This is an optimization exercise on Yosys and OpenROAD, whose aim is small area, a short achievable clock period and few clock cycles per item, not a production implementation.
The RTL was checked by simulation tests, not by an equivalence proof against the original design.
The series may have gaps, and a smaller design here may also do less where the tests do not look.
The clock input has no modelled driver; a real chip could not lean on it and would need a root buffer or a full tree.

--- design.v ---
module Mux2to1
#(
	parameter WORD_LENGTH = 32
)
(
	input selector,
	input [WORD_LENGTH-1:0]Data_0,
	input [WORD_LENGTH-1:0]Data_1,	
	output [WORD_LENGTH-1:0] Mux_Output
);
assign Mux_Output=selector ? Data_1:Data_0;
endmodule
module Mux4to1
#(
	parameter WORD_LENGTH = 32
)
(
	input [1:0]selector,
	input [WORD_LENGTH-1:0]Data_0,
	input [WORD_LENGTH-1:0]Data_1,
	input [WORD_LENGTH-1:0]Data_2,
	input [WORD_LENGTH-1:0]Data_3,
	output [WORD_LENGTH-1:0] Mux_Output
);
wire [WORD_LENGTH-1:0] wire_muxa;
wire [WORD_LENGTH-1:0] wire_muxb;
Mux2to1
#(
	.WORD_LENGTH(WORD_LENGTH)
)
Mux_A
(
	.selector(selector[0]),
	.Data_0(Data_0),
	.Data_1(Data_1),
	.Mux_Output(wire_muxa)
);
Mux2to1
#(
	.WORD_LENGTH(WORD_LENGTH)
)
Mux_B
(
	.selector(selector[0]),
	.Data_0(Data_2),
	.Data_1(Data_3),
	.Mux_Output(wire_muxb)
);
Mux2to1
#(
	.WORD_LENGTH(WORD_LENGTH)
)
Mux_C
(
	.selector(selector[1]),
	.Data_0(wire_muxa),
	.Data_1(wire_muxb),
	.Mux_Output(Mux_Output)
);
endmodule
 module Register
#(
	parameter WORD_LENGTH = 32
)
(
	input clk,
	input reset,
	input enable,
	input [WORD_LENGTH-1 : 0] Data_Input,
	output [WORD_LENGTH-1 : 0] Data_Output
);
reg  [WORD_LENGTH-1 : 0] Data_reg;
always@(posedge clk) begin
	if(~reset) Data_reg <= 0;
	else begin
			if (enable)	Data_reg <= Data_Input;
			else Data_reg <= Data_reg;
		end
end
assign Data_Output = Data_reg;
endmodule
 module Register_pc
#(
	parameter WORD_LENGTH = 32, parameter DATA_BASE_ADDRESS = 'h40_0000
)
(
	input clk,
	input reset,
	input enable,
	input [WORD_LENGTH-1 : 0] Data_Input,
	output [WORD_LENGTH-1 : 0] Data_Output
);
reg  [WORD_LENGTH-1 : 0] Data_reg;
always@(posedge clk) begin
	if(~reset) Data_reg <= ({WORD_LENGTH{1'b0}}) | DATA_BASE_ADDRESS;
	else begin
			if (enable)	Data_reg <= Data_Input;
			else Data_reg <= Data_reg;
		end
end
assign Data_Output = Data_reg;
endmodule
module sign_extend(
	input [15:0] Data_in,
	output [31:0] Data_out
);
assign Data_out = (Data_in[15])?{{16{1'b1}},Data_in}:{{16{1'b0}},Data_in};
endmodule
module ALU
#(
	parameter WORD_LENGTH = 32
)
(
	input signed [WORD_LENGTH-1:0] A,
	input signed [WORD_LENGTH-1:0] B,
	input [4:0] Shamt,
	input [2:0] Control,
	output signed [WORD_LENGTH-1:0] C
); 
reg signed[WORD_LENGTH-1: 0] reg_C;
always@* begin
		case(Control[2:0])
				3'd0:	reg_C = A + B;								 
				3'd1: reg_C = B << Shamt;							 
				3'd2: reg_C = A | {16'b0, B[15:0]};								 
				3'd3: reg_C = A & B;								 
				3'd4: reg_C = A - B;								 
				3'd5: reg_C = {B[15:0],16'b0};				 
				default: reg_C = 'h40_0000;
			endcase
end
assign C = reg_C;
endmodule
module RegisterFile 
#(
	parameter WORD_LENGTH = 32,
	parameter NUM_REGISTERS = 32,
	parameter READ_REGISTER_LENGTH = CeilLog(NUM_REGISTERS),
	parameter CONTROL_WORD_LENGTH = CeilLog(WORD_LENGTH)
)
(
	input [READ_REGISTER_LENGTH-1:0]read_register_1,
	input [READ_REGISTER_LENGTH-1:0]read_register_2,
	input [CONTROL_WORD_LENGTH-1:0]write_register,
	input [WORD_LENGTH-1:0] write_data,
	input write, clk, reset,
	output [WORD_LENGTH-1:0] read_data_1,
	output [WORD_LENGTH-1:0] read_data_2
);
reg [NUM_REGISTERS-1:0] write_select_reg;
wire [WORD_LENGTH-1:0] output_reg [NUM_REGISTERS-1:0];
reg [WORD_LENGTH-1:0] reg_read_data_1;
reg [WORD_LENGTH-1:0] reg_read_data_2;
Register
#(
	.WORD_LENGTH(WORD_LENGTH)
)
RegisterUnit
(
	.clk(clk),
	.reset(reset),
	.Data_Input({WORD_LENGTH{1'b0}}),
	.enable(1'b1),
	.Data_Output(output_reg[0])
	);
integer j;
genvar i;
generate
	for (i = 1; i < NUM_REGISTERS; i = i+1) begin: register_inst 
	Register
	#(
		.WORD_LENGTH(WORD_LENGTH)
	)
	RegisterUnit
	(
		.clk(clk),
		.reset(reset),
		.Data_Input(write_data),
		.enable(write_select_reg[i]),
		.Data_Output(output_reg[i])
	);
	end
endgenerate
always @(*) begin
	case(read_register_1)
		0: reg_read_data_1 = output_reg[0];
		1: reg_read_data_1 = output_reg[1];
		2: reg_read_data_1 = output_reg[2] ;
		3: reg_read_data_1 = output_reg[3] ;
		4: reg_read_data_1 = output_reg[4] ;
		5: reg_read_data_1 = output_reg[5] ;
		6: reg_read_data_1 = output_reg[6] ;
		7: reg_read_data_1 = output_reg[7] ;
		8: reg_read_data_1 = output_reg[8] ;
		9: reg_read_data_1 = output_reg[9] ;
		10: reg_read_data_1 = output_reg[10] ;
		11: reg_read_data_1 = output_reg[11] ;
		12: reg_read_data_1 = output_reg[12] ;
		13: reg_read_data_1 = output_reg[13] ;
		14: reg_read_data_1 = output_reg[14] ;
		15: reg_read_data_1 = output_reg[15] ;
		16: reg_read_data_1 = output_reg[16] ;
		17: reg_read_data_1 = output_reg[17] ;
		18: reg_read_data_1 = output_reg[18] ;
		19: reg_read_data_1 = output_reg[19] ;
		20: reg_read_data_1 = output_reg[20] ;
		21: reg_read_data_1 = output_reg[21] ;
		22: reg_read_data_1 = output_reg[22] ;
		23: reg_read_data_1 = output_reg[23] ;
		24: reg_read_data_1 = output_reg[24] ;
		25: reg_read_data_1 = output_reg[25] ;
		26: reg_read_data_1 = output_reg[26] ;
		27: reg_read_data_1 = output_reg[27] ;
		28: reg_read_data_1 = output_reg[28] ;
		29: reg_read_data_1 = output_reg[29] ;
		30: reg_read_data_1 = output_reg[30] ;
		31: reg_read_data_1 = output_reg[31] ;	
	endcase
end
always @(*) begin
	case(read_register_2)
		0: reg_read_data_2= output_reg[0];
		1: reg_read_data_2= output_reg[1];
		2: reg_read_data_2= output_reg[2] ;
		3: reg_read_data_2= output_reg[3] ;
		4: reg_read_data_2= output_reg[4] ;
		5: reg_read_data_2= output_reg[5] ;
		6: reg_read_data_2= output_reg[6] ;
		7: reg_read_data_2= output_reg[7] ;
		8: reg_read_data_2= output_reg[8] ;
		9: reg_read_data_2= output_reg[9] ;
		10: reg_read_data_2= output_reg[10] ;
		11: reg_read_data_2= output_reg[11] ;
		12: reg_read_data_2= output_reg[12] ;
		13: reg_read_data_2= output_reg[13] ;
		14: reg_read_data_2= output_reg[14] ;
		15: reg_read_data_2= output_reg[15] ;
		16: reg_read_data_2= output_reg[16] ;
		17: reg_read_data_2= output_reg[17] ;
		18: reg_read_data_2= output_reg[18] ;
		19: reg_read_data_2= output_reg[19] ;
		20: reg_read_data_2= output_reg[20] ;
		21: reg_read_data_2= output_reg[21] ;
		22: reg_read_data_2= output_reg[22] ;
		23: reg_read_data_2= output_reg[23] ;
		24: reg_read_data_2= output_reg[24] ;
		25: reg_read_data_2= output_reg[25] ;
		26: reg_read_data_2= output_reg[26] ;
		27: reg_read_data_2= output_reg[27] ;
		28: reg_read_data_2= output_reg[28] ;
		29: reg_read_data_2= output_reg[29] ;
		30: reg_read_data_2= output_reg[30] ;
		31: reg_read_data_2= output_reg[31] ;		
	endcase
end
always @(write_register, write) begin
			for (j=0; j<NUM_REGISTERS;j=j+1)
				if ((j == write_register) & (write)) write_select_reg[j] = 1'b1;
				else write_select_reg [j] = 1'b0;			
end 
assign read_data_1 = reg_read_data_1;
assign read_data_2 = reg_read_data_2;
     function integer CeilLog;
       input integer data;
       integer i,result;
       begin
          for(i=0; 2**i < data; i=i+1)
             result = i + 1;
          CeilLog = result;
       end
    endfunction
endmodule
module Control (clk, reset, Op, Funct, IorD, ALUControl, ALUSrcB, MemWrite, IRWrite, PCWrite, Branch, PCSrc,ALUSrcA,RegWrite, RegDst, MemtoReg);
input [5:0] Op, Funct;
input clk, reset;
output reg [2:0] ALUControl;
output reg [1:0] ALUSrcB;
output reg IorD,MemWrite, IRWrite, PCWrite, Branch, PCSrc,ALUSrcA,RegWrite, RegDst, MemtoReg;
localparam IDLE = 0;
localparam FETCH = 1;
localparam DECODE = 2;
localparam EXECUTE = 3;
localparam MEMORY = 4;
localparam WRITE_BACK = 5;
localparam ADD = 'h20;
localparam SLL = 'h00;
localparam SUB = 'h22;
localparam LUI = 'hf;
localparam ORI = 'hd;
localparam ADDI = 'h8;
reg [2:0] State;
reg reg_ALUSrcA,reg_IorD,reg_RegWrite,reg_RegDst,reg_MemtoReg,reg_MemWrite;
reg [1:0] reg_ALUSrcB; 
reg [2:0] reg_ALUControl;
reg [127:0] STATE_DEBUG;
always@(posedge clk) begin
	if (reset==0)
		State <= IDLE;
	else begin
		case (State)
		IDLE: State <= FETCH;
		FETCH: State <= DECODE;
		DECODE: State <= EXECUTE;
		EXECUTE: State <= MEMORY;
		MEMORY: State <= WRITE_BACK;
		WRITE_BACK: State <= FETCH;
		endcase
	end
end
always@(State,reg_ALUControl,reg_ALUSrcB,reg_ALUSrcA,reg_IorD,reg_RegWrite,reg_RegDst,reg_MemtoReg,reg_MemWrite)begin
	case (State)
		IDLE: 		{IorD, MemWrite, IRWrite, PCWrite, Branch, PCSrc, ALUControl, ALUSrcB, ALUSrcA, RegWrite, RegDst, MemtoReg,STATE_DEBUG} = {15'b0,({128{1'b0}}|"IDLE")};
		FETCH: 		{IorD, MemWrite, IRWrite, PCWrite, Branch, PCSrc, ALUControl, ALUSrcB, ALUSrcA, RegWrite, RegDst, MemtoReg,STATE_DEBUG} = {15'b0_0_1_1_0_0_000_01_0_0_0_0,({128{1'b0}}|"FETCH")};
		DECODE:		{IorD, MemWrite, IRWrite, PCWrite, Branch, PCSrc, ALUControl, ALUSrcB, ALUSrcA, RegWrite, RegDst, MemtoReg,STATE_DEBUG} = {15'b0,({128{1'b0}}|"DECODE")};
		EXECUTE: 	{IorD, MemWrite, IRWrite, PCWrite, Branch, PCSrc, ALUControl, ALUSrcB, ALUSrcA, RegWrite, RegDst, MemtoReg,STATE_DEBUG} = {6'b0_0_0_0_0_0,reg_ALUControl,reg_ALUSrcB,reg_ALUSrcA,3'b0,({128{1'b0}}|"EXECUTE")};
		MEMORY: 		{IorD, MemWrite, IRWrite, PCWrite, Branch, PCSrc, ALUControl, ALUSrcB, ALUSrcA, RegWrite, RegDst, MemtoReg,STATE_DEBUG} = {reg_IorD,8'b0,3'b1_10,reg_RegWrite,reg_RegDst,reg_MemtoReg,({128{1'b0}}|"MEMORY")};
		WRITE_BACK:	{IorD, MemWrite, IRWrite, PCWrite, Branch, PCSrc, ALUControl, ALUSrcB, ALUSrcA, RegWrite, RegDst, MemtoReg,STATE_DEBUG} = {reg_IorD, reg_MemWrite,13'b0,({128{1'b0}}|"WRITE_BACK")};	
		default:		{IorD, MemWrite, IRWrite, PCWrite, Branch, PCSrc, ALUControl, ALUSrcB, ALUSrcA, RegWrite, RegDst, MemtoReg,STATE_DEBUG} = {15'b0,({128{1'b0}}|"DEFAULT")};
	endcase
end
always @(Op, Funct) begin
	if (Op == 0) begin  
		{reg_ALUSrcB, reg_ALUSrcA,reg_IorD,reg_RegWrite,reg_RegDst,reg_MemtoReg,reg_MemWrite} <= 8'b00_1_0_1_1_0_0;
		case(Funct)
			ADD: 		reg_ALUControl <= 3'b000;
			SLL: 		reg_ALUControl <= 3'b001;
			SUB: 		reg_ALUControl <= 3'b100;
			default: reg_ALUControl <= 3'b000;
		endcase
	end else begin
		{reg_ALUSrcB,reg_ALUSrcA,reg_IorD,reg_RegWrite,reg_RegDst,reg_MemtoReg,reg_MemWrite} <= 'b10_1_0_1_0_0_0;
		case (Op)
			LUI: 		reg_ALUControl <= 3'b101;
			ORI: 		reg_ALUControl <= 3'b010;
			ADDI:    reg_ALUControl <= 3'b000;
			default: reg_ALUControl <= 3'b101;
		endcase
	end
end
endmodule
module MIPS(clk, reset, imem_addr, imem_rdata, rf_we, rf_waddr, rf_wdata);
parameter DATA_WIDTH='d32; 
parameter ADDR_WIDTH='d32;
parameter ADDR_SIZE='d8;
parameter DATA_BASE_ADDRESS='h40_0000;
input clk, reset;
output [ADDR_WIDTH-1:0] imem_addr;
input [DATA_WIDTH-1:0] imem_rdata;
output rf_we;
output [4:0] rf_waddr;
output [DATA_WIDTH-1:0] rf_wdata;
wire [5:0] Op, Funct;
wire [2:0] ALUControl;
wire [1:0] ALUSrcB;
wire IorD, MemWrite, IRWrite, PCWrite, Branch, PCSrc,ALUSrcA,RegWrite, RegDst, MemtoReg, PCEn;
wire [DATA_WIDTH-1:0] PC_PRIMO, PC, Adr, ALUOut, WD, RD, Instr, Data, WD3, RD1, RD2, A, SignImm, SrcA, SrcB, ALUResult;
wire [4:0] A3;
Register_pc #(.WORD_LENGTH(DATA_WIDTH), .DATA_BASE_ADDRESS(DATA_BASE_ADDRESS)) PCEnable (.clk(clk), .reset(reset), .enable(PCEn), .Data_Input(PC_PRIMO), .Data_Output(PC));
Mux2to1 #(.WORD_LENGTH(DATA_WIDTH)) MuxIorD (.selector(IorD), .Data_0({12'b0,PC[21:2]}), .Data_1(ALUOut), .Mux_Output(Adr));
assign RD = imem_rdata;
Register #(.WORD_LENGTH(DATA_WIDTH)) InstructionRegister (.clk(clk), .reset(reset), .enable(IRWrite), .Data_Input(RD), .Data_Output(Instr));
Register #(.WORD_LENGTH(DATA_WIDTH)) DataRegister (.clk(clk), .reset(reset), .enable(1'b1), .Data_Input(RD), .Data_Output(Data));
Mux2to1 #(.WORD_LENGTH(5)) RegDstMux (.selector(RegDst), .Data_0(Instr[20:16]), .Data_1(Instr[15:11]), .Mux_Output(A3));
Mux2to1 #(.WORD_LENGTH(DATA_WIDTH)) MemtoRegMux (.selector(MemtoReg), .Data_0(ALUOut), .Data_1(Data), .Mux_Output(WD3));
RegisterFile #(.WORD_LENGTH(DATA_WIDTH)) RegisterFileMips (.read_register_1(Instr[25:21]),.read_register_2(Instr[20:16]), .write_register(A3), .write_data(WD3), .write(RegWrite), .clk(clk), .reset(reset), .read_data_1(RD1), .read_data_2(RD2));
Register #(.WORD_LENGTH(DATA_WIDTH)) DataRegister_A (.clk(clk), .reset(reset), .enable(1'b1), .Data_Input(RD1), .Data_Output(A));
Register #(.WORD_LENGTH(DATA_WIDTH)) DataRegister_B (.clk(clk), .reset(reset), .enable(1'b1), .Data_Input(RD2), .Data_Output(WD));
sign_extend datosigno (.Data_in(Instr[15:0]), .Data_out(SignImm));
Mux2to1 #(.WORD_LENGTH(DATA_WIDTH)) ALUSrcAMux (.selector(ALUSrcA), .Data_0(PC), .Data_1(A), .Mux_Output(SrcA));
Mux4to1 #(.WORD_LENGTH(DATA_WIDTH)) ALUSrcBMux (.selector (ALUSrcB), .Data_0(WD), .Data_1(32'd4), .Data_2(SignImm), .Data_3({SignImm[DATA_WIDTH-1:2],2'b0}), .Mux_Output(SrcB));
ALU #(.WORD_LENGTH(DATA_WIDTH)) ALUMIPS (.A(SrcA), .B(SrcB), .Shamt(Instr[10:6]), .Control(ALUControl), .C(ALUResult));
Register #(.WORD_LENGTH(DATA_WIDTH)) RegALUResult (.clk(clk), .reset(reset), .enable(1'b1), .Data_Input(ALUResult), .Data_Output(ALUOut));
Mux2to1 #(.WORD_LENGTH(DATA_WIDTH)) ALUOutMux (.selector(PCSrc), .Data_0(ALUResult), .Data_1(ALUOut), .Mux_Output(PC_PRIMO));
Control uControl (clk, reset, Instr[31:26], Instr[5:0], IorD, ALUControl, ALUSrcB, MemWrite, IRWrite, PCWrite, Branch, PCSrc,ALUSrcA,RegWrite, RegDst, MemtoReg);
assign PCEn = PCWrite | Branch;
assign imem_addr = Adr;
assign rf_we = RegWrite;
assign rf_waddr = A3;
assign rf_wdata = WD3;
endmodule
--- run.sh ---
#!/bin/bash
# synth_recipe.tcl (not shown) runs the flow's synth.tcl, then flattens the netlist and writes it again
# the make line also repeats each setting of config.mk as NAME=value (left out here)
make -C /OpenROAD-flow-scripts/flow DESIGN_CONFIG=/design/flow/config.mk WORK_HOME=/design/flow/orfs CLKGATE_MAP_FILE= SYNTH_SCRIPT=/design/flow/synth_recipe.tcl finish
--- config.mk ---
export PLATFORM = sky130hd
export DESIGN_NAME = MIPS
export DESIGN_NICKNAME = MIPS
export VERILOG_FILES = /design/flow/design.v
export SDC_FILE = /design/flow/constraint.sdc
export NUM_CORES = 4
export LEC_CHECK = 0
export CAP_MARGIN = 20
export CORE_MARGIN = 2
export CORE_UTILIZATION = 30
export PLACE_DENSITY = 0.5
export SLEW_MARGIN = 20
--- constraint.sdc ---
create_clock -name core_clock -period 10.0 [get_ports {clk}]
set_input_delay 2.0000 -clock core_clock [delete_from_list [all_inputs] [get_ports {clk}]]
set_output_delay 2.0000 -clock core_clock [all_outputs]
set_load 0.01 [all_outputs]
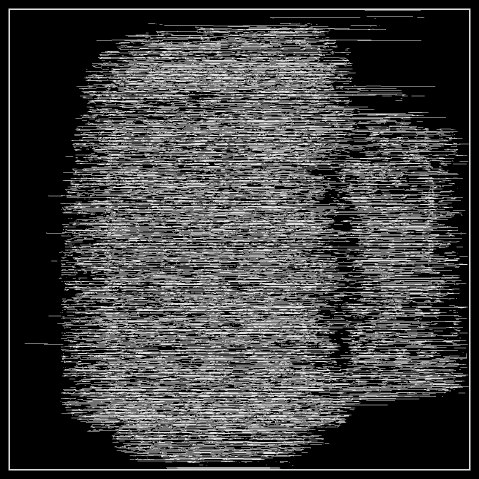
Figure 1: run 1, met1 routing.
main direction: horizontal
share of all routed wire: 36%
nets with wire on the layer: 6805
longest straight run: 108 µm
wire length on this layer: 133 mm
met1 Resource Use GR: 45.3%
overall routed net length: 372 mm
Vias: 64968

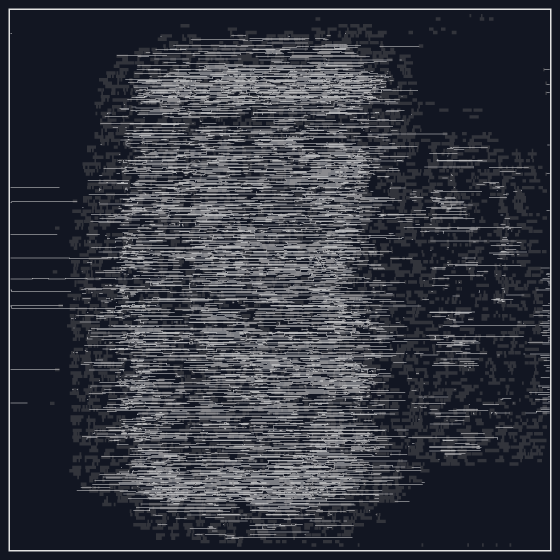
Figure 2: run 1, met3 routing.
Cells faint in the background.
longest straight run: 200 µm
share of all routed wire: 16%

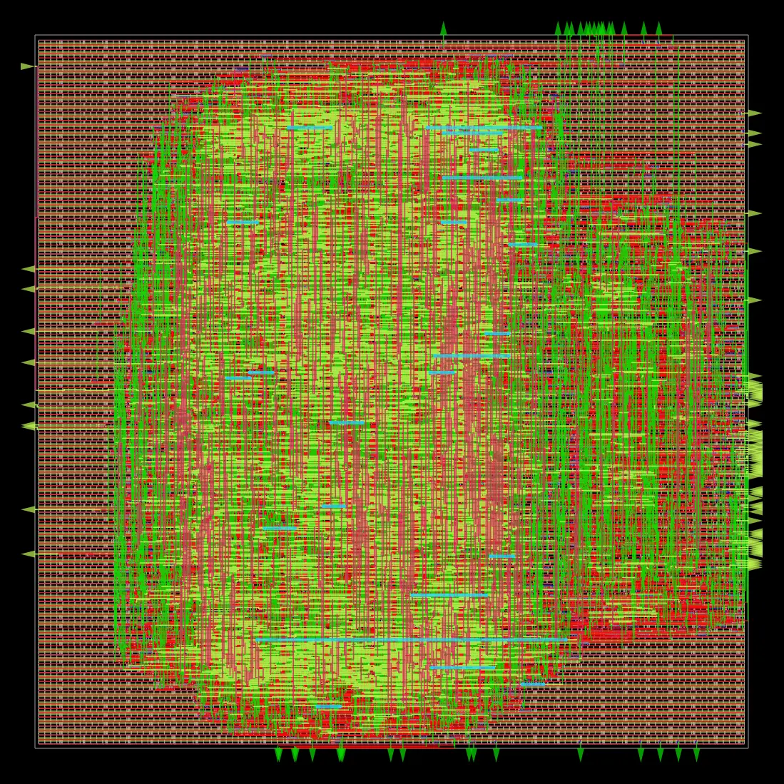
Figure 3: run 1, wires after detailed routing.
total track usage: 37.3%
Metal-1 WL: 133 mm
Wirelength per Cell: 38.5 µm

==> impl_metrics.ini, run 1 <==
[cells_and_area]
clk_share_pct = 6.70
diodes = 27
area_growth_pct = 14.9
largest_reg_flops = 992

[clock_tree]
cts_tree = done
cts.sinks = 1155
cts_max_path_buffers = 3
hold_buffers = 0

[synthesis]
synth_compound_area_share_pct = 28.1
async_reset_ff_share_pct = 0
netlist_top_cells_area = dfxtp_1 (41%), nand2_1 (14%), a21oi_1 (9.7%), a221oi_1 (5.1%), a22o_1 (5.0%)
synth_xor_area_share_pct = 0.922
synthCells = 7293
synth-simple-area-share_pct = 20.7

[pwr]
seq_power_share_pct = 39.4
pg_seq_mw = 4.79
ir_worst_vdd_uv = 178
p_clk_share_pct = 41.6
switching_share_pct = 32.6
p_per_area_nw_per_um2 = 189

[min_path]
hold_depth = 2

[placement]
placed_area_um2 = 59800
dp_hpwl_mm = 215
place_ws_ps = 3190

[timing]
fin_skew_ps = 53.2
worst_pin_slew_ps = 1340
min_period_ps = 6950
setup-tns-final_ps = 0

[global_routing]
grt_pass1_wl_mm = 496
grt_max_degree = 215
grt-ovfl-total = 0
grt-busiest-layer = met2
grt_use_met2_pct = 51.7

[critical_path]
critical_path_class = reg2reg
critPathLaunch = uControl.State[2]$_SDFFE_PN0P_
cp_data_arrival_time_ps = 7680
r2r_cells = 19
r2r-start = uControl.State[2]$_SDFFE_PN0P_
cp_max_fo = 36

[outcome]
status = timing/DRC/antenna clean

[floorplan]
die_h_um = 436
Testbench counts for the RTL of run 1, summed over its fixed seeds: cycles 16,000, instrs 3,200.
==> inputs of run 2 (changes only) <==
--- a/design.v
+++ b/design.v
@@ -340,41 +340,96 @@
 endmodule
 module MIPS(clk, reset, imem_addr, imem_rdata, rf_we, rf_waddr, rf_wdata);
-parameter DATA_WIDTH='d32; 
-parameter ADDR_WIDTH='d32;
-parameter ADDR_SIZE='d8;
-parameter DATA_BASE_ADDRESS='h40_0000;
 input clk, reset;
-output [ADDR_WIDTH-1:0] imem_addr;
-input [DATA_WIDTH-1:0] imem_rdata;
+output [31:0] imem_addr;
+input [31:0] imem_rdata;
 output rf_we;
 output [4:0] rf_waddr;
-output [DATA_WIDTH-1:0] rf_wdata;
-wire [5:0] Op, Funct;
-wire [2:0] ALUControl;
-wire [1:0] ALUSrcB;
-wire IorD, MemWrite, IRWrite, PCWrite, Branch, PCSrc,ALUSrcA,RegWrite, RegDst, MemtoReg, PCEn;
-wire [DATA_WIDTH-1:0] PC_PRIMO, PC, Adr, ALUOut, WD, RD, Instr, Data, WD3, RD1, RD2, A, SignImm, SrcA, SrcB, ALUResult;
-wire [4:0] A3;
-Register_pc #(.WORD_LENGTH(DATA_WIDTH), .DATA_BASE_ADDRESS(DATA_BASE_ADDRESS)) PCEnable (.clk(clk), .reset(reset), .enable(PCEn), .Data_Input(PC_PRIMO), .Data_Output(PC));
-Mux2to1 #(.WORD_LENGTH(DATA_WIDTH)) MuxIorD (.selector(IorD), .Data_0({12'b0,PC[21:2]}), .Data_1(ALUOut), .Mux_Output(Adr));
-assign RD = imem_rdata;
-Register #(.WORD_LENGTH(DATA_WIDTH)) InstructionRegister (.clk(clk), .reset(reset), .enable(IRWrite), .Data_Input(RD), .Data_Output(Instr));
-Register #(.WORD_LENGTH(DATA_WIDTH)) DataRegister (.clk(clk), .reset(reset), .enable(1'b1), .Data_Input(RD), .Data_Output(Data));
-Mux2to1 #(.WORD_LENGTH(5)) RegDstMux (.selector(RegDst), .Data_0(Instr[20:16]), .Data_1(Instr[15:11]), .Mux_Output(A3));
-Mux2to1 #(.WORD_LENGTH(DATA_WIDTH)) MemtoRegMux (.selector(MemtoReg), .Data_0(ALUOut), .Data_1(Data), .Mux_Output(WD3));
-RegisterFile #(.WORD_LENGTH(DATA_WIDTH)) RegisterFileMips (.read_register_1(Instr[25:21]),.read_register_2(Instr[20:16]), .write_register(A3), .write_data(WD3), .write(RegWrite), .clk(clk), .reset(reset), .read_data_1(RD1), .read_data_2(RD2));
-Register #(.WORD_LENGTH(DATA_WIDTH)) DataRegister_A (.clk(clk), .reset(reset), .enable(1'b1), .Data_Input(RD1), .Data_Output(A));
-Register #(.WORD_LENGTH(DATA_WIDTH)) DataRegister_B (.clk(clk), .reset(reset), .enable(1'b1), .Data_Input(RD2), .Data_Output(WD));
-sign_extend datosigno (.Data_in(Instr[15:0]), .Data_out(SignImm));
-Mux2to1 #(.WORD_LENGTH(DATA_WIDTH)) ALUSrcAMux (.selector(ALUSrcA), .Data_0(PC), .Data_1(A), .Mux_Output(SrcA));
-Mux4to1 #(.WORD_LENGTH(DATA_WIDTH)) ALUSrcBMux (.selector (ALUSrcB), .Data_0(WD), .Data_1(32'd4), .Data_2(SignImm), .Data_3({SignImm[DATA_WIDTH-1:2],2'b0}), .Mux_Output(SrcB));
-ALU #(.WORD_LENGTH(DATA_WIDTH)) ALUMIPS (.A(SrcA), .B(SrcB), .Shamt(Instr[10:6]), .Control(ALUControl), .C(ALUResult));
-Register #(.WORD_LENGTH(DATA_WIDTH)) RegALUResult (.clk(clk), .reset(reset), .enable(1'b1), .Data_Input(ALUResult), .Data_Output(ALUOut));
-Mux2to1 #(.WORD_LENGTH(DATA_WIDTH)) ALUOutMux (.selector(PCSrc), .Data_0(ALUResult), .Data_1(ALUOut), .Mux_Output(PC_PRIMO));
-Control uControl (clk, reset, Instr[31:26], Instr[5:0], IorD, ALUControl, ALUSrcB, MemWrite, IRWrite, PCWrite, Branch, PCSrc,ALUSrcA,RegWrite, RegDst, MemtoReg);
-assign PCEn = PCWrite | Branch;
-assign imem_addr = Adr;
-assign rf_we = RegWrite;
-assign rf_waddr = A3;
-assign rf_wdata = WD3;
+output [31:0] rf_wdata;
+reg [19:0] pc;
+reg rst_q;                  
+always @(posedge clk) begin
+	rst_q <= reset;
+	if (~reset) pc <= 20'd0;
+	else pc <= pc + 20'd1;
+end
+assign imem_addr = {12'd0, pc};
+reg [31:0] ir;
+reg v_d, v_e, v_w;
+always @(posedge clk) ir <= imem_rdata;
+wire [5:0] op    = ir[31:26];
+wire [4:0] rs    = ir[25:21];
+wire [4:0] rt    = ir[20:16];
+wire [4:0] rd    = ir[15:11];
+wire [4:0] shamt = ir[10:6];
+wire [15:0] imm  = ir[15:0];
+wire [5:0] funct = ir[5:0];
+wire rtype  = ~op[3];               
+wire is_sll = rtype & ~funct[5];
+wire is_sub = rtype & funct[1];
+wire is_lui = ~rtype & op[1];
+wire is_ori = ~rtype & op[0] & ~op[1];
+wire use_a  = ~is_sll & ~is_lui;    
+wire use_b  = rtype;                
+wire [4:0] dest = rtype ? rd : rt;
+reg [31:0] a_e, b_e;
+reg fwd_a, fwd_b;
+reg [4:0] sh_e;
+reg sub_e, or_e, sll_e;
+reg [4:0] dest_e;
+reg [31:0] res_w;
+reg [4:0] dest_w;
+reg [32*32-1:0] rf;
+wire clr = ~rst_q;
+wire [31:0] wdata = res_w & {32{~clr}};
+genvar gi;
+generate
+	for (gi = 1; gi < 32; gi = gi + 1) begin : g_rf
+		wire we = clr | (v_w & (dest_w == gi));
+		always @(posedge clk)
+			if (we) rf[gi*32 +: 32] <= wdata;
+	end
+endgenerate
+wire byp_a = v_w & (dest_w == rs) & (rs != 5'd0);
+wire byp_b = v_w & (dest_w == rt) & (rt != 5'd0);
+reg [31:0] rd_a, rd_b;
+integer k;
+always @(*) begin
+	rd_a = res_w & {32{byp_a & use_a}};
+	rd_b = res_w & {32{byp_b & use_b}};
+	for (k = 1; k < 32; k = k + 1) begin
+		rd_a = rd_a | (rf[k*32 +: 32] & {32{(rs == k) & ~byp_a & use_a}});
+		rd_b = rd_b | (rf[k*32 +: 32] & {32{(rt == k) & ~byp_b & use_b}});
+	end
+end
+wire [31:0] imm_v = is_lui ? {imm, 16'd0} : is_ori ? {16'd0, imm} : {{16{imm[15]}}, imm};
+always @(posedge clk) begin
+	a_e    <= rd_a;
+	b_e    <= use_b ? rd_b : imm_v;
+	fwd_a  <= use_a & v_e & (dest_e == rs) & (rs != 5'd0);
+	fwd_b  <= use_b & v_e & (dest_e == rt) & (rt != 5'd0);
+	sh_e   <= shamt;
+	sub_e  <= is_sub;
+	or_e   <= is_ori;
+	sll_e  <= is_sll;
+	dest_e <= dest;
+end
+wire [31:0] opa = fwd_a ? res_w : a_e;
+wire [31:0] opb = fwd_b ? res_w : b_e;
+wire [31:0] bx  = opb ^ {32{sub_e}};
+wire [32:0] sum33 = {opa, 1'b1} + {bx, sub_e};
+wire [31:0] sum = sum33[32:1];
+wire [31:0] shl = opb << sh_e;
+wire [31:0] res = or_e ? (opa | opb) : sll_e ? shl : sum;
+always @(posedge clk) begin
+	res_w  <= res;
+	dest_w <= dest_e;
+end
+always @(posedge clk) begin
+	v_d <= reset & rst_q;
+	v_e <= reset & v_d;
+	v_w <= reset & v_e;
+end
+assign rf_we    = v_w;
+assign rf_waddr = dest_w;
+assign rf_wdata = res_w;
 endmodule
==> impl_metrics.ini, run 2 <==
[pwr]
switching_share_pct = 29.3
seq_power_share_pct = 52.7
p_per_area_nw_per_um2 = 226
ir_worst_vdd_uv = 186
p_clk_share_pct = 35.5
pg_seq_mw = 7.08

[critical_path]
critical_path_class = reg2reg
critPathLaunch = fwd_b$_DFF_P_
r2r_cells = 12
cp_max_fo = 48
cp_data_arrival_time_ps = 5270

[placement]
dp_hpwl_mm = 133
placed_area_um2 = 55200
place_ws_ps = 5430

[min_path]
hold_depth = 0

[clock_tree]
cts.sinks = 1161
cts_max_path_buffers = 3
hold_buffers = 0
cts_tree = done

[synthesis]
synthCells = 3721
async_reset_ff_share_pct = 0
synth_xor_area_share_pct = 1.59
synth-simple-area-share_pct = 7.85
netlist_top_cells_area = edfxtp_1 (58%), a22oi_1 (12%), dfxtp_1 (6.6%), nand4_1 (2.2%), mux2i_1 (1.6%)

[route]
wl_met1_mm = 94.7
post_drt_wl_per_cell_um = 43.7

[global_routing]
grt-ovfl-total = 0
grt_pass1_wl_mm = 351
grtUsageMet1_pct = 37.5
grt_use_met2_pct = 41.8
grt_max_degree = 53
grt-busiest-layer = met2

[cells_and_area]
area_growth_pct = 15.9
clk_share_pct = 6.96

[outcome]
status = timing/DRC/antenna clean

[timing]
fin_skew_ps = 59.4
Testbench counts for the RTL of run 2, summed over its fixed seeds: cycles 3,232, instrs 3,200.
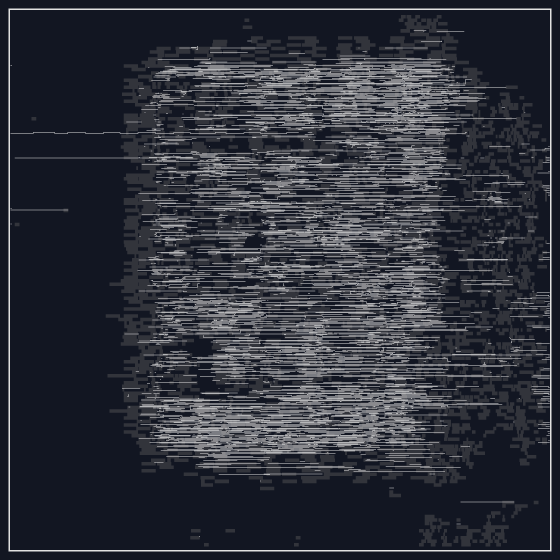
Figure 4: run 2, met3 routing.
Cells faint in the background.
nets with wire on the layer: 676
wire length on this layer: 44.6 mm
main direction: horizontal
share of all routed wire: 17%
Vias: 42428
overall routed net length: 267 mm

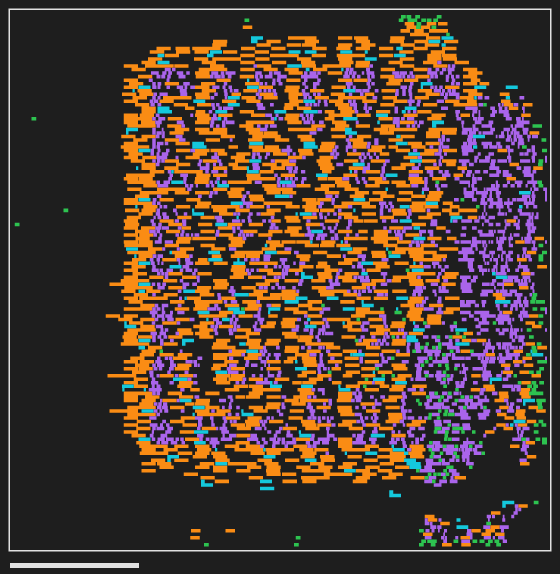
Figure 5: run 2, cells coloured by class.
Bar = 100 µm.
[all other logic] purple | cells: 2288 | share of their area: 31%
[clock drivers and dummy loads] cyan | cells: 227 | share of their area: 7.3%
[other buffers and delay cells] green | cells: 201 | share of their area: 3.1%
[flip-flops] orange | cells: 1161 | share of their area: 59%
register share of the cell area: 55.9%
cell area after layout: 59400 µm²

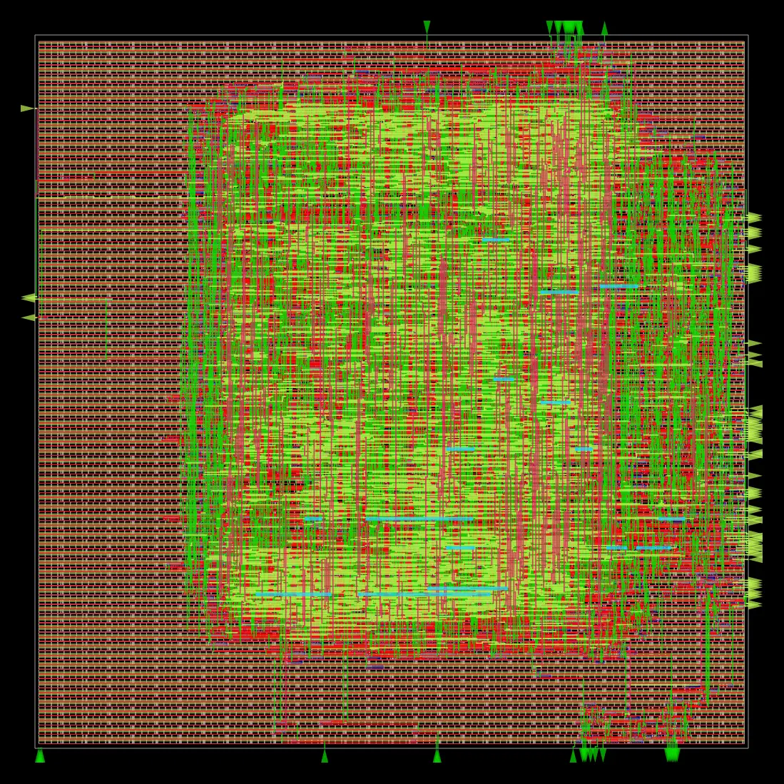
Figure 6: run 2, wires after detailed routing.
Top Metal Used: met5
total track usage: 29.5%

==> inputs of run 3 (changes only) <==
--- a/design.v
+++ b/design.v
@@ -373,5 +373,4 @@
 wire [4:0] dest = rtype ? rd : rt;
 reg [31:0] a_e, b_e;
-reg fwd_a, fwd_b;
 reg [4:0] sh_e;
 reg sub_e, or_e, sll_e;
@@ -379,33 +378,45 @@
 reg [31:0] res_w;
 reg [4:0] dest_w;
+reg ph;
+always @(posedge clk) ph <= ~ph & rst_q;
 reg [32*32-1:0] rf;
-wire clr = ~rst_q;
-wire [31:0] wdata = res_w & {32{~clr}};
+reg [31:1] we_r, nwe_r;
+reg clr_r;
+wire [31:0] wdn = ~(res_w & {32{~clr_r}}) ^ {32{~ph & ~clr_r}};
 genvar gi;
 generate
 	for (gi = 1; gi < 32; gi = gi + 1) begin : g_rf
-		wire we = clr | (v_w & (dest_w == gi));
-		always @(posedge clk)
-			if (we) rf[gi*32 +: 32] <= wdata;
+		always @(posedge clk) begin
+			we_r[gi]  <= ~reset | (v_e & (dest_e == gi));
+			nwe_r[gi] <= ~(~reset | (v_e & (dest_e == gi)));
+			rf[gi*32 +: 32] <= ~(({32{we_r[gi]}} | rf[gi*32 +: 32]) & ({32{nwe_r[gi]}} | wdn));
+		end
 	end
 endgenerate
+always @(posedge clk) clr_r <= ~reset;
 wire byp_a = v_w & (dest_w == rs) & (rs != 5'd0);
 wire byp_b = v_w & (dest_w == rt) & (rt != 5'd0);
-reg [31:0] rd_a, rd_b;
+wire nz_a = use_a & (rs != 5'd0);
+wire nz_b = use_b & (rt != 5'd0);
+reg [31:0] sel_a, sel_b;
 integer k;
 always @(*) begin
-	rd_a = res_w & {32{byp_a & use_a}};
-	rd_b = res_w & {32{byp_b & use_b}};
+	sel_a = 32'd0;
+	sel_b = 32'd0;
 	for (k = 1; k < 32; k = k + 1) begin
-		rd_a = rd_a | (rf[k*32 +: 32] & {32{(rs == k) & ~byp_a & use_a}});
-		rd_b = rd_b | (rf[k*32 +: 32] & {32{(rt == k) & ~byp_b & use_b}});
+		sel_a = sel_a | (rf[k*32 +: 32] & {32{(rs == k) & use_a}});
+		sel_b = sel_b | (rf[k*32 +: 32] & {32{(rt == k) & use_b}});
 	end
 end
+wire [31:0] rd_a = byp_a & use_a ? res_w : sel_a ^ {32{ph & nz_a}};
+wire [31:0] rd_b = byp_b & use_b ? res_w : sel_b ^ {32{ph & nz_b}};
 wire [31:0] imm_v = is_lui ? {imm, 16'd0} : is_ori ? {16'd0, imm} : {{16{imm[15]}}, imm};
+wire [31:0] res;
+wire fwd_a_d = use_a & v_e & (dest_e == rs) & (rs != 5'd0);
+wire fwd_b_d = use_b & v_e & (dest_e == rt) & (rt != 5'd0);
+wire [31:0] b_d = use_b ? (fwd_b_d ? res : rd_b) : imm_v;
 always @(posedge clk) begin
-	a_e    <= rd_a;
-	b_e    <= use_b ? rd_b : imm_v;
-	fwd_a  <= use_a & v_e & (dest_e == rs) & (rs != 5'd0);
-	fwd_b  <= use_b & v_e & (dest_e == rt) & (rt != 5'd0);
+	a_e    <= fwd_a_d ? res : rd_a;
+	b_e    <= b_d ^ {32{is_sub}};    
 	sh_e   <= shamt;
 	sub_e  <= is_sub;
@@ -414,11 +425,8 @@
 	dest_e <= dest;
 end
-wire [31:0] opa = fwd_a ? res_w : a_e;
-wire [31:0] opb = fwd_b ? res_w : b_e;
-wire [31:0] bx  = opb ^ {32{sub_e}};
-wire [32:0] sum33 = {opa, 1'b1} + {bx, sub_e};
+wire [32:0] sum33 = {a_e, 1'b1} + {b_e, sub_e};
 wire [31:0] sum = sum33[32:1];
-wire [31:0] shl = opb << sh_e;
-wire [31:0] res = or_e ? (opa | opb) : sll_e ? shl : sum;
+wire [31:0] shl = b_e << sh_e;
+assign res = or_e ? (a_e | b_e) : sll_e ? shl : sum;
 always @(posedge clk) begin
 	res_w  <= res;
==> impl_metrics.ini, run 3 <==
[outcome]
status = timing/DRC/antenna clean

[min_path]
min_from = v_d$_DFF_P_
hold_depth = 1

[synthesis]
synth_compound_area_share_pct = 28.7
async_reset_ff_share_pct = 0
netlist_top_cells_area = dfxtp_1 (46%), o22ai_1 (12%), a22oi_1 (4.8%), nand3_1 (4.1%), clkbuf_1 (3.3%)
synthCells = 5750
synth_xor_area_share_pct = 2.18

[cells_and_area]
diodes = 26
final_area_um2 = 61300
drive_gt1_share_pct = 11.4
seq-cell-share_pct = 40.3
clk_share_pct = 7.24
buffers = 258
layout.cells.most_common_list = dfxtp_1 (1156), o22ai_1 (1011), nand3_1 (435)
area_growth_pct = 14.5

[route]
wl_mm = 337
drtPass1Iterations = 9
post_drt_wl_per_cell_um = 42.2
route.vias.total = 58979

[placement]
placed_area_um2 = 56700
place_ws_ps = 4870
dp_hpwl_mm = 181

[global_routing]
grt-busiest-layer = met2
grt_pass1_wl_mm = 450
use_met3_pct = 18.5
grt-ovfl-total = 0
grt_max_degree = 132
grt_usage_pct = 35.4
grt_use_met2_pct = 47.7

[pwr]
p_per_area_nw_per_um2 = 263
total_power_mw = 16.1
seq_power_share_pct = 47.4
pg_seq_mw = 7.64
p_clk_share_pct = 31.9
power_leader = sequential cells
switching_share_pct = 36.4
internal_power_mw = 10.2
ir_worst_vdd_uv = 132

[critical_path]
cp_num_buf_inv = 3
cp_max_fo = 42
critPathLaunch = ir[18]$_DFF_P_
r2r_cells = 12
critical_path_class = reg2reg
r2r-start = ir[18]$_DFF_P_
cp_data_arrival_time_ps = 6220

[floorplan]
die_h_um = 426
dieArea_um2 = 182000

[clock_tree]
cts_max_path_buffers = 3
cts_tree = done
cts.sinks = 1223
hold_buffers = 0

[timing]
setup-tns-final_ps = 0
worst_pin_slew_ps = 1360
drv_slew = 0
min_period_ps = 5510
fin_skew_ps = 50.5
Testbench counts for the RTL of run 3, summed over its fixed seeds: cycles 3,232, instrs 3,200.
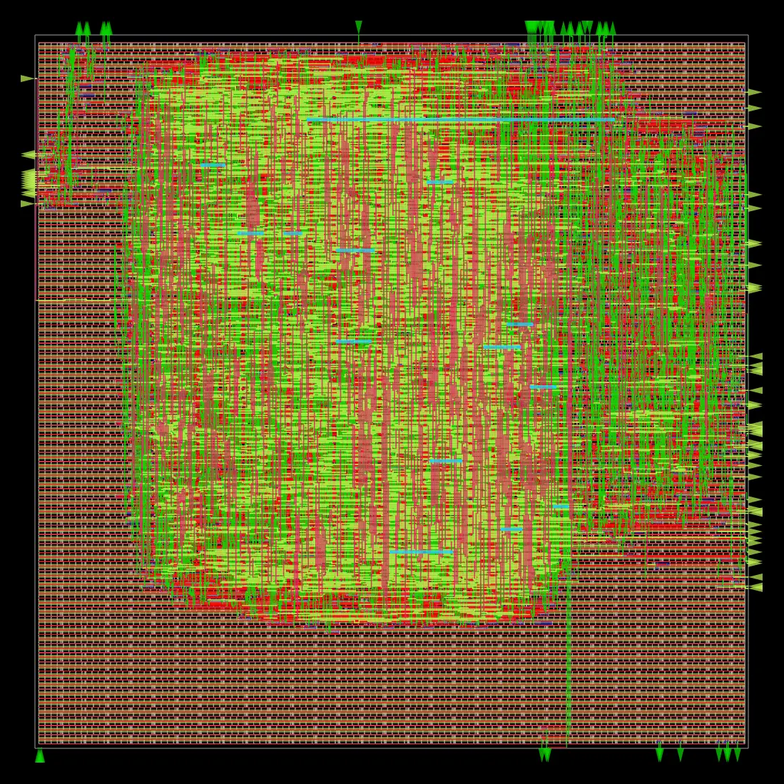
Figure 7: run 3, wires after detailed routing.
WL met2: 129 mm
Metal-1 WL: 119 mm

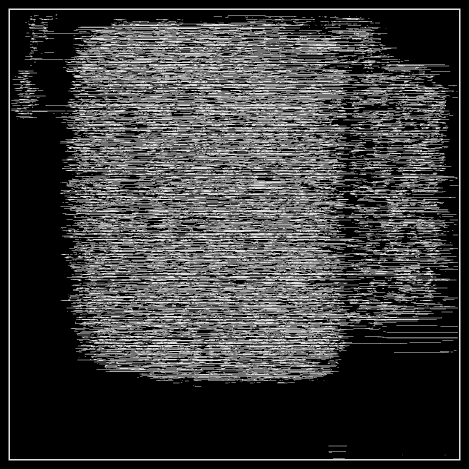
Figure 8: run 3, met1 routing.
share of all routed wire: 35%
main direction: horizontal
wire length on this layer: 119 mm
longest straight run: 136 µm
nets with wire on the layer: 5313

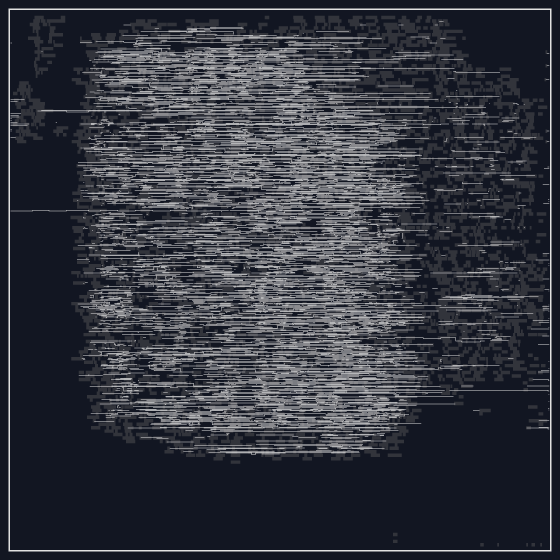
Figure 9: run 3, met3 routing.
Cells faint in the background.
share of all routed wire: 17%
nets with wire on the layer: 890
wire length on this layer: 57.5 mm
main direction: horizontal

==> inputs of run 4 (changes only) <==
--- a/design.v
+++ b/design.v
@@ -354,74 +354,88 @@
 end
 assign imem_addr = {12'd0, pc};
-reg [31:0] ir;
-reg v_d, v_e, v_w;
-always @(posedge clk) ir <= imem_rdata;
-wire [5:0] op    = ir[31:26];
-wire [4:0] rs    = ir[25:21];
-wire [4:0] rt    = ir[20:16];
-wire [4:0] rd    = ir[15:11];
-wire [4:0] shamt = ir[10:6];
-wire [15:0] imm  = ir[15:0];
-wire [5:0] funct = ir[5:0];
-wire rtype  = ~op[3];               
-wire is_sll = rtype & ~funct[5];
-wire is_sub = rtype & funct[1];
-wire is_lui = ~rtype & op[1];
-wire is_ori = ~rtype & op[0] & ~op[1];
-wire use_a  = ~is_sll & ~is_lui;    
-wire use_b  = rtype;                
-wire [4:0] dest = rtype ? rd : rt;
-reg [31:0] a_e, b_e;
-reg [4:0] sh_e;
-reg sub_e, or_e, sll_e;
-reg [4:0] dest_e;
-reg [31:0] res_w;
-reg [4:0] dest_w;
-reg ph;
-always @(posedge clk) ph <= ~ph & rst_q;
+reg v_d, v_e, v_w;           
+reg [4:0] dest_d, dest_e;    
+reg ph;                      
+wire [31:0] in = imem_rdata;
+wire [4:0] i_rs = in[25:21];
+wire [4:0] i_rt = in[20:16];
+wire i_rtype = ~in[29];                  
+wire i_sll   = i_rtype & ~in[5];
+wire i_use_a = ~(i_rtype ? ~in[5] : in[27]);    
+wire i_use_b = i_rtype;                  
+wire [4:0] i_dest = i_rtype ? in[15:11] : in[20:16];
+wire i_nz_a = i_use_a & (i_rs != 5'd0);
+wire i_nz_b = i_use_b & (i_rt != 5'd0);
+wire i_fa = i_nz_a & v_d & (i_rs == dest_d);
+wire i_fb = i_nz_b & v_d & (i_rt == dest_d);
+wire i_ba = i_nz_a & v_e & (i_rs == dest_e);
+wire i_bb = i_nz_b & v_e & (i_rt == dest_e);
+reg [31:1] sa_d, sb_d;       
+reg fa_d, fb_d, ba_d, bb_d, nz_a_d, nz_b_d;
+reg sub_d, sll_d, or_d, lui_d, use_b_d;
+reg [15:0] imm_d;
+integer k;
+always @(posedge clk) begin
+	for (k = 1; k < 32; k = k + 1) begin
+		sa_d[k] <= i_use_a & (i_rs == k) & ~i_ba;
+		sb_d[k] <= i_use_b & (i_rt == k) & ~i_bb;
+	end
+	fa_d   <= i_fa;
+	fb_d   <= i_fb;
+	ba_d   <= i_ba;
+	bb_d   <= i_bb;
+	nz_a_d <= i_nz_a;
+	nz_b_d <= i_nz_b;
+	sub_d  <= i_rtype & in[1];
+	sll_d  <= i_sll;
+	or_d   <= ~i_rtype & in[26] & ~in[27];
+	lui_d  <= ~i_rtype & in[27];
+	use_b_d <= i_use_b;
+	imm_d  <= in[15:0];
+	dest_d <= i_dest;
+end
 reg [32*32-1:0] rf;
-reg [31:1] we_r, nwe_r;
+reg [31:1] we_r, nwe_r;      
+reg [31:0] wb_enc;           
 reg clr_r;
-wire [31:0] wdn = ~(res_w & {32{~clr_r}}) ^ {32{~ph & ~clr_r}};
+always @(posedge clk) begin
+	clr_r <= ~rst_q;
+	ph <= ~clr_r & ~ph;
+end
 genvar gi;
 generate
 	for (gi = 1; gi < 32; gi = gi + 1) begin : g_rf
 		always @(posedge clk) begin
-			we_r[gi]  <= ~reset | (v_e & (dest_e == gi));
-			nwe_r[gi] <= ~(~reset | (v_e & (dest_e == gi)));
-			rf[gi*32 +: 32] <= ~(({32{we_r[gi]}} | rf[gi*32 +: 32]) & ({32{nwe_r[gi]}} | wdn));
+			we_r[gi]  <= ~rst_q | (v_e & (dest_e == gi));
+			nwe_r[gi] <= ~rst_q | ~(v_e & (dest_e == gi));
+			rf[gi*32 +: 32] <= ~(({32{we_r[gi]}} | rf[gi*32 +: 32]) & ({32{nwe_r[gi]}} | wb_enc));
 		end
 	end
 endgenerate
-always @(posedge clk) clr_r <= ~reset;
-wire byp_a = v_w & (dest_w == rs) & (rs != 5'd0);
-wire byp_b = v_w & (dest_w == rt) & (rt != 5'd0);
-wire nz_a = use_a & (rs != 5'd0);
-wire nz_b = use_b & (rt != 5'd0);
-reg [31:0] sel_a, sel_b;
-integer k;
+reg [31:0] ra, rb;
 always @(*) begin
-	sel_a = 32'd0;
-	sel_b = 32'd0;
+	ra = wb_enc & {32{ba_d}};
+	rb = wb_enc & {32{bb_d}};
 	for (k = 1; k < 32; k = k + 1) begin
-		sel_a = sel_a | (rf[k*32 +: 32] & {32{(rs == k) & use_a}});
-		sel_b = sel_b | (rf[k*32 +: 32] & {32{(rt == k) & use_b}});
+		ra = ra | (rf[k*32 +: 32] & {32{sa_d[k]}});
+		rb = rb | (rf[k*32 +: 32] & {32{sb_d[k]}});
 	end
 end
-wire [31:0] rd_a = byp_a & use_a ? res_w : sel_a ^ {32{ph & nz_a}};
-wire [31:0] rd_b = byp_b & use_b ? res_w : sel_b ^ {32{ph & nz_b}};
-wire [31:0] imm_v = is_lui ? {imm, 16'd0} : is_ori ? {16'd0, imm} : {{16{imm[15]}}, imm};
+wire [31:0] rd_a = ra ^ {32{ph & nz_a_d}};
+wire [31:0] rd_b = rb ^ {32{ph & nz_b_d}};
+wire [15:0] imm = imm_d;
+wire [31:0] imm_v = lui_d ? {imm, 16'd0} : or_d ? {16'd0, imm} : {{16{imm[15]}}, imm};
 wire [31:0] res;
-wire fwd_a_d = use_a & v_e & (dest_e == rs) & (rs != 5'd0);
-wire fwd_b_d = use_b & v_e & (dest_e == rt) & (rt != 5'd0);
-wire [31:0] b_d = use_b ? (fwd_b_d ? res : rd_b) : imm_v;
+reg [31:0] a_e, b_e;
+reg [4:0] sh_e;
+reg sub_e, or_e, sll_e;
 always @(posedge clk) begin
-	a_e    <= fwd_a_d ? res : rd_a;
-	b_e    <= b_d ^ {32{is_sub}};    
-	sh_e   <= shamt;
-	sub_e  <= is_sub;
-	or_e   <= is_ori;
-	sll_e  <= is_sll;
-	dest_e <= dest;
+	a_e    <= fa_d ? res : rd_a;
+	b_e    <= (fb_d ? res : (rd_b | (imm_v & {32{~use_b_d}}))) ^ {32{sub_d}};
+	sh_e   <= imm[10:6];
+	sub_e  <= sub_d;
+	or_e   <= or_d;
+	sll_e  <= sll_d;
+	dest_e <= dest_d;
 end
 wire [32:0] sum33 = {a_e, 1'b1} + {b_e, sub_e};
@@ -429,15 +443,18 @@
 wire [31:0] shl = b_e << sh_e;
 assign res = or_e ? (a_e | b_e) : sll_e ? shl : sum;
+reg [4:0] waddr_q;
+reg [31:0] wdata_q;          
 always @(posedge clk) begin
-	res_w  <= res;
-	dest_w <= dest_e;
+	wb_enc  <= res ^ {32{~ph}};
+	wdata_q <= res;
+	waddr_q <= dest_e;
 end
 always @(posedge clk) begin
-	v_d <= reset & rst_q;
-	v_e <= reset & v_d;
-	v_w <= reset & v_e;
+	v_d <= rst_q & reset;
+	v_e <= rst_q & v_d;
+	v_w <= rst_q & v_e;
 end
 assign rf_we    = v_w;
-assign rf_waddr = dest_w;
-assign rf_wdata = res_w;
+assign rf_waddr = waddr_q;
+assign rf_wdata = wdata_q;
 endmodule
==> flow/run.sh (new file) <==
#!/bin/bash
# Own layout flow: the standard synthesis unchanged, then the standard ORFS
# steps with a tighter repair target (setup margin), port buffers from buf_2
# (repair may resize them), and a clock tree with larger sink clusters and no
# dummy loads. Each step's full output goes to a log file in this folder.
set -euo pipefail
bash standard.sh synth > run_synth.log 2>&1
bash standard.sh \
  SETUP_SLACK_MARGIN=6.8 \
  "BUFFER_PORTS_ARGS=-buffer_cell sky130_fd_sc_hd__buf_2" \
  "CTS_ARGS=-sink_clustering_enable -repair_clock_nets -dont_use_dummy_load -sink_clustering_size 26 -sink_clustering_max_diameter 80" \
  finish > run_layout.log 2>&1
==> standard.sh (new file) <==
#!/bin/bash
# synth_recipe.tcl (not shown) runs the flow's synth.tcl, then flattens the netlist and writes it again
# the make line also repeats each setting of config.mk as NAME=value (left out here)
make -C /OpenROAD-flow-scripts/flow DESIGN_CONFIG=/design/flow/config.mk WORK_HOME=/design/flow/orfs CLKGATE_MAP_FILE= SYNTH_SCRIPT=/design/flow/synth_recipe.tcl "${@:-finish}"
--- a/config.mk
+++ b/config.mk
@@ -8,5 +8,5 @@
 export CAP_MARGIN = 20
 export CORE_MARGIN = 2
-export CORE_UTILIZATION = 30
-export PLACE_DENSITY = 0.5
+export CORE_UTILIZATION = 40
+export PLACE_DENSITY = 0.6
 export SLEW_MARGIN = 20
removed: run.sh
==> impl_metrics.ini, run 4 <==
[outcome]
status = timing/DRC/antenna clean

[timing]
worst_pin_slew_ps = 1430
drv_slew = 0
setup-tns-final_ps = 0
fin_skew_ps = 84.2
min_period_ps = 3480

[critical_path]
cp_num_buf_inv = 1
r2r_cells = 7
cp_data_arrival_time_ps = 4170
critPathLaunch = sa_d[18]$_DFF_P_
critical_path_class = reg2reg

[synthesis]
synthCells = 5421
async_reset_ff_share_pct = 0
synth_compound_area_share_pct = 31.3
netlist_top_cells_area = dfxtp_1 (50%), o22ai_1 (12%), a22oi_1 (7.1%), a221oi_1 (4.3%), a22o_1 (4.3%)
synth_xor_area_share_pct = 2.99
synth-simple-area-share_pct = 7.05

[pwr]
p_clk_share_pct = 23.4
ir_worst_vdd_uv = 141
total_power_mw = 12.3
power_leader = sequential cells
pg_seq_mw = 6.39
seq_power_share_pct = 52.1
internal_power_mw = 7.84
p_per_area_nw_per_um2 = 212
switching_share_pct = 36.0

[route]
met2_length_mm = 109
highest_layer = met5
post_drt_wl_per_cell_um = 44.5
wl_mm = 311

[floorplan]
die_h_um = 368
dieArea_um2 = 135000

[cells_and_area]
drive_gt1_share_pct = 13.5
layout.cells.most_common_list = dfxtp_1 (1136), o22ai_1 (1001), a22oi_1 (502)
clk_share_pct = 2.64
final_area_um2 = 57800
multi_input_area_share_pct = 42.6
seq-cell-share_pct = 46.3
area_growth_pct = 9.01

[clock_tree]
hold_buffers = 0
cts_tree = done
cts.sinks = 1320

[global_routing]
grtUsageMet1_pct = 53.1
grt-ovfl-total = 0
grt_use_met2_pct = 53.5
grt-busiest-layer = met2
use_met3_pct = 28.0

[placement]
place_ws_ps = 6020
dp_hpwl_mm = 158

[min_path]
hold_depth = 0
Testbench counts for the RTL of run 4, summed over its fixed seeds: cycles 3,232, instrs 3,200.
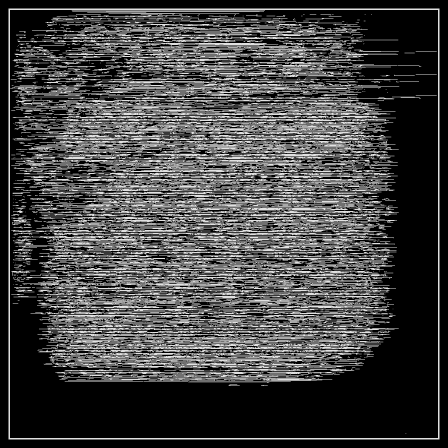
Figure 10: run 4, met1 routing.
longest straight run: 166 µm
nets with wire on the layer: 5029
main direction: horizontal
wire length on this layer: 108 mm

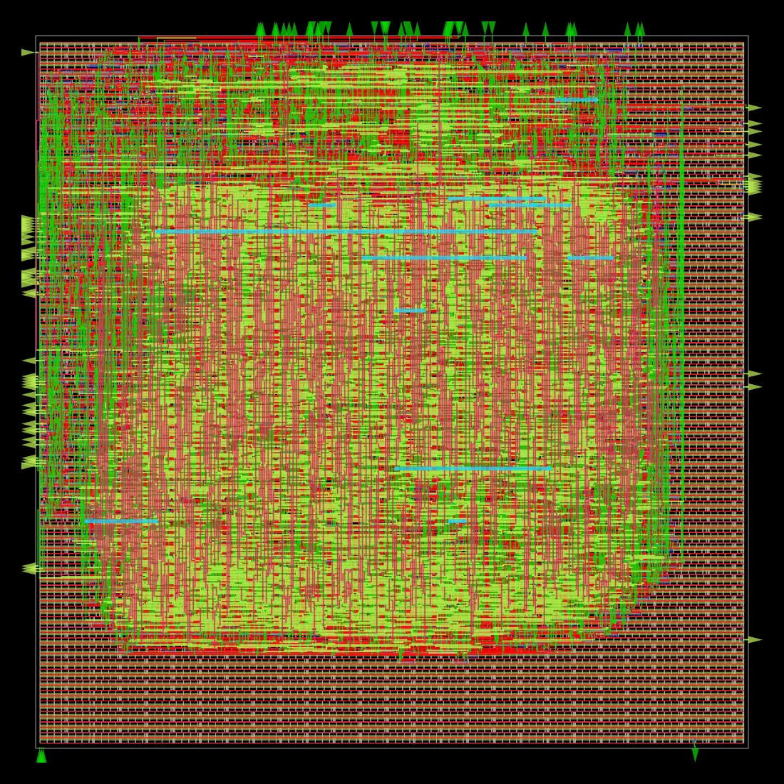
Figure 11: run 4, wires after detailed routing.
Vias: 57378
total track usage: 43.5%
Metal-1 WL: 108 mm

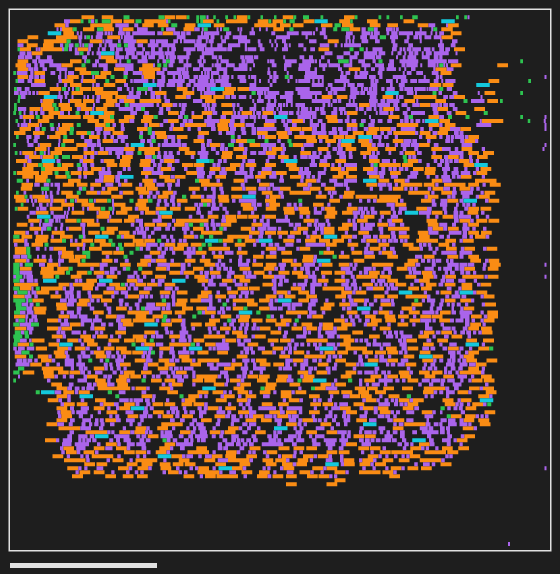
Figure 12: run 4, cells coloured by class.
Bar = 100 µm.
[flip-flops] orange | cells: 1320 | share of their area: 48%
[all other logic] purple | cells: 3505 | share of their area: 45%
[cells driving clock nets] cyan | cells: 61 | share of their area: 2.8%
[other buffers and delay cells] green | cells: 291 | share of their area: 4.0%

==> inputs of run 5 (changes only) <==
==> flow/run.sh (replaced) <==
#!/bin/bash
# Own layout flow: the standard synthesis unchanged, then the standard ORFS
# steps with a tighter repair target (setup margin), port buffers from buf_2
# (repair may resize them), and a clock tree with larger sink clusters and no
# dummy loads, whose root buffer is removed (post_cts.tcl) before the CTS-stage
# timing repair. Each step's full output goes to a log file in this folder.
set -euo pipefail
HERE=$(pwd)
bash standard.sh synth > run_synth.log 2>&1
POST_CTS_TCL=$HERE/flow/post_cts.tcl bash standard.sh \
  SETUP_SLACK_MARGIN=7.1 \
  SKIP_CTS_REPAIR_TIMING=1 \
  "BUFFER_PORTS_ARGS=-buffer_cell sky130_fd_sc_hd__buf_2" \
  "CTS_ARGS=-sink_clustering_enable -repair_clock_nets -dont_use_dummy_load -sink_clustering_size 26 -sink_clustering_max_diameter 80" \
  finish > run_layout.log 2>&1
==> flow/post_cts.tcl (new file) <==
set block [ord::get_db_block]
set clkport [get_full_name [lindex [get_property [lindex [all_clocks] 0] sources] 0]]
set clknet [[$block findBTerm $clkport] getNet]
set iterms [$clknet getITerms]
if { [llength $iterms] == 1 } {
  set root [[lindex $iterms 0] getInst]
  set rootout [$root findITerm X]
  if { $rootout != "NULL" && [string match "*clkbuf*" [[$root getMaster] getName]] } {
    set onet [$rootout getNet]
    set loads {}
    foreach it [$onet getITerms] {
      if { [$it isInputSignal] } { lappend loads $it }
    }
    if { [llength $loads] <= 4 && [llength [$onet getBTerms]] == 0 } {
      foreach it $loads {
        $it disconnect
        $it connect $clknet
      }
      puts "post_cts: removed clock root buffer [$root getName]; clock port drives [llength $loads] buffers"
      odb::dbInst_destroy $root
      odb::dbNet_destroy $onet
    }
  }
}
estimate_parasitics -placement
repair_timing_helper
detailed_placement
check_placement -verbose
==> impl_metrics.ini, run 5 <==
[timing]
holdWs_ps = 334
min_period_ps = 3250
setup-tns-final_ps = 0
hold_viol = 0
fin_skew_ps = 88.6

[cells_and_area]
layout.cells.most_common_list = dfxtp_1 (1116), o22ai_1 (1001), a22oi_1 (502)
multiInputGateArea_um2 = 25300
clk_share_pct = 2.53
multi_input_area_share_pct = 42.7
area_growth_pct = 11.9
diodes = 47
largest_reg_flops = 992
buffers = 348

[pwr]
total_power_mw = 12.5
ir_worst_vdd_uv = 129
seq_power_share_pct = 51.0
p_per_area_nw_per_um2 = 211
internal_power_mw = 8.02
p_clk_share_pct = 22.5
pg_seq_mw = 6.39
power_leader = sequential cells
switching_share_pct = 36.0

[critical_path]
critical_path_class = reg2reg
cp_num_buf_inv = 1
r2r-start = sa_d[3]$_DFF_P_
critPathLaunch = sa_d[3]$_DFF_P_
cp_max_fo = 18
cp_data_arrival_time_ps = 3610
r2r_cells = 7

[synthesis]
async_reset_ff_share_pct = 0
netlist_top_cells_area = dfxtp_1 (50%), o22ai_1 (12%), a22oi_1 (7.1%), a221oi_1 (4.3%), a22o_1 (4.3%)
synth-simple-area-share_pct = 7.05
synth_xor_area_share_pct = 2.99

[placement]
dp_hpwl_mm = 159
placed_area_um2 = 54900

[global_routing]
grt_max_degree = 58
grtUsageMet1_pct = 53.1
grt_use_met2_pct = 53.2
grt-ovfl-total = 0
grt_usage_pct = 43.9
grt-busiest-layer = met2
use_met3_pct = 29.1

[clock_tree]
clk_pin_slew_worst_paths_ps = 90

[min_path]
hold_depth = 0
min_from = sll_d$_DFF_P_

[route]
highest_layer = met5
wl_met1_mm = 107
wl_mm = 313
route.vias.total = 57974
post_drt_wl_per_cell_um = 44.6
met2_length_mm = 109
drtPass1Iterations = 17

[outcome]
status = timing/DRC/antenna clean

[floorplan]
dieArea_um2 = 135000
die_h_um = 368
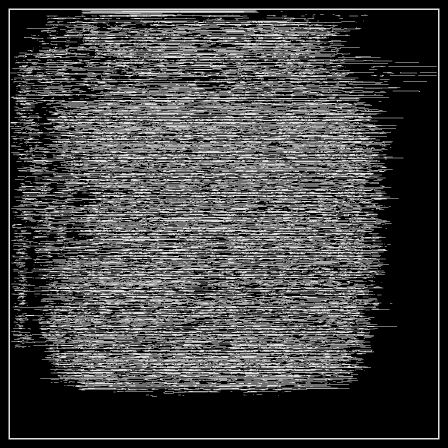
Figure 13: run 5, met1 routing.
nets with wire on the layer: 5079
longest straight run: 152 µm
main direction: horizontal

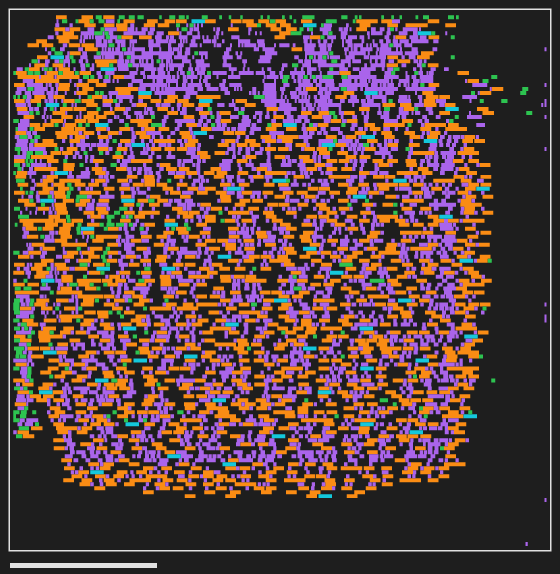
Figure 14: run 5, cells coloured by class.
Bar = 100 µm.
[cells driving clock nets] cyan | cells: 60 | share of their area: 2.6%
[all other logic] purple | cells: 3505 | share of their area: 45%
[flip-flops] orange | cells: 1320 | share of their area: 47%
[other buffers and delay cells] green | cells: 348 | share of their area: 5.2%
Core Footprint: 131000 µm²
end-of-flow core utilization: 45.1%
register share of the cell area: 45.2%
Placement Rows: 133
cell area after layout: 59300 µm²

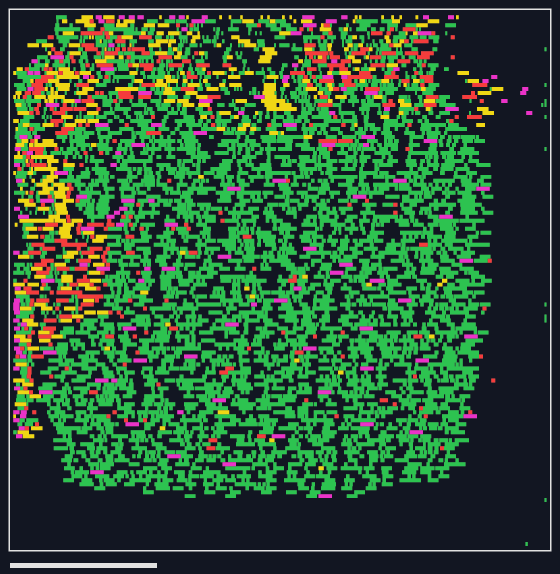
Figure 15: run 5, sizing map.
Bar = 100 µm.
[drive 1 or less] green | cells: 4364 | share: 83% | most used: dfxtp_1
[drive 2] yellow | cells: 358 | share: 6.8% | most used: dfxtp_2
[drive 6 and up] magenta | cells: 149 | share: 2.8% | most used: buf_6
[drive 3 to 4] red | cells: 362 | share: 6.9% | most used: buf_4

==> inputs of run 6 (changes only) <==
--- a/design.v
+++ b/design.v
@@ -425,15 +425,15 @@
 wire [31:0] rd_b = rb ^ {32{ph & nz_b_d}};
 wire [15:0] imm = imm_d;
-wire [31:0] imm_v = lui_d ? {imm, 16'd0} : or_d ? {16'd0, imm} : {{16{imm[15]}}, imm};
+wire [31:0] a_d = fa_d ? res : rd_a;
+wire [31:0] imm_v = lui_d ? {imm, 16'd0} : or_d ? {16'd0, imm & ~a_d[15:0]} : {{16{imm[15]}}, imm};
 wire [31:0] res;
 reg [31:0] a_e, b_e;
 reg [4:0] sh_e;
-reg sub_e, or_e, sll_e;
+reg sub_e, sll_e;
 always @(posedge clk) begin
-	a_e    <= fa_d ? res : rd_a;
+	a_e    <= a_d;
 	b_e    <= (fb_d ? res : (rd_b | (imm_v & {32{~use_b_d}}))) ^ {32{sub_d}};
 	sh_e   <= imm[10:6];
 	sub_e  <= sub_d;
-	or_e   <= or_d;
 	sll_e  <= sll_d;
 	dest_e <= dest_d;
@@ -442,5 +442,5 @@
 wire [31:0] sum = sum33[32:1];
 wire [31:0] shl = b_e << sh_e;
-assign res = or_e ? (a_e | b_e) : sll_e ? shl : sum;
+assign res = sll_e ? shl : sum;
 reg [4:0] waddr_q;
 reg [31:0] wdata_q;          
--- a/flow/run.sh
+++ b/flow/run.sh
@@ -12,4 +12,4 @@
   SKIP_CTS_REPAIR_TIMING=1 \
   "BUFFER_PORTS_ARGS=-buffer_cell sky130_fd_sc_hd__buf_2" \
-  "CTS_ARGS=-sink_clustering_enable -repair_clock_nets -dont_use_dummy_load -sink_clustering_size 26 -sink_clustering_max_diameter 80" \
+  "CTS_ARGS=-sink_clustering_enable -repair_clock_nets -dont_use_dummy_load -sink_clustering_size 26 -sink_clustering_max_diameter 90" \
   finish > run_layout.log 2>&1
==> impl_metrics.ini, run 6 <==
[synthesis]
synth_compound_area_share_pct = 31.6
netlist_top_cells_area = dfxtp_1 (51%), o22ai_1 (12%), a22oi_1 (7.9%), a221oi_1 (4.1%), a22o_1 (4.0%)
synth-simple-area-share_pct = 7.24

[critical_path]
critPathLaunch = a_e[0]$_DFF_P_
cp_num_buf_inv = 2
r2r-start = a_e[0]$_DFF_P_

[placement]
place_ws_ps = 6030
placed_area_um2 = 53700

[timing]
min_period_ps = 3120
setup-tns-final_ps = 0
fin_skew_ps = 129
holdWs_ps = 337

[pwr]
p_per_area_nw_per_um2 = 213
ir_worst_vdd_uv = 214
internal_power_mw = 7.90
seq_power_share_pct = 52.7
switching_share_pct = 35.6
power_leader = sequential cells
pg_seq_mw = 6.47
p_clk_share_pct = 22.9

[min_path]
min_from = sll_d$_DFF_P_
hold_depth = 0

[route]
route.vias.total = 57171
met2_length_mm = 108
highest_layer = met5
post_drt_wl_per_cell_um = 44.3

[clock_tree]
clk_pin_slew_worst_paths_ps = 100

[cells_and_area]
final_core_util_pct = 44.5
clk_share_pct = 2.60
seq-cell-share_pct = 46.5
multiInputGateArea_um2 = 24400
largest_reg_flops = 992
layout.cells.most_common_list = dfxtp_1 (1136), o22ai_1 (1013), a22oi_1 (547)
buffers = 290
area_growth_pct = 10.5

[global_routing]
grt-busiest-layer = met2
grt_pass1_wl_mm = 403
grt_max_degree = 59
grt_use_met2_pct = 53.9

[outcome]
status = timing/DRC/antenna clean

[floorplan]
core-area_um2 = 129000
die_h_um = 365
Testbench counts for the RTL of run 6, summed over its fixed seeds: cycles 3,232, instrs 3,200.
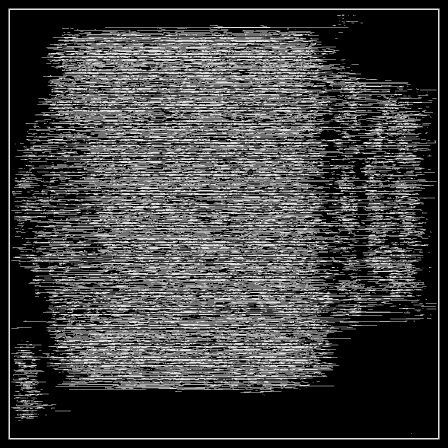
Figure 16: run 6, met1 routing.
wire length on this layer: 102 mm
longest straight run: 208 µm
nets with wire on the layer: 4917
share of all routed wire: 34%

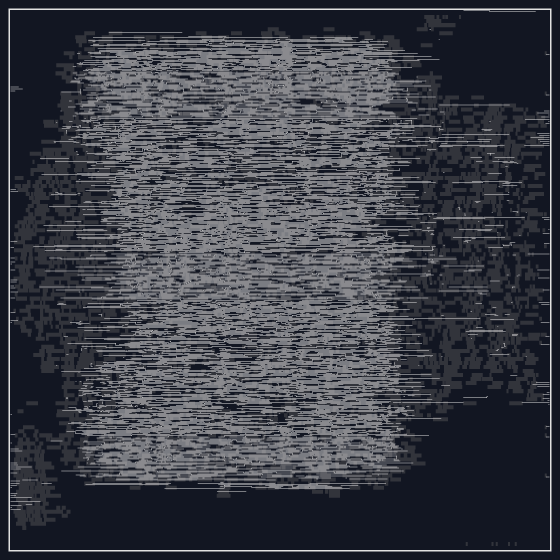
Figure 17: run 6, met3 routing.
Cells faint in the background.
longest straight run: 268 µm
share of all routed wire: 20%
nets with wire on the layer: 846
wire length on this layer: 61.4 mm

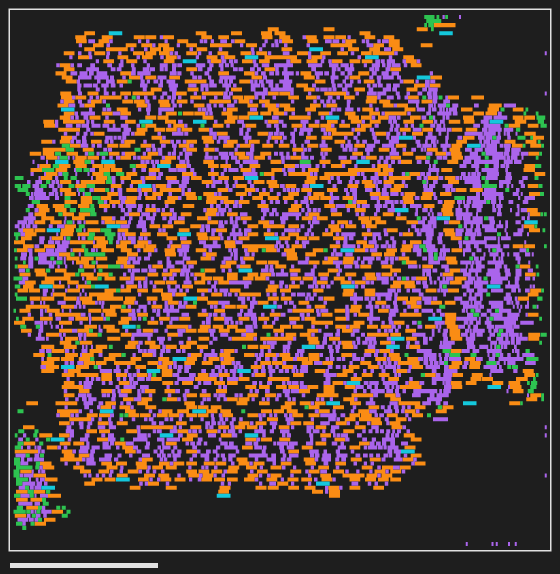
Figure 18: run 6, cells coloured by class.
Bar = 100 µm.
[all other logic] purple | cells: 3406 | share of their area: 44%
[other buffers and delay cells] green | cells: 290 | share of their area: 4.7%
[flip-flops] orange | cells: 1319 | share of their area: 48%
[cells driving clock nets] cyan | cells: 60 | share of their area: 2.7%

==> inputs of run 7 (changes only) <==
--- a/flow/run.sh
+++ b/flow/run.sh
@@ -9,5 +9,5 @@
 bash standard.sh synth > run_synth.log 2>&1
 POST_CTS_TCL=$HERE/flow/post_cts.tcl bash standard.sh \
-  SETUP_SLACK_MARGIN=7.1 \
+  SETUP_SLACK_MARGIN=7.0 \
   SKIP_CTS_REPAIR_TIMING=1 \
   "BUFFER_PORTS_ARGS=-buffer_cell sky130_fd_sc_hd__buf_2" \
==> impl_metrics.ini, run 7 <==
[route]
wl_met1_mm = 103
highest_layer = met5
drtPass1Iterations = 11
met2_length_mm = 106
post_drt_wl_per_cell_um = 44.1
wl_mm = 302

[min_path]
min_from = sll_d$_DFF_P_

[synthesis]
netlist_top_cells_area = dfxtp_1 (51%), o22ai_1 (12%), a22oi_1 (7.9%), a221oi_1 (4.1%), a22o_1 (4.0%)
synth-simple-area-share_pct = 7.24
synth_compound_area_share_pct = 31.6
synthCells = 5321
synth_xor_area_share_pct = 3.02
synth_edf_count = 0
async_reset_ff_share_pct = 0

[cells_and_area]
drive_gt1_share_pct = 14.2
area_growth_pct = 10.2
largest_reg_flops = 992
multi_input_area_share_pct = 42.4
multiInputGateArea_um2 = 24400
layout.cells.most_common_list = dfxtp_1 (1149), o22ai_1 (1013), a22oi_1 (546)
diodes = 40

[timing]
drv_slew = 0
worst_pin_slew_ps = 1240
min_period_ps = 3210
holdWs_ps = 339
hold_viol = 0
setup-tns-final_ps = 0
fin_skew_ps = 133

[global_routing]
grt_max_degree = 59
grt-busiest-layer = met2
grt_use_met2_pct = 53.5
use_met3_pct = 30.9
grt-ovfl-total = 0
grtUsageMet1_pct = 50.2
grt_pass1_wl_mm = 400
grt_usage_pct = 42.8

[pwr]
seq_power_share_pct = 52.5
power_leader = sequential cells
p_per_area_nw_per_um2 = 214
internal_power_mw = 7.90
total_power_mw = 12.3
ir_worst_vdd_uv = 163
p_clk_share_pct = 22.8
pg_seq_mw = 6.45
switching_share_pct = 35.6

[critical_path]
cp_data_arrival_time_ps = 3650
r2r_cells = 11
cp_max_fo = 6
critical_path_class = reg2reg
critPathLaunch = sub_e$_DFF_P_

[outcome]
status = timing/DRC/antenna clean

[floorplan]
tap-cell-count = 1742
die_h_um = 365
dieArea_um2 = 133000

[clock_tree]
cts.sinks = 1319

[placement]
dp_hpwl_mm = 142
place_ws_ps = 5950
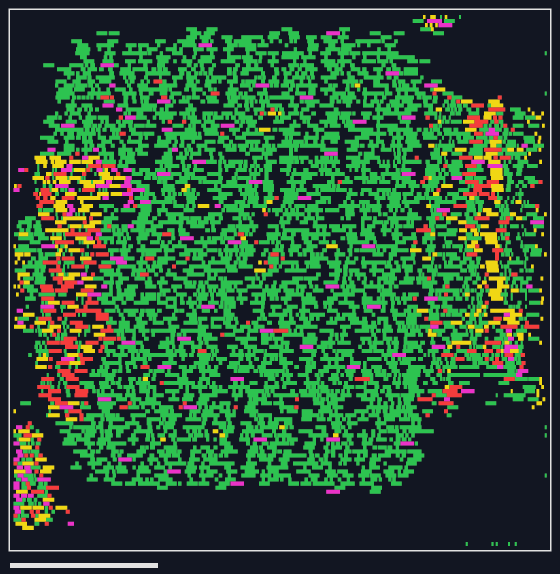
Figure 19: run 7, sizing map.
Bar = 100 µm.
[drive 6 and up] magenta | cells: 136 | share: 2.7% | most used: buf_6
[drive 3 to 4] red | cells: 291 | share: 5.7% | most used: buf_4
[drive 1 or less] green | cells: 4357 | share: 86% | most used: dfxtp_1
[drive 2] yellow | cells: 294 | share: 5.8% | most used: dfxtp_2

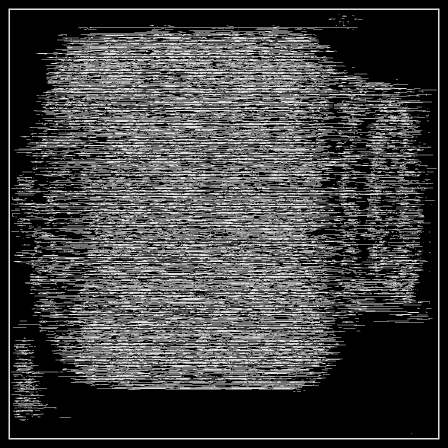
Figure 20: run 7, met1 routing.
wire length on this layer: 103 mm
longest straight run: 218 µm

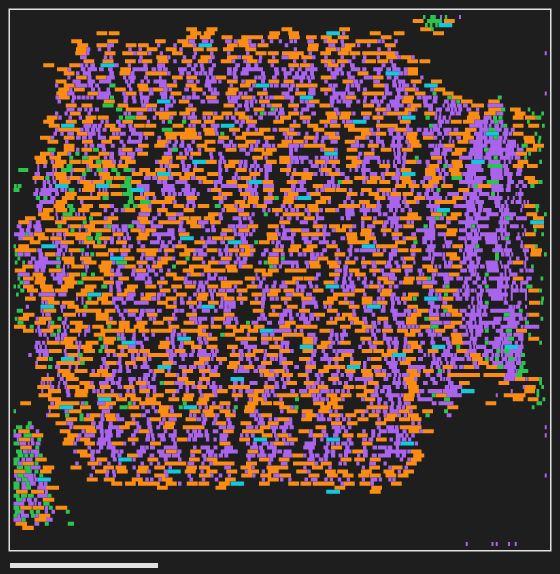
Figure 21: run 7, cells coloured by class.
Bar = 100 µm.
[all other logic] purple | cells: 3406 | share of their area: 44%
[other buffers and delay cells] green | cells: 293 | share of their area: 4.5%
[flip-flops] orange | cells: 1319 | share of their area: 48%
[cells driving clock nets] cyan | cells: 60 | share of their area: 2.7%
cell area after layout: 57500 µm²
Core Footprint: 129000 µm²
Placement Rows: 132
register share of the cell area: 46.6%
end-of-flow core utilization: 44.4%

==> inputs of run 8 (changes only) <==
--- a/flow/run.sh
+++ b/flow/run.sh
@@ -9,5 +9,5 @@
 bash standard.sh synth > run_synth.log 2>&1
 POST_CTS_TCL=$HERE/flow/post_cts.tcl bash standard.sh \
-  SETUP_SLACK_MARGIN=7.0 \
+  SETUP_SLACK_MARGIN=7.2 \
   SKIP_CTS_REPAIR_TIMING=1 \
   "BUFFER_PORTS_ARGS=-buffer_cell sky130_fd_sc_hd__buf_2" \
==> impl_metrics.ini, run 8 <==
[placement]
gp_congestion = 0.935
place_ws_ps = 6060
dp_hpwl_mm = 141

[cells_and_area]
drive_gt1_share_pct = 16.5
buffers = 331
seq-cell-share_pct = 45.7
layout.cells.most_common_list = dfxtp_1 (1129), o22ai_1 (1012), a22oi_1 (546)
final_area_um2 = 58600
final_core_util_pct = 45.3
clk_share_pct = 2.52
area_growth_pct = 12.3
multi_input_area_share_pct = 42.4
largest_reg_flops = 992
diodes = 36
multiInputGateArea_um2 = 24800

[critical_path]
cp_num_buf_inv = 1
cp_data_arrival_time_ps = 3510
critPathLaunch = sub_e$_DFF_P_
r2r-start = sub_e$_DFF_P_
cp_max_fo = 5
r2r_cells = 10
critical_path_class = reg2reg

[global_routing]
grt_use_met2_pct = 54.6
grt_max_degree = 59
grt-busiest-layer = met2
grt-ovfl-total = 0
grtUsageMet1_pct = 50.9
use_met3_pct = 31.2

[outcome]
status = timing/DRC/antenna clean

[synthesis]
synthCells = 5321
synth-simple-area-share_pct = 7.24
netlist_top_cells_area = dfxtp_1 (51%), o22ai_1 (12%), a22oi_1 (7.9%), a221oi_1 (4.1%), a22o_1 (4.0%)
synth_compound_area_share_pct = 31.6
synth_edf_count = 0
async_reset_ff_share_pct = 0

[route]
drtPass1Iterations = 17
met2_length_mm = 108
route.vias.total = 56799
highest_layer = met5
wl_mm = 305
wl_met1_mm = 102

[pwr]
switching_share_pct = 35.6
seq_power_share_pct = 51.8
ir_worst_vdd_uv = 172
power_leader = sequential cells
p_clk_share_pct = 22.3
total_power_mw = 12.5

[timing]
hold_viol = 0
holdWs_ps = 335
fin_skew_ps = 106
setup-tns-final_ps = 0
drv_slew = 0

[floorplan]
row_count = 132
die_h_um = 365
tap-cell-count = 1742
core-area_um2 = 129000

[min_path]
min_from = sll_d$_DFF_P_
hold_depth = 0
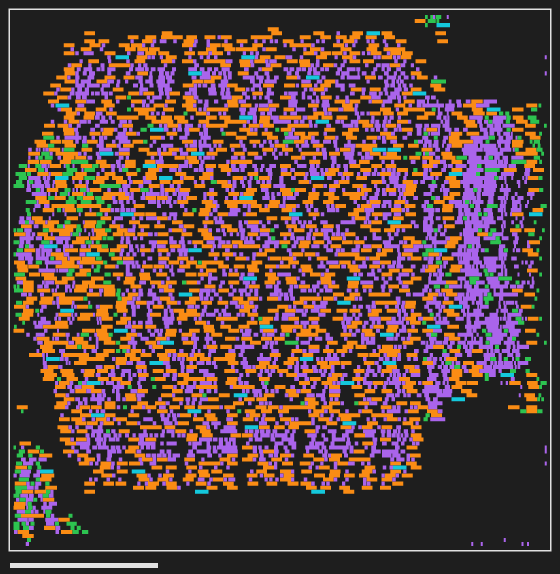
Figure 22: run 8, cells coloured by class.
Bar = 100 µm.
[cells driving clock nets] cyan | cells: 59 | share of their area: 2.6%
[all other logic] purple | cells: 3406 | share of their area: 44%
[other buffers and delay cells] green | cells: 331 | share of their area: 5.5%
[flip-flops] orange | cells: 1319 | share of their area: 48%

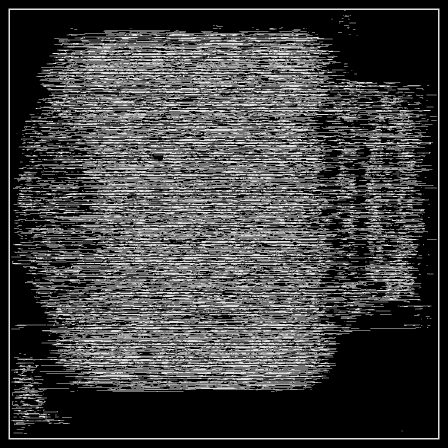
Figure 23: run 8, met1 routing.
share of all routed wire: 34%
longest straight run: 101 µm
nets with wire on the layer: 4948
main direction: horizontal

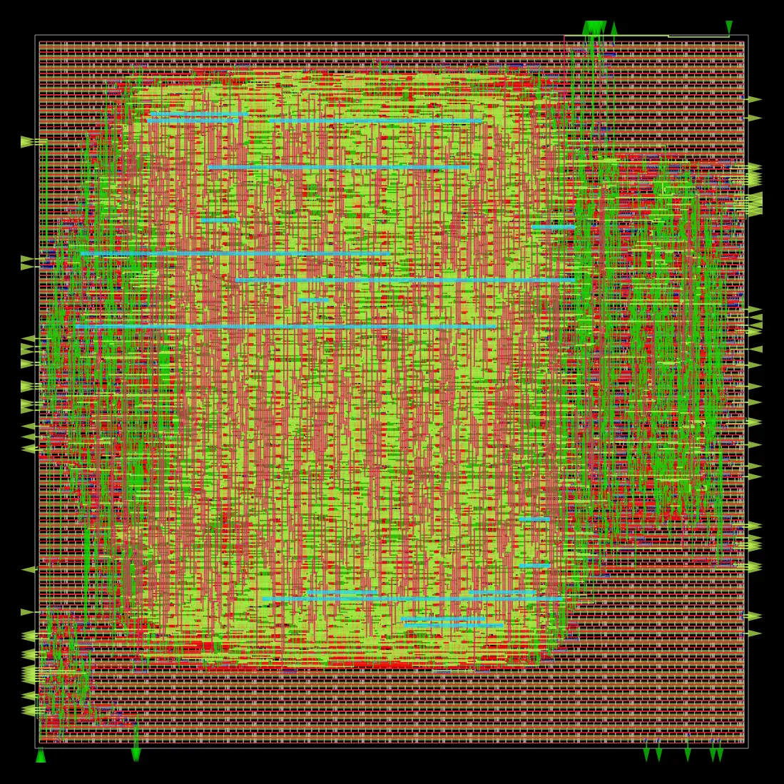
Figure 24: run 8, wires after detailed routing.
Wirelength per Cell: 44.2 µm
total track usage: 43.3%


==> gallery <==
Sizing map.
Bar = 100 µm.
(a)
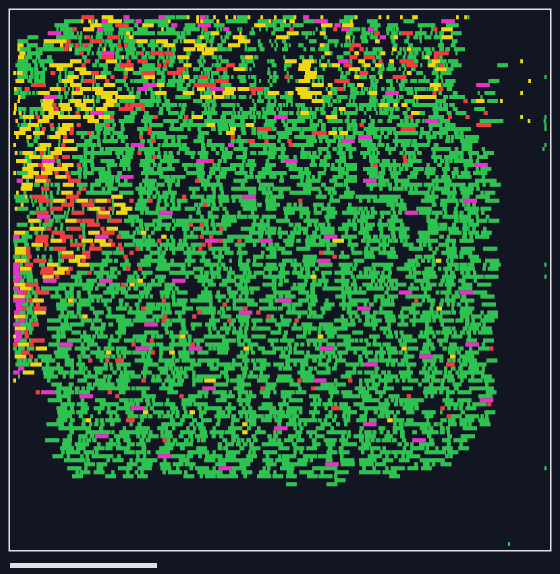
(b)
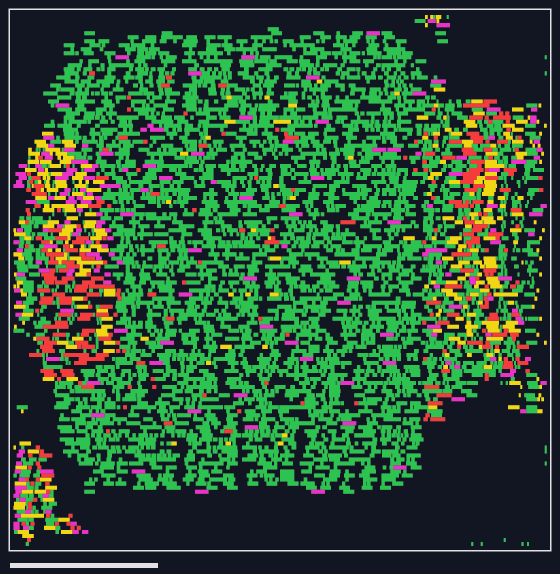
run 8 -> (b)
run 4 -> (a)

Key to (b):
[drive 1 or less] green | cells: 4273 | share: 84% | most used: dfxtp_1
[drive 3 to 4] red | cells: 316 | share: 6.2% | most used: buf_4
[drive 2] yellow | cells: 336 | share: 6.6% | most used: dfxtp_2
[drive 6 and up] magenta | cells: 190 | share: 3.7% | most used: buf_6

## re-timing with driven ports
No port has a modelled driver above. Below, the same layouts with a new extraction and two added sets of constraints.
Step 1, drivers: a clkbuf_16 drives clk and a buf_2 each remaining input, both assumed.
Step 2 adds t to the input delays and takes it off the output delays; t is the mean of the earliest and latest rising clock arrival at the registers after step 1. Input paths then give back, and output paths get back, about the clock's delay inside the block.
Three values: ideal, step 1, step 2; two values: the first two.
run | t (ns) | setup WS [ns] | worst register clock-pin slew, ns | worst slew at a driven data input, ns
run 1 | 0.901 | 3.054 / 3.054 / 3.054 | 0.07 / 0.07 | 0.10
run 2 | 0.860 | 5.386 / 5.386 / 5.386 | 0.07 / 0.07 | 0.05
run 3 | 0.895 | 4.489 / 4.489 / 4.489 | 0.07 / 0.07 | 0.06
run 4 | 0.823 | 6.519 / 6.519 / 6.270 | 0.11 / 0.11 | 0.19
run 5 | 0.682 | 6.746 / 6.745 / 6.428 | 0.11 / 0.11 | 0.19
run 6 | 0.670 | 6.884 / 6.770 / 6.558 | 0.11 / 0.11 | 0.08
run 7 | 0.680 | 6.795 / 6.787 / 6.483 | 0.12 / 0.12 | 0.08
run 8 | 0.662 | 6.900 / 6.819 / 6.591 | 0.12 / 0.12 | 0.11
After both steps every run listed still meets setup and hold. The setup slack of run 6, which loses most, moves by -0.114 ns with the drivers and by -0.326 ns with both steps.
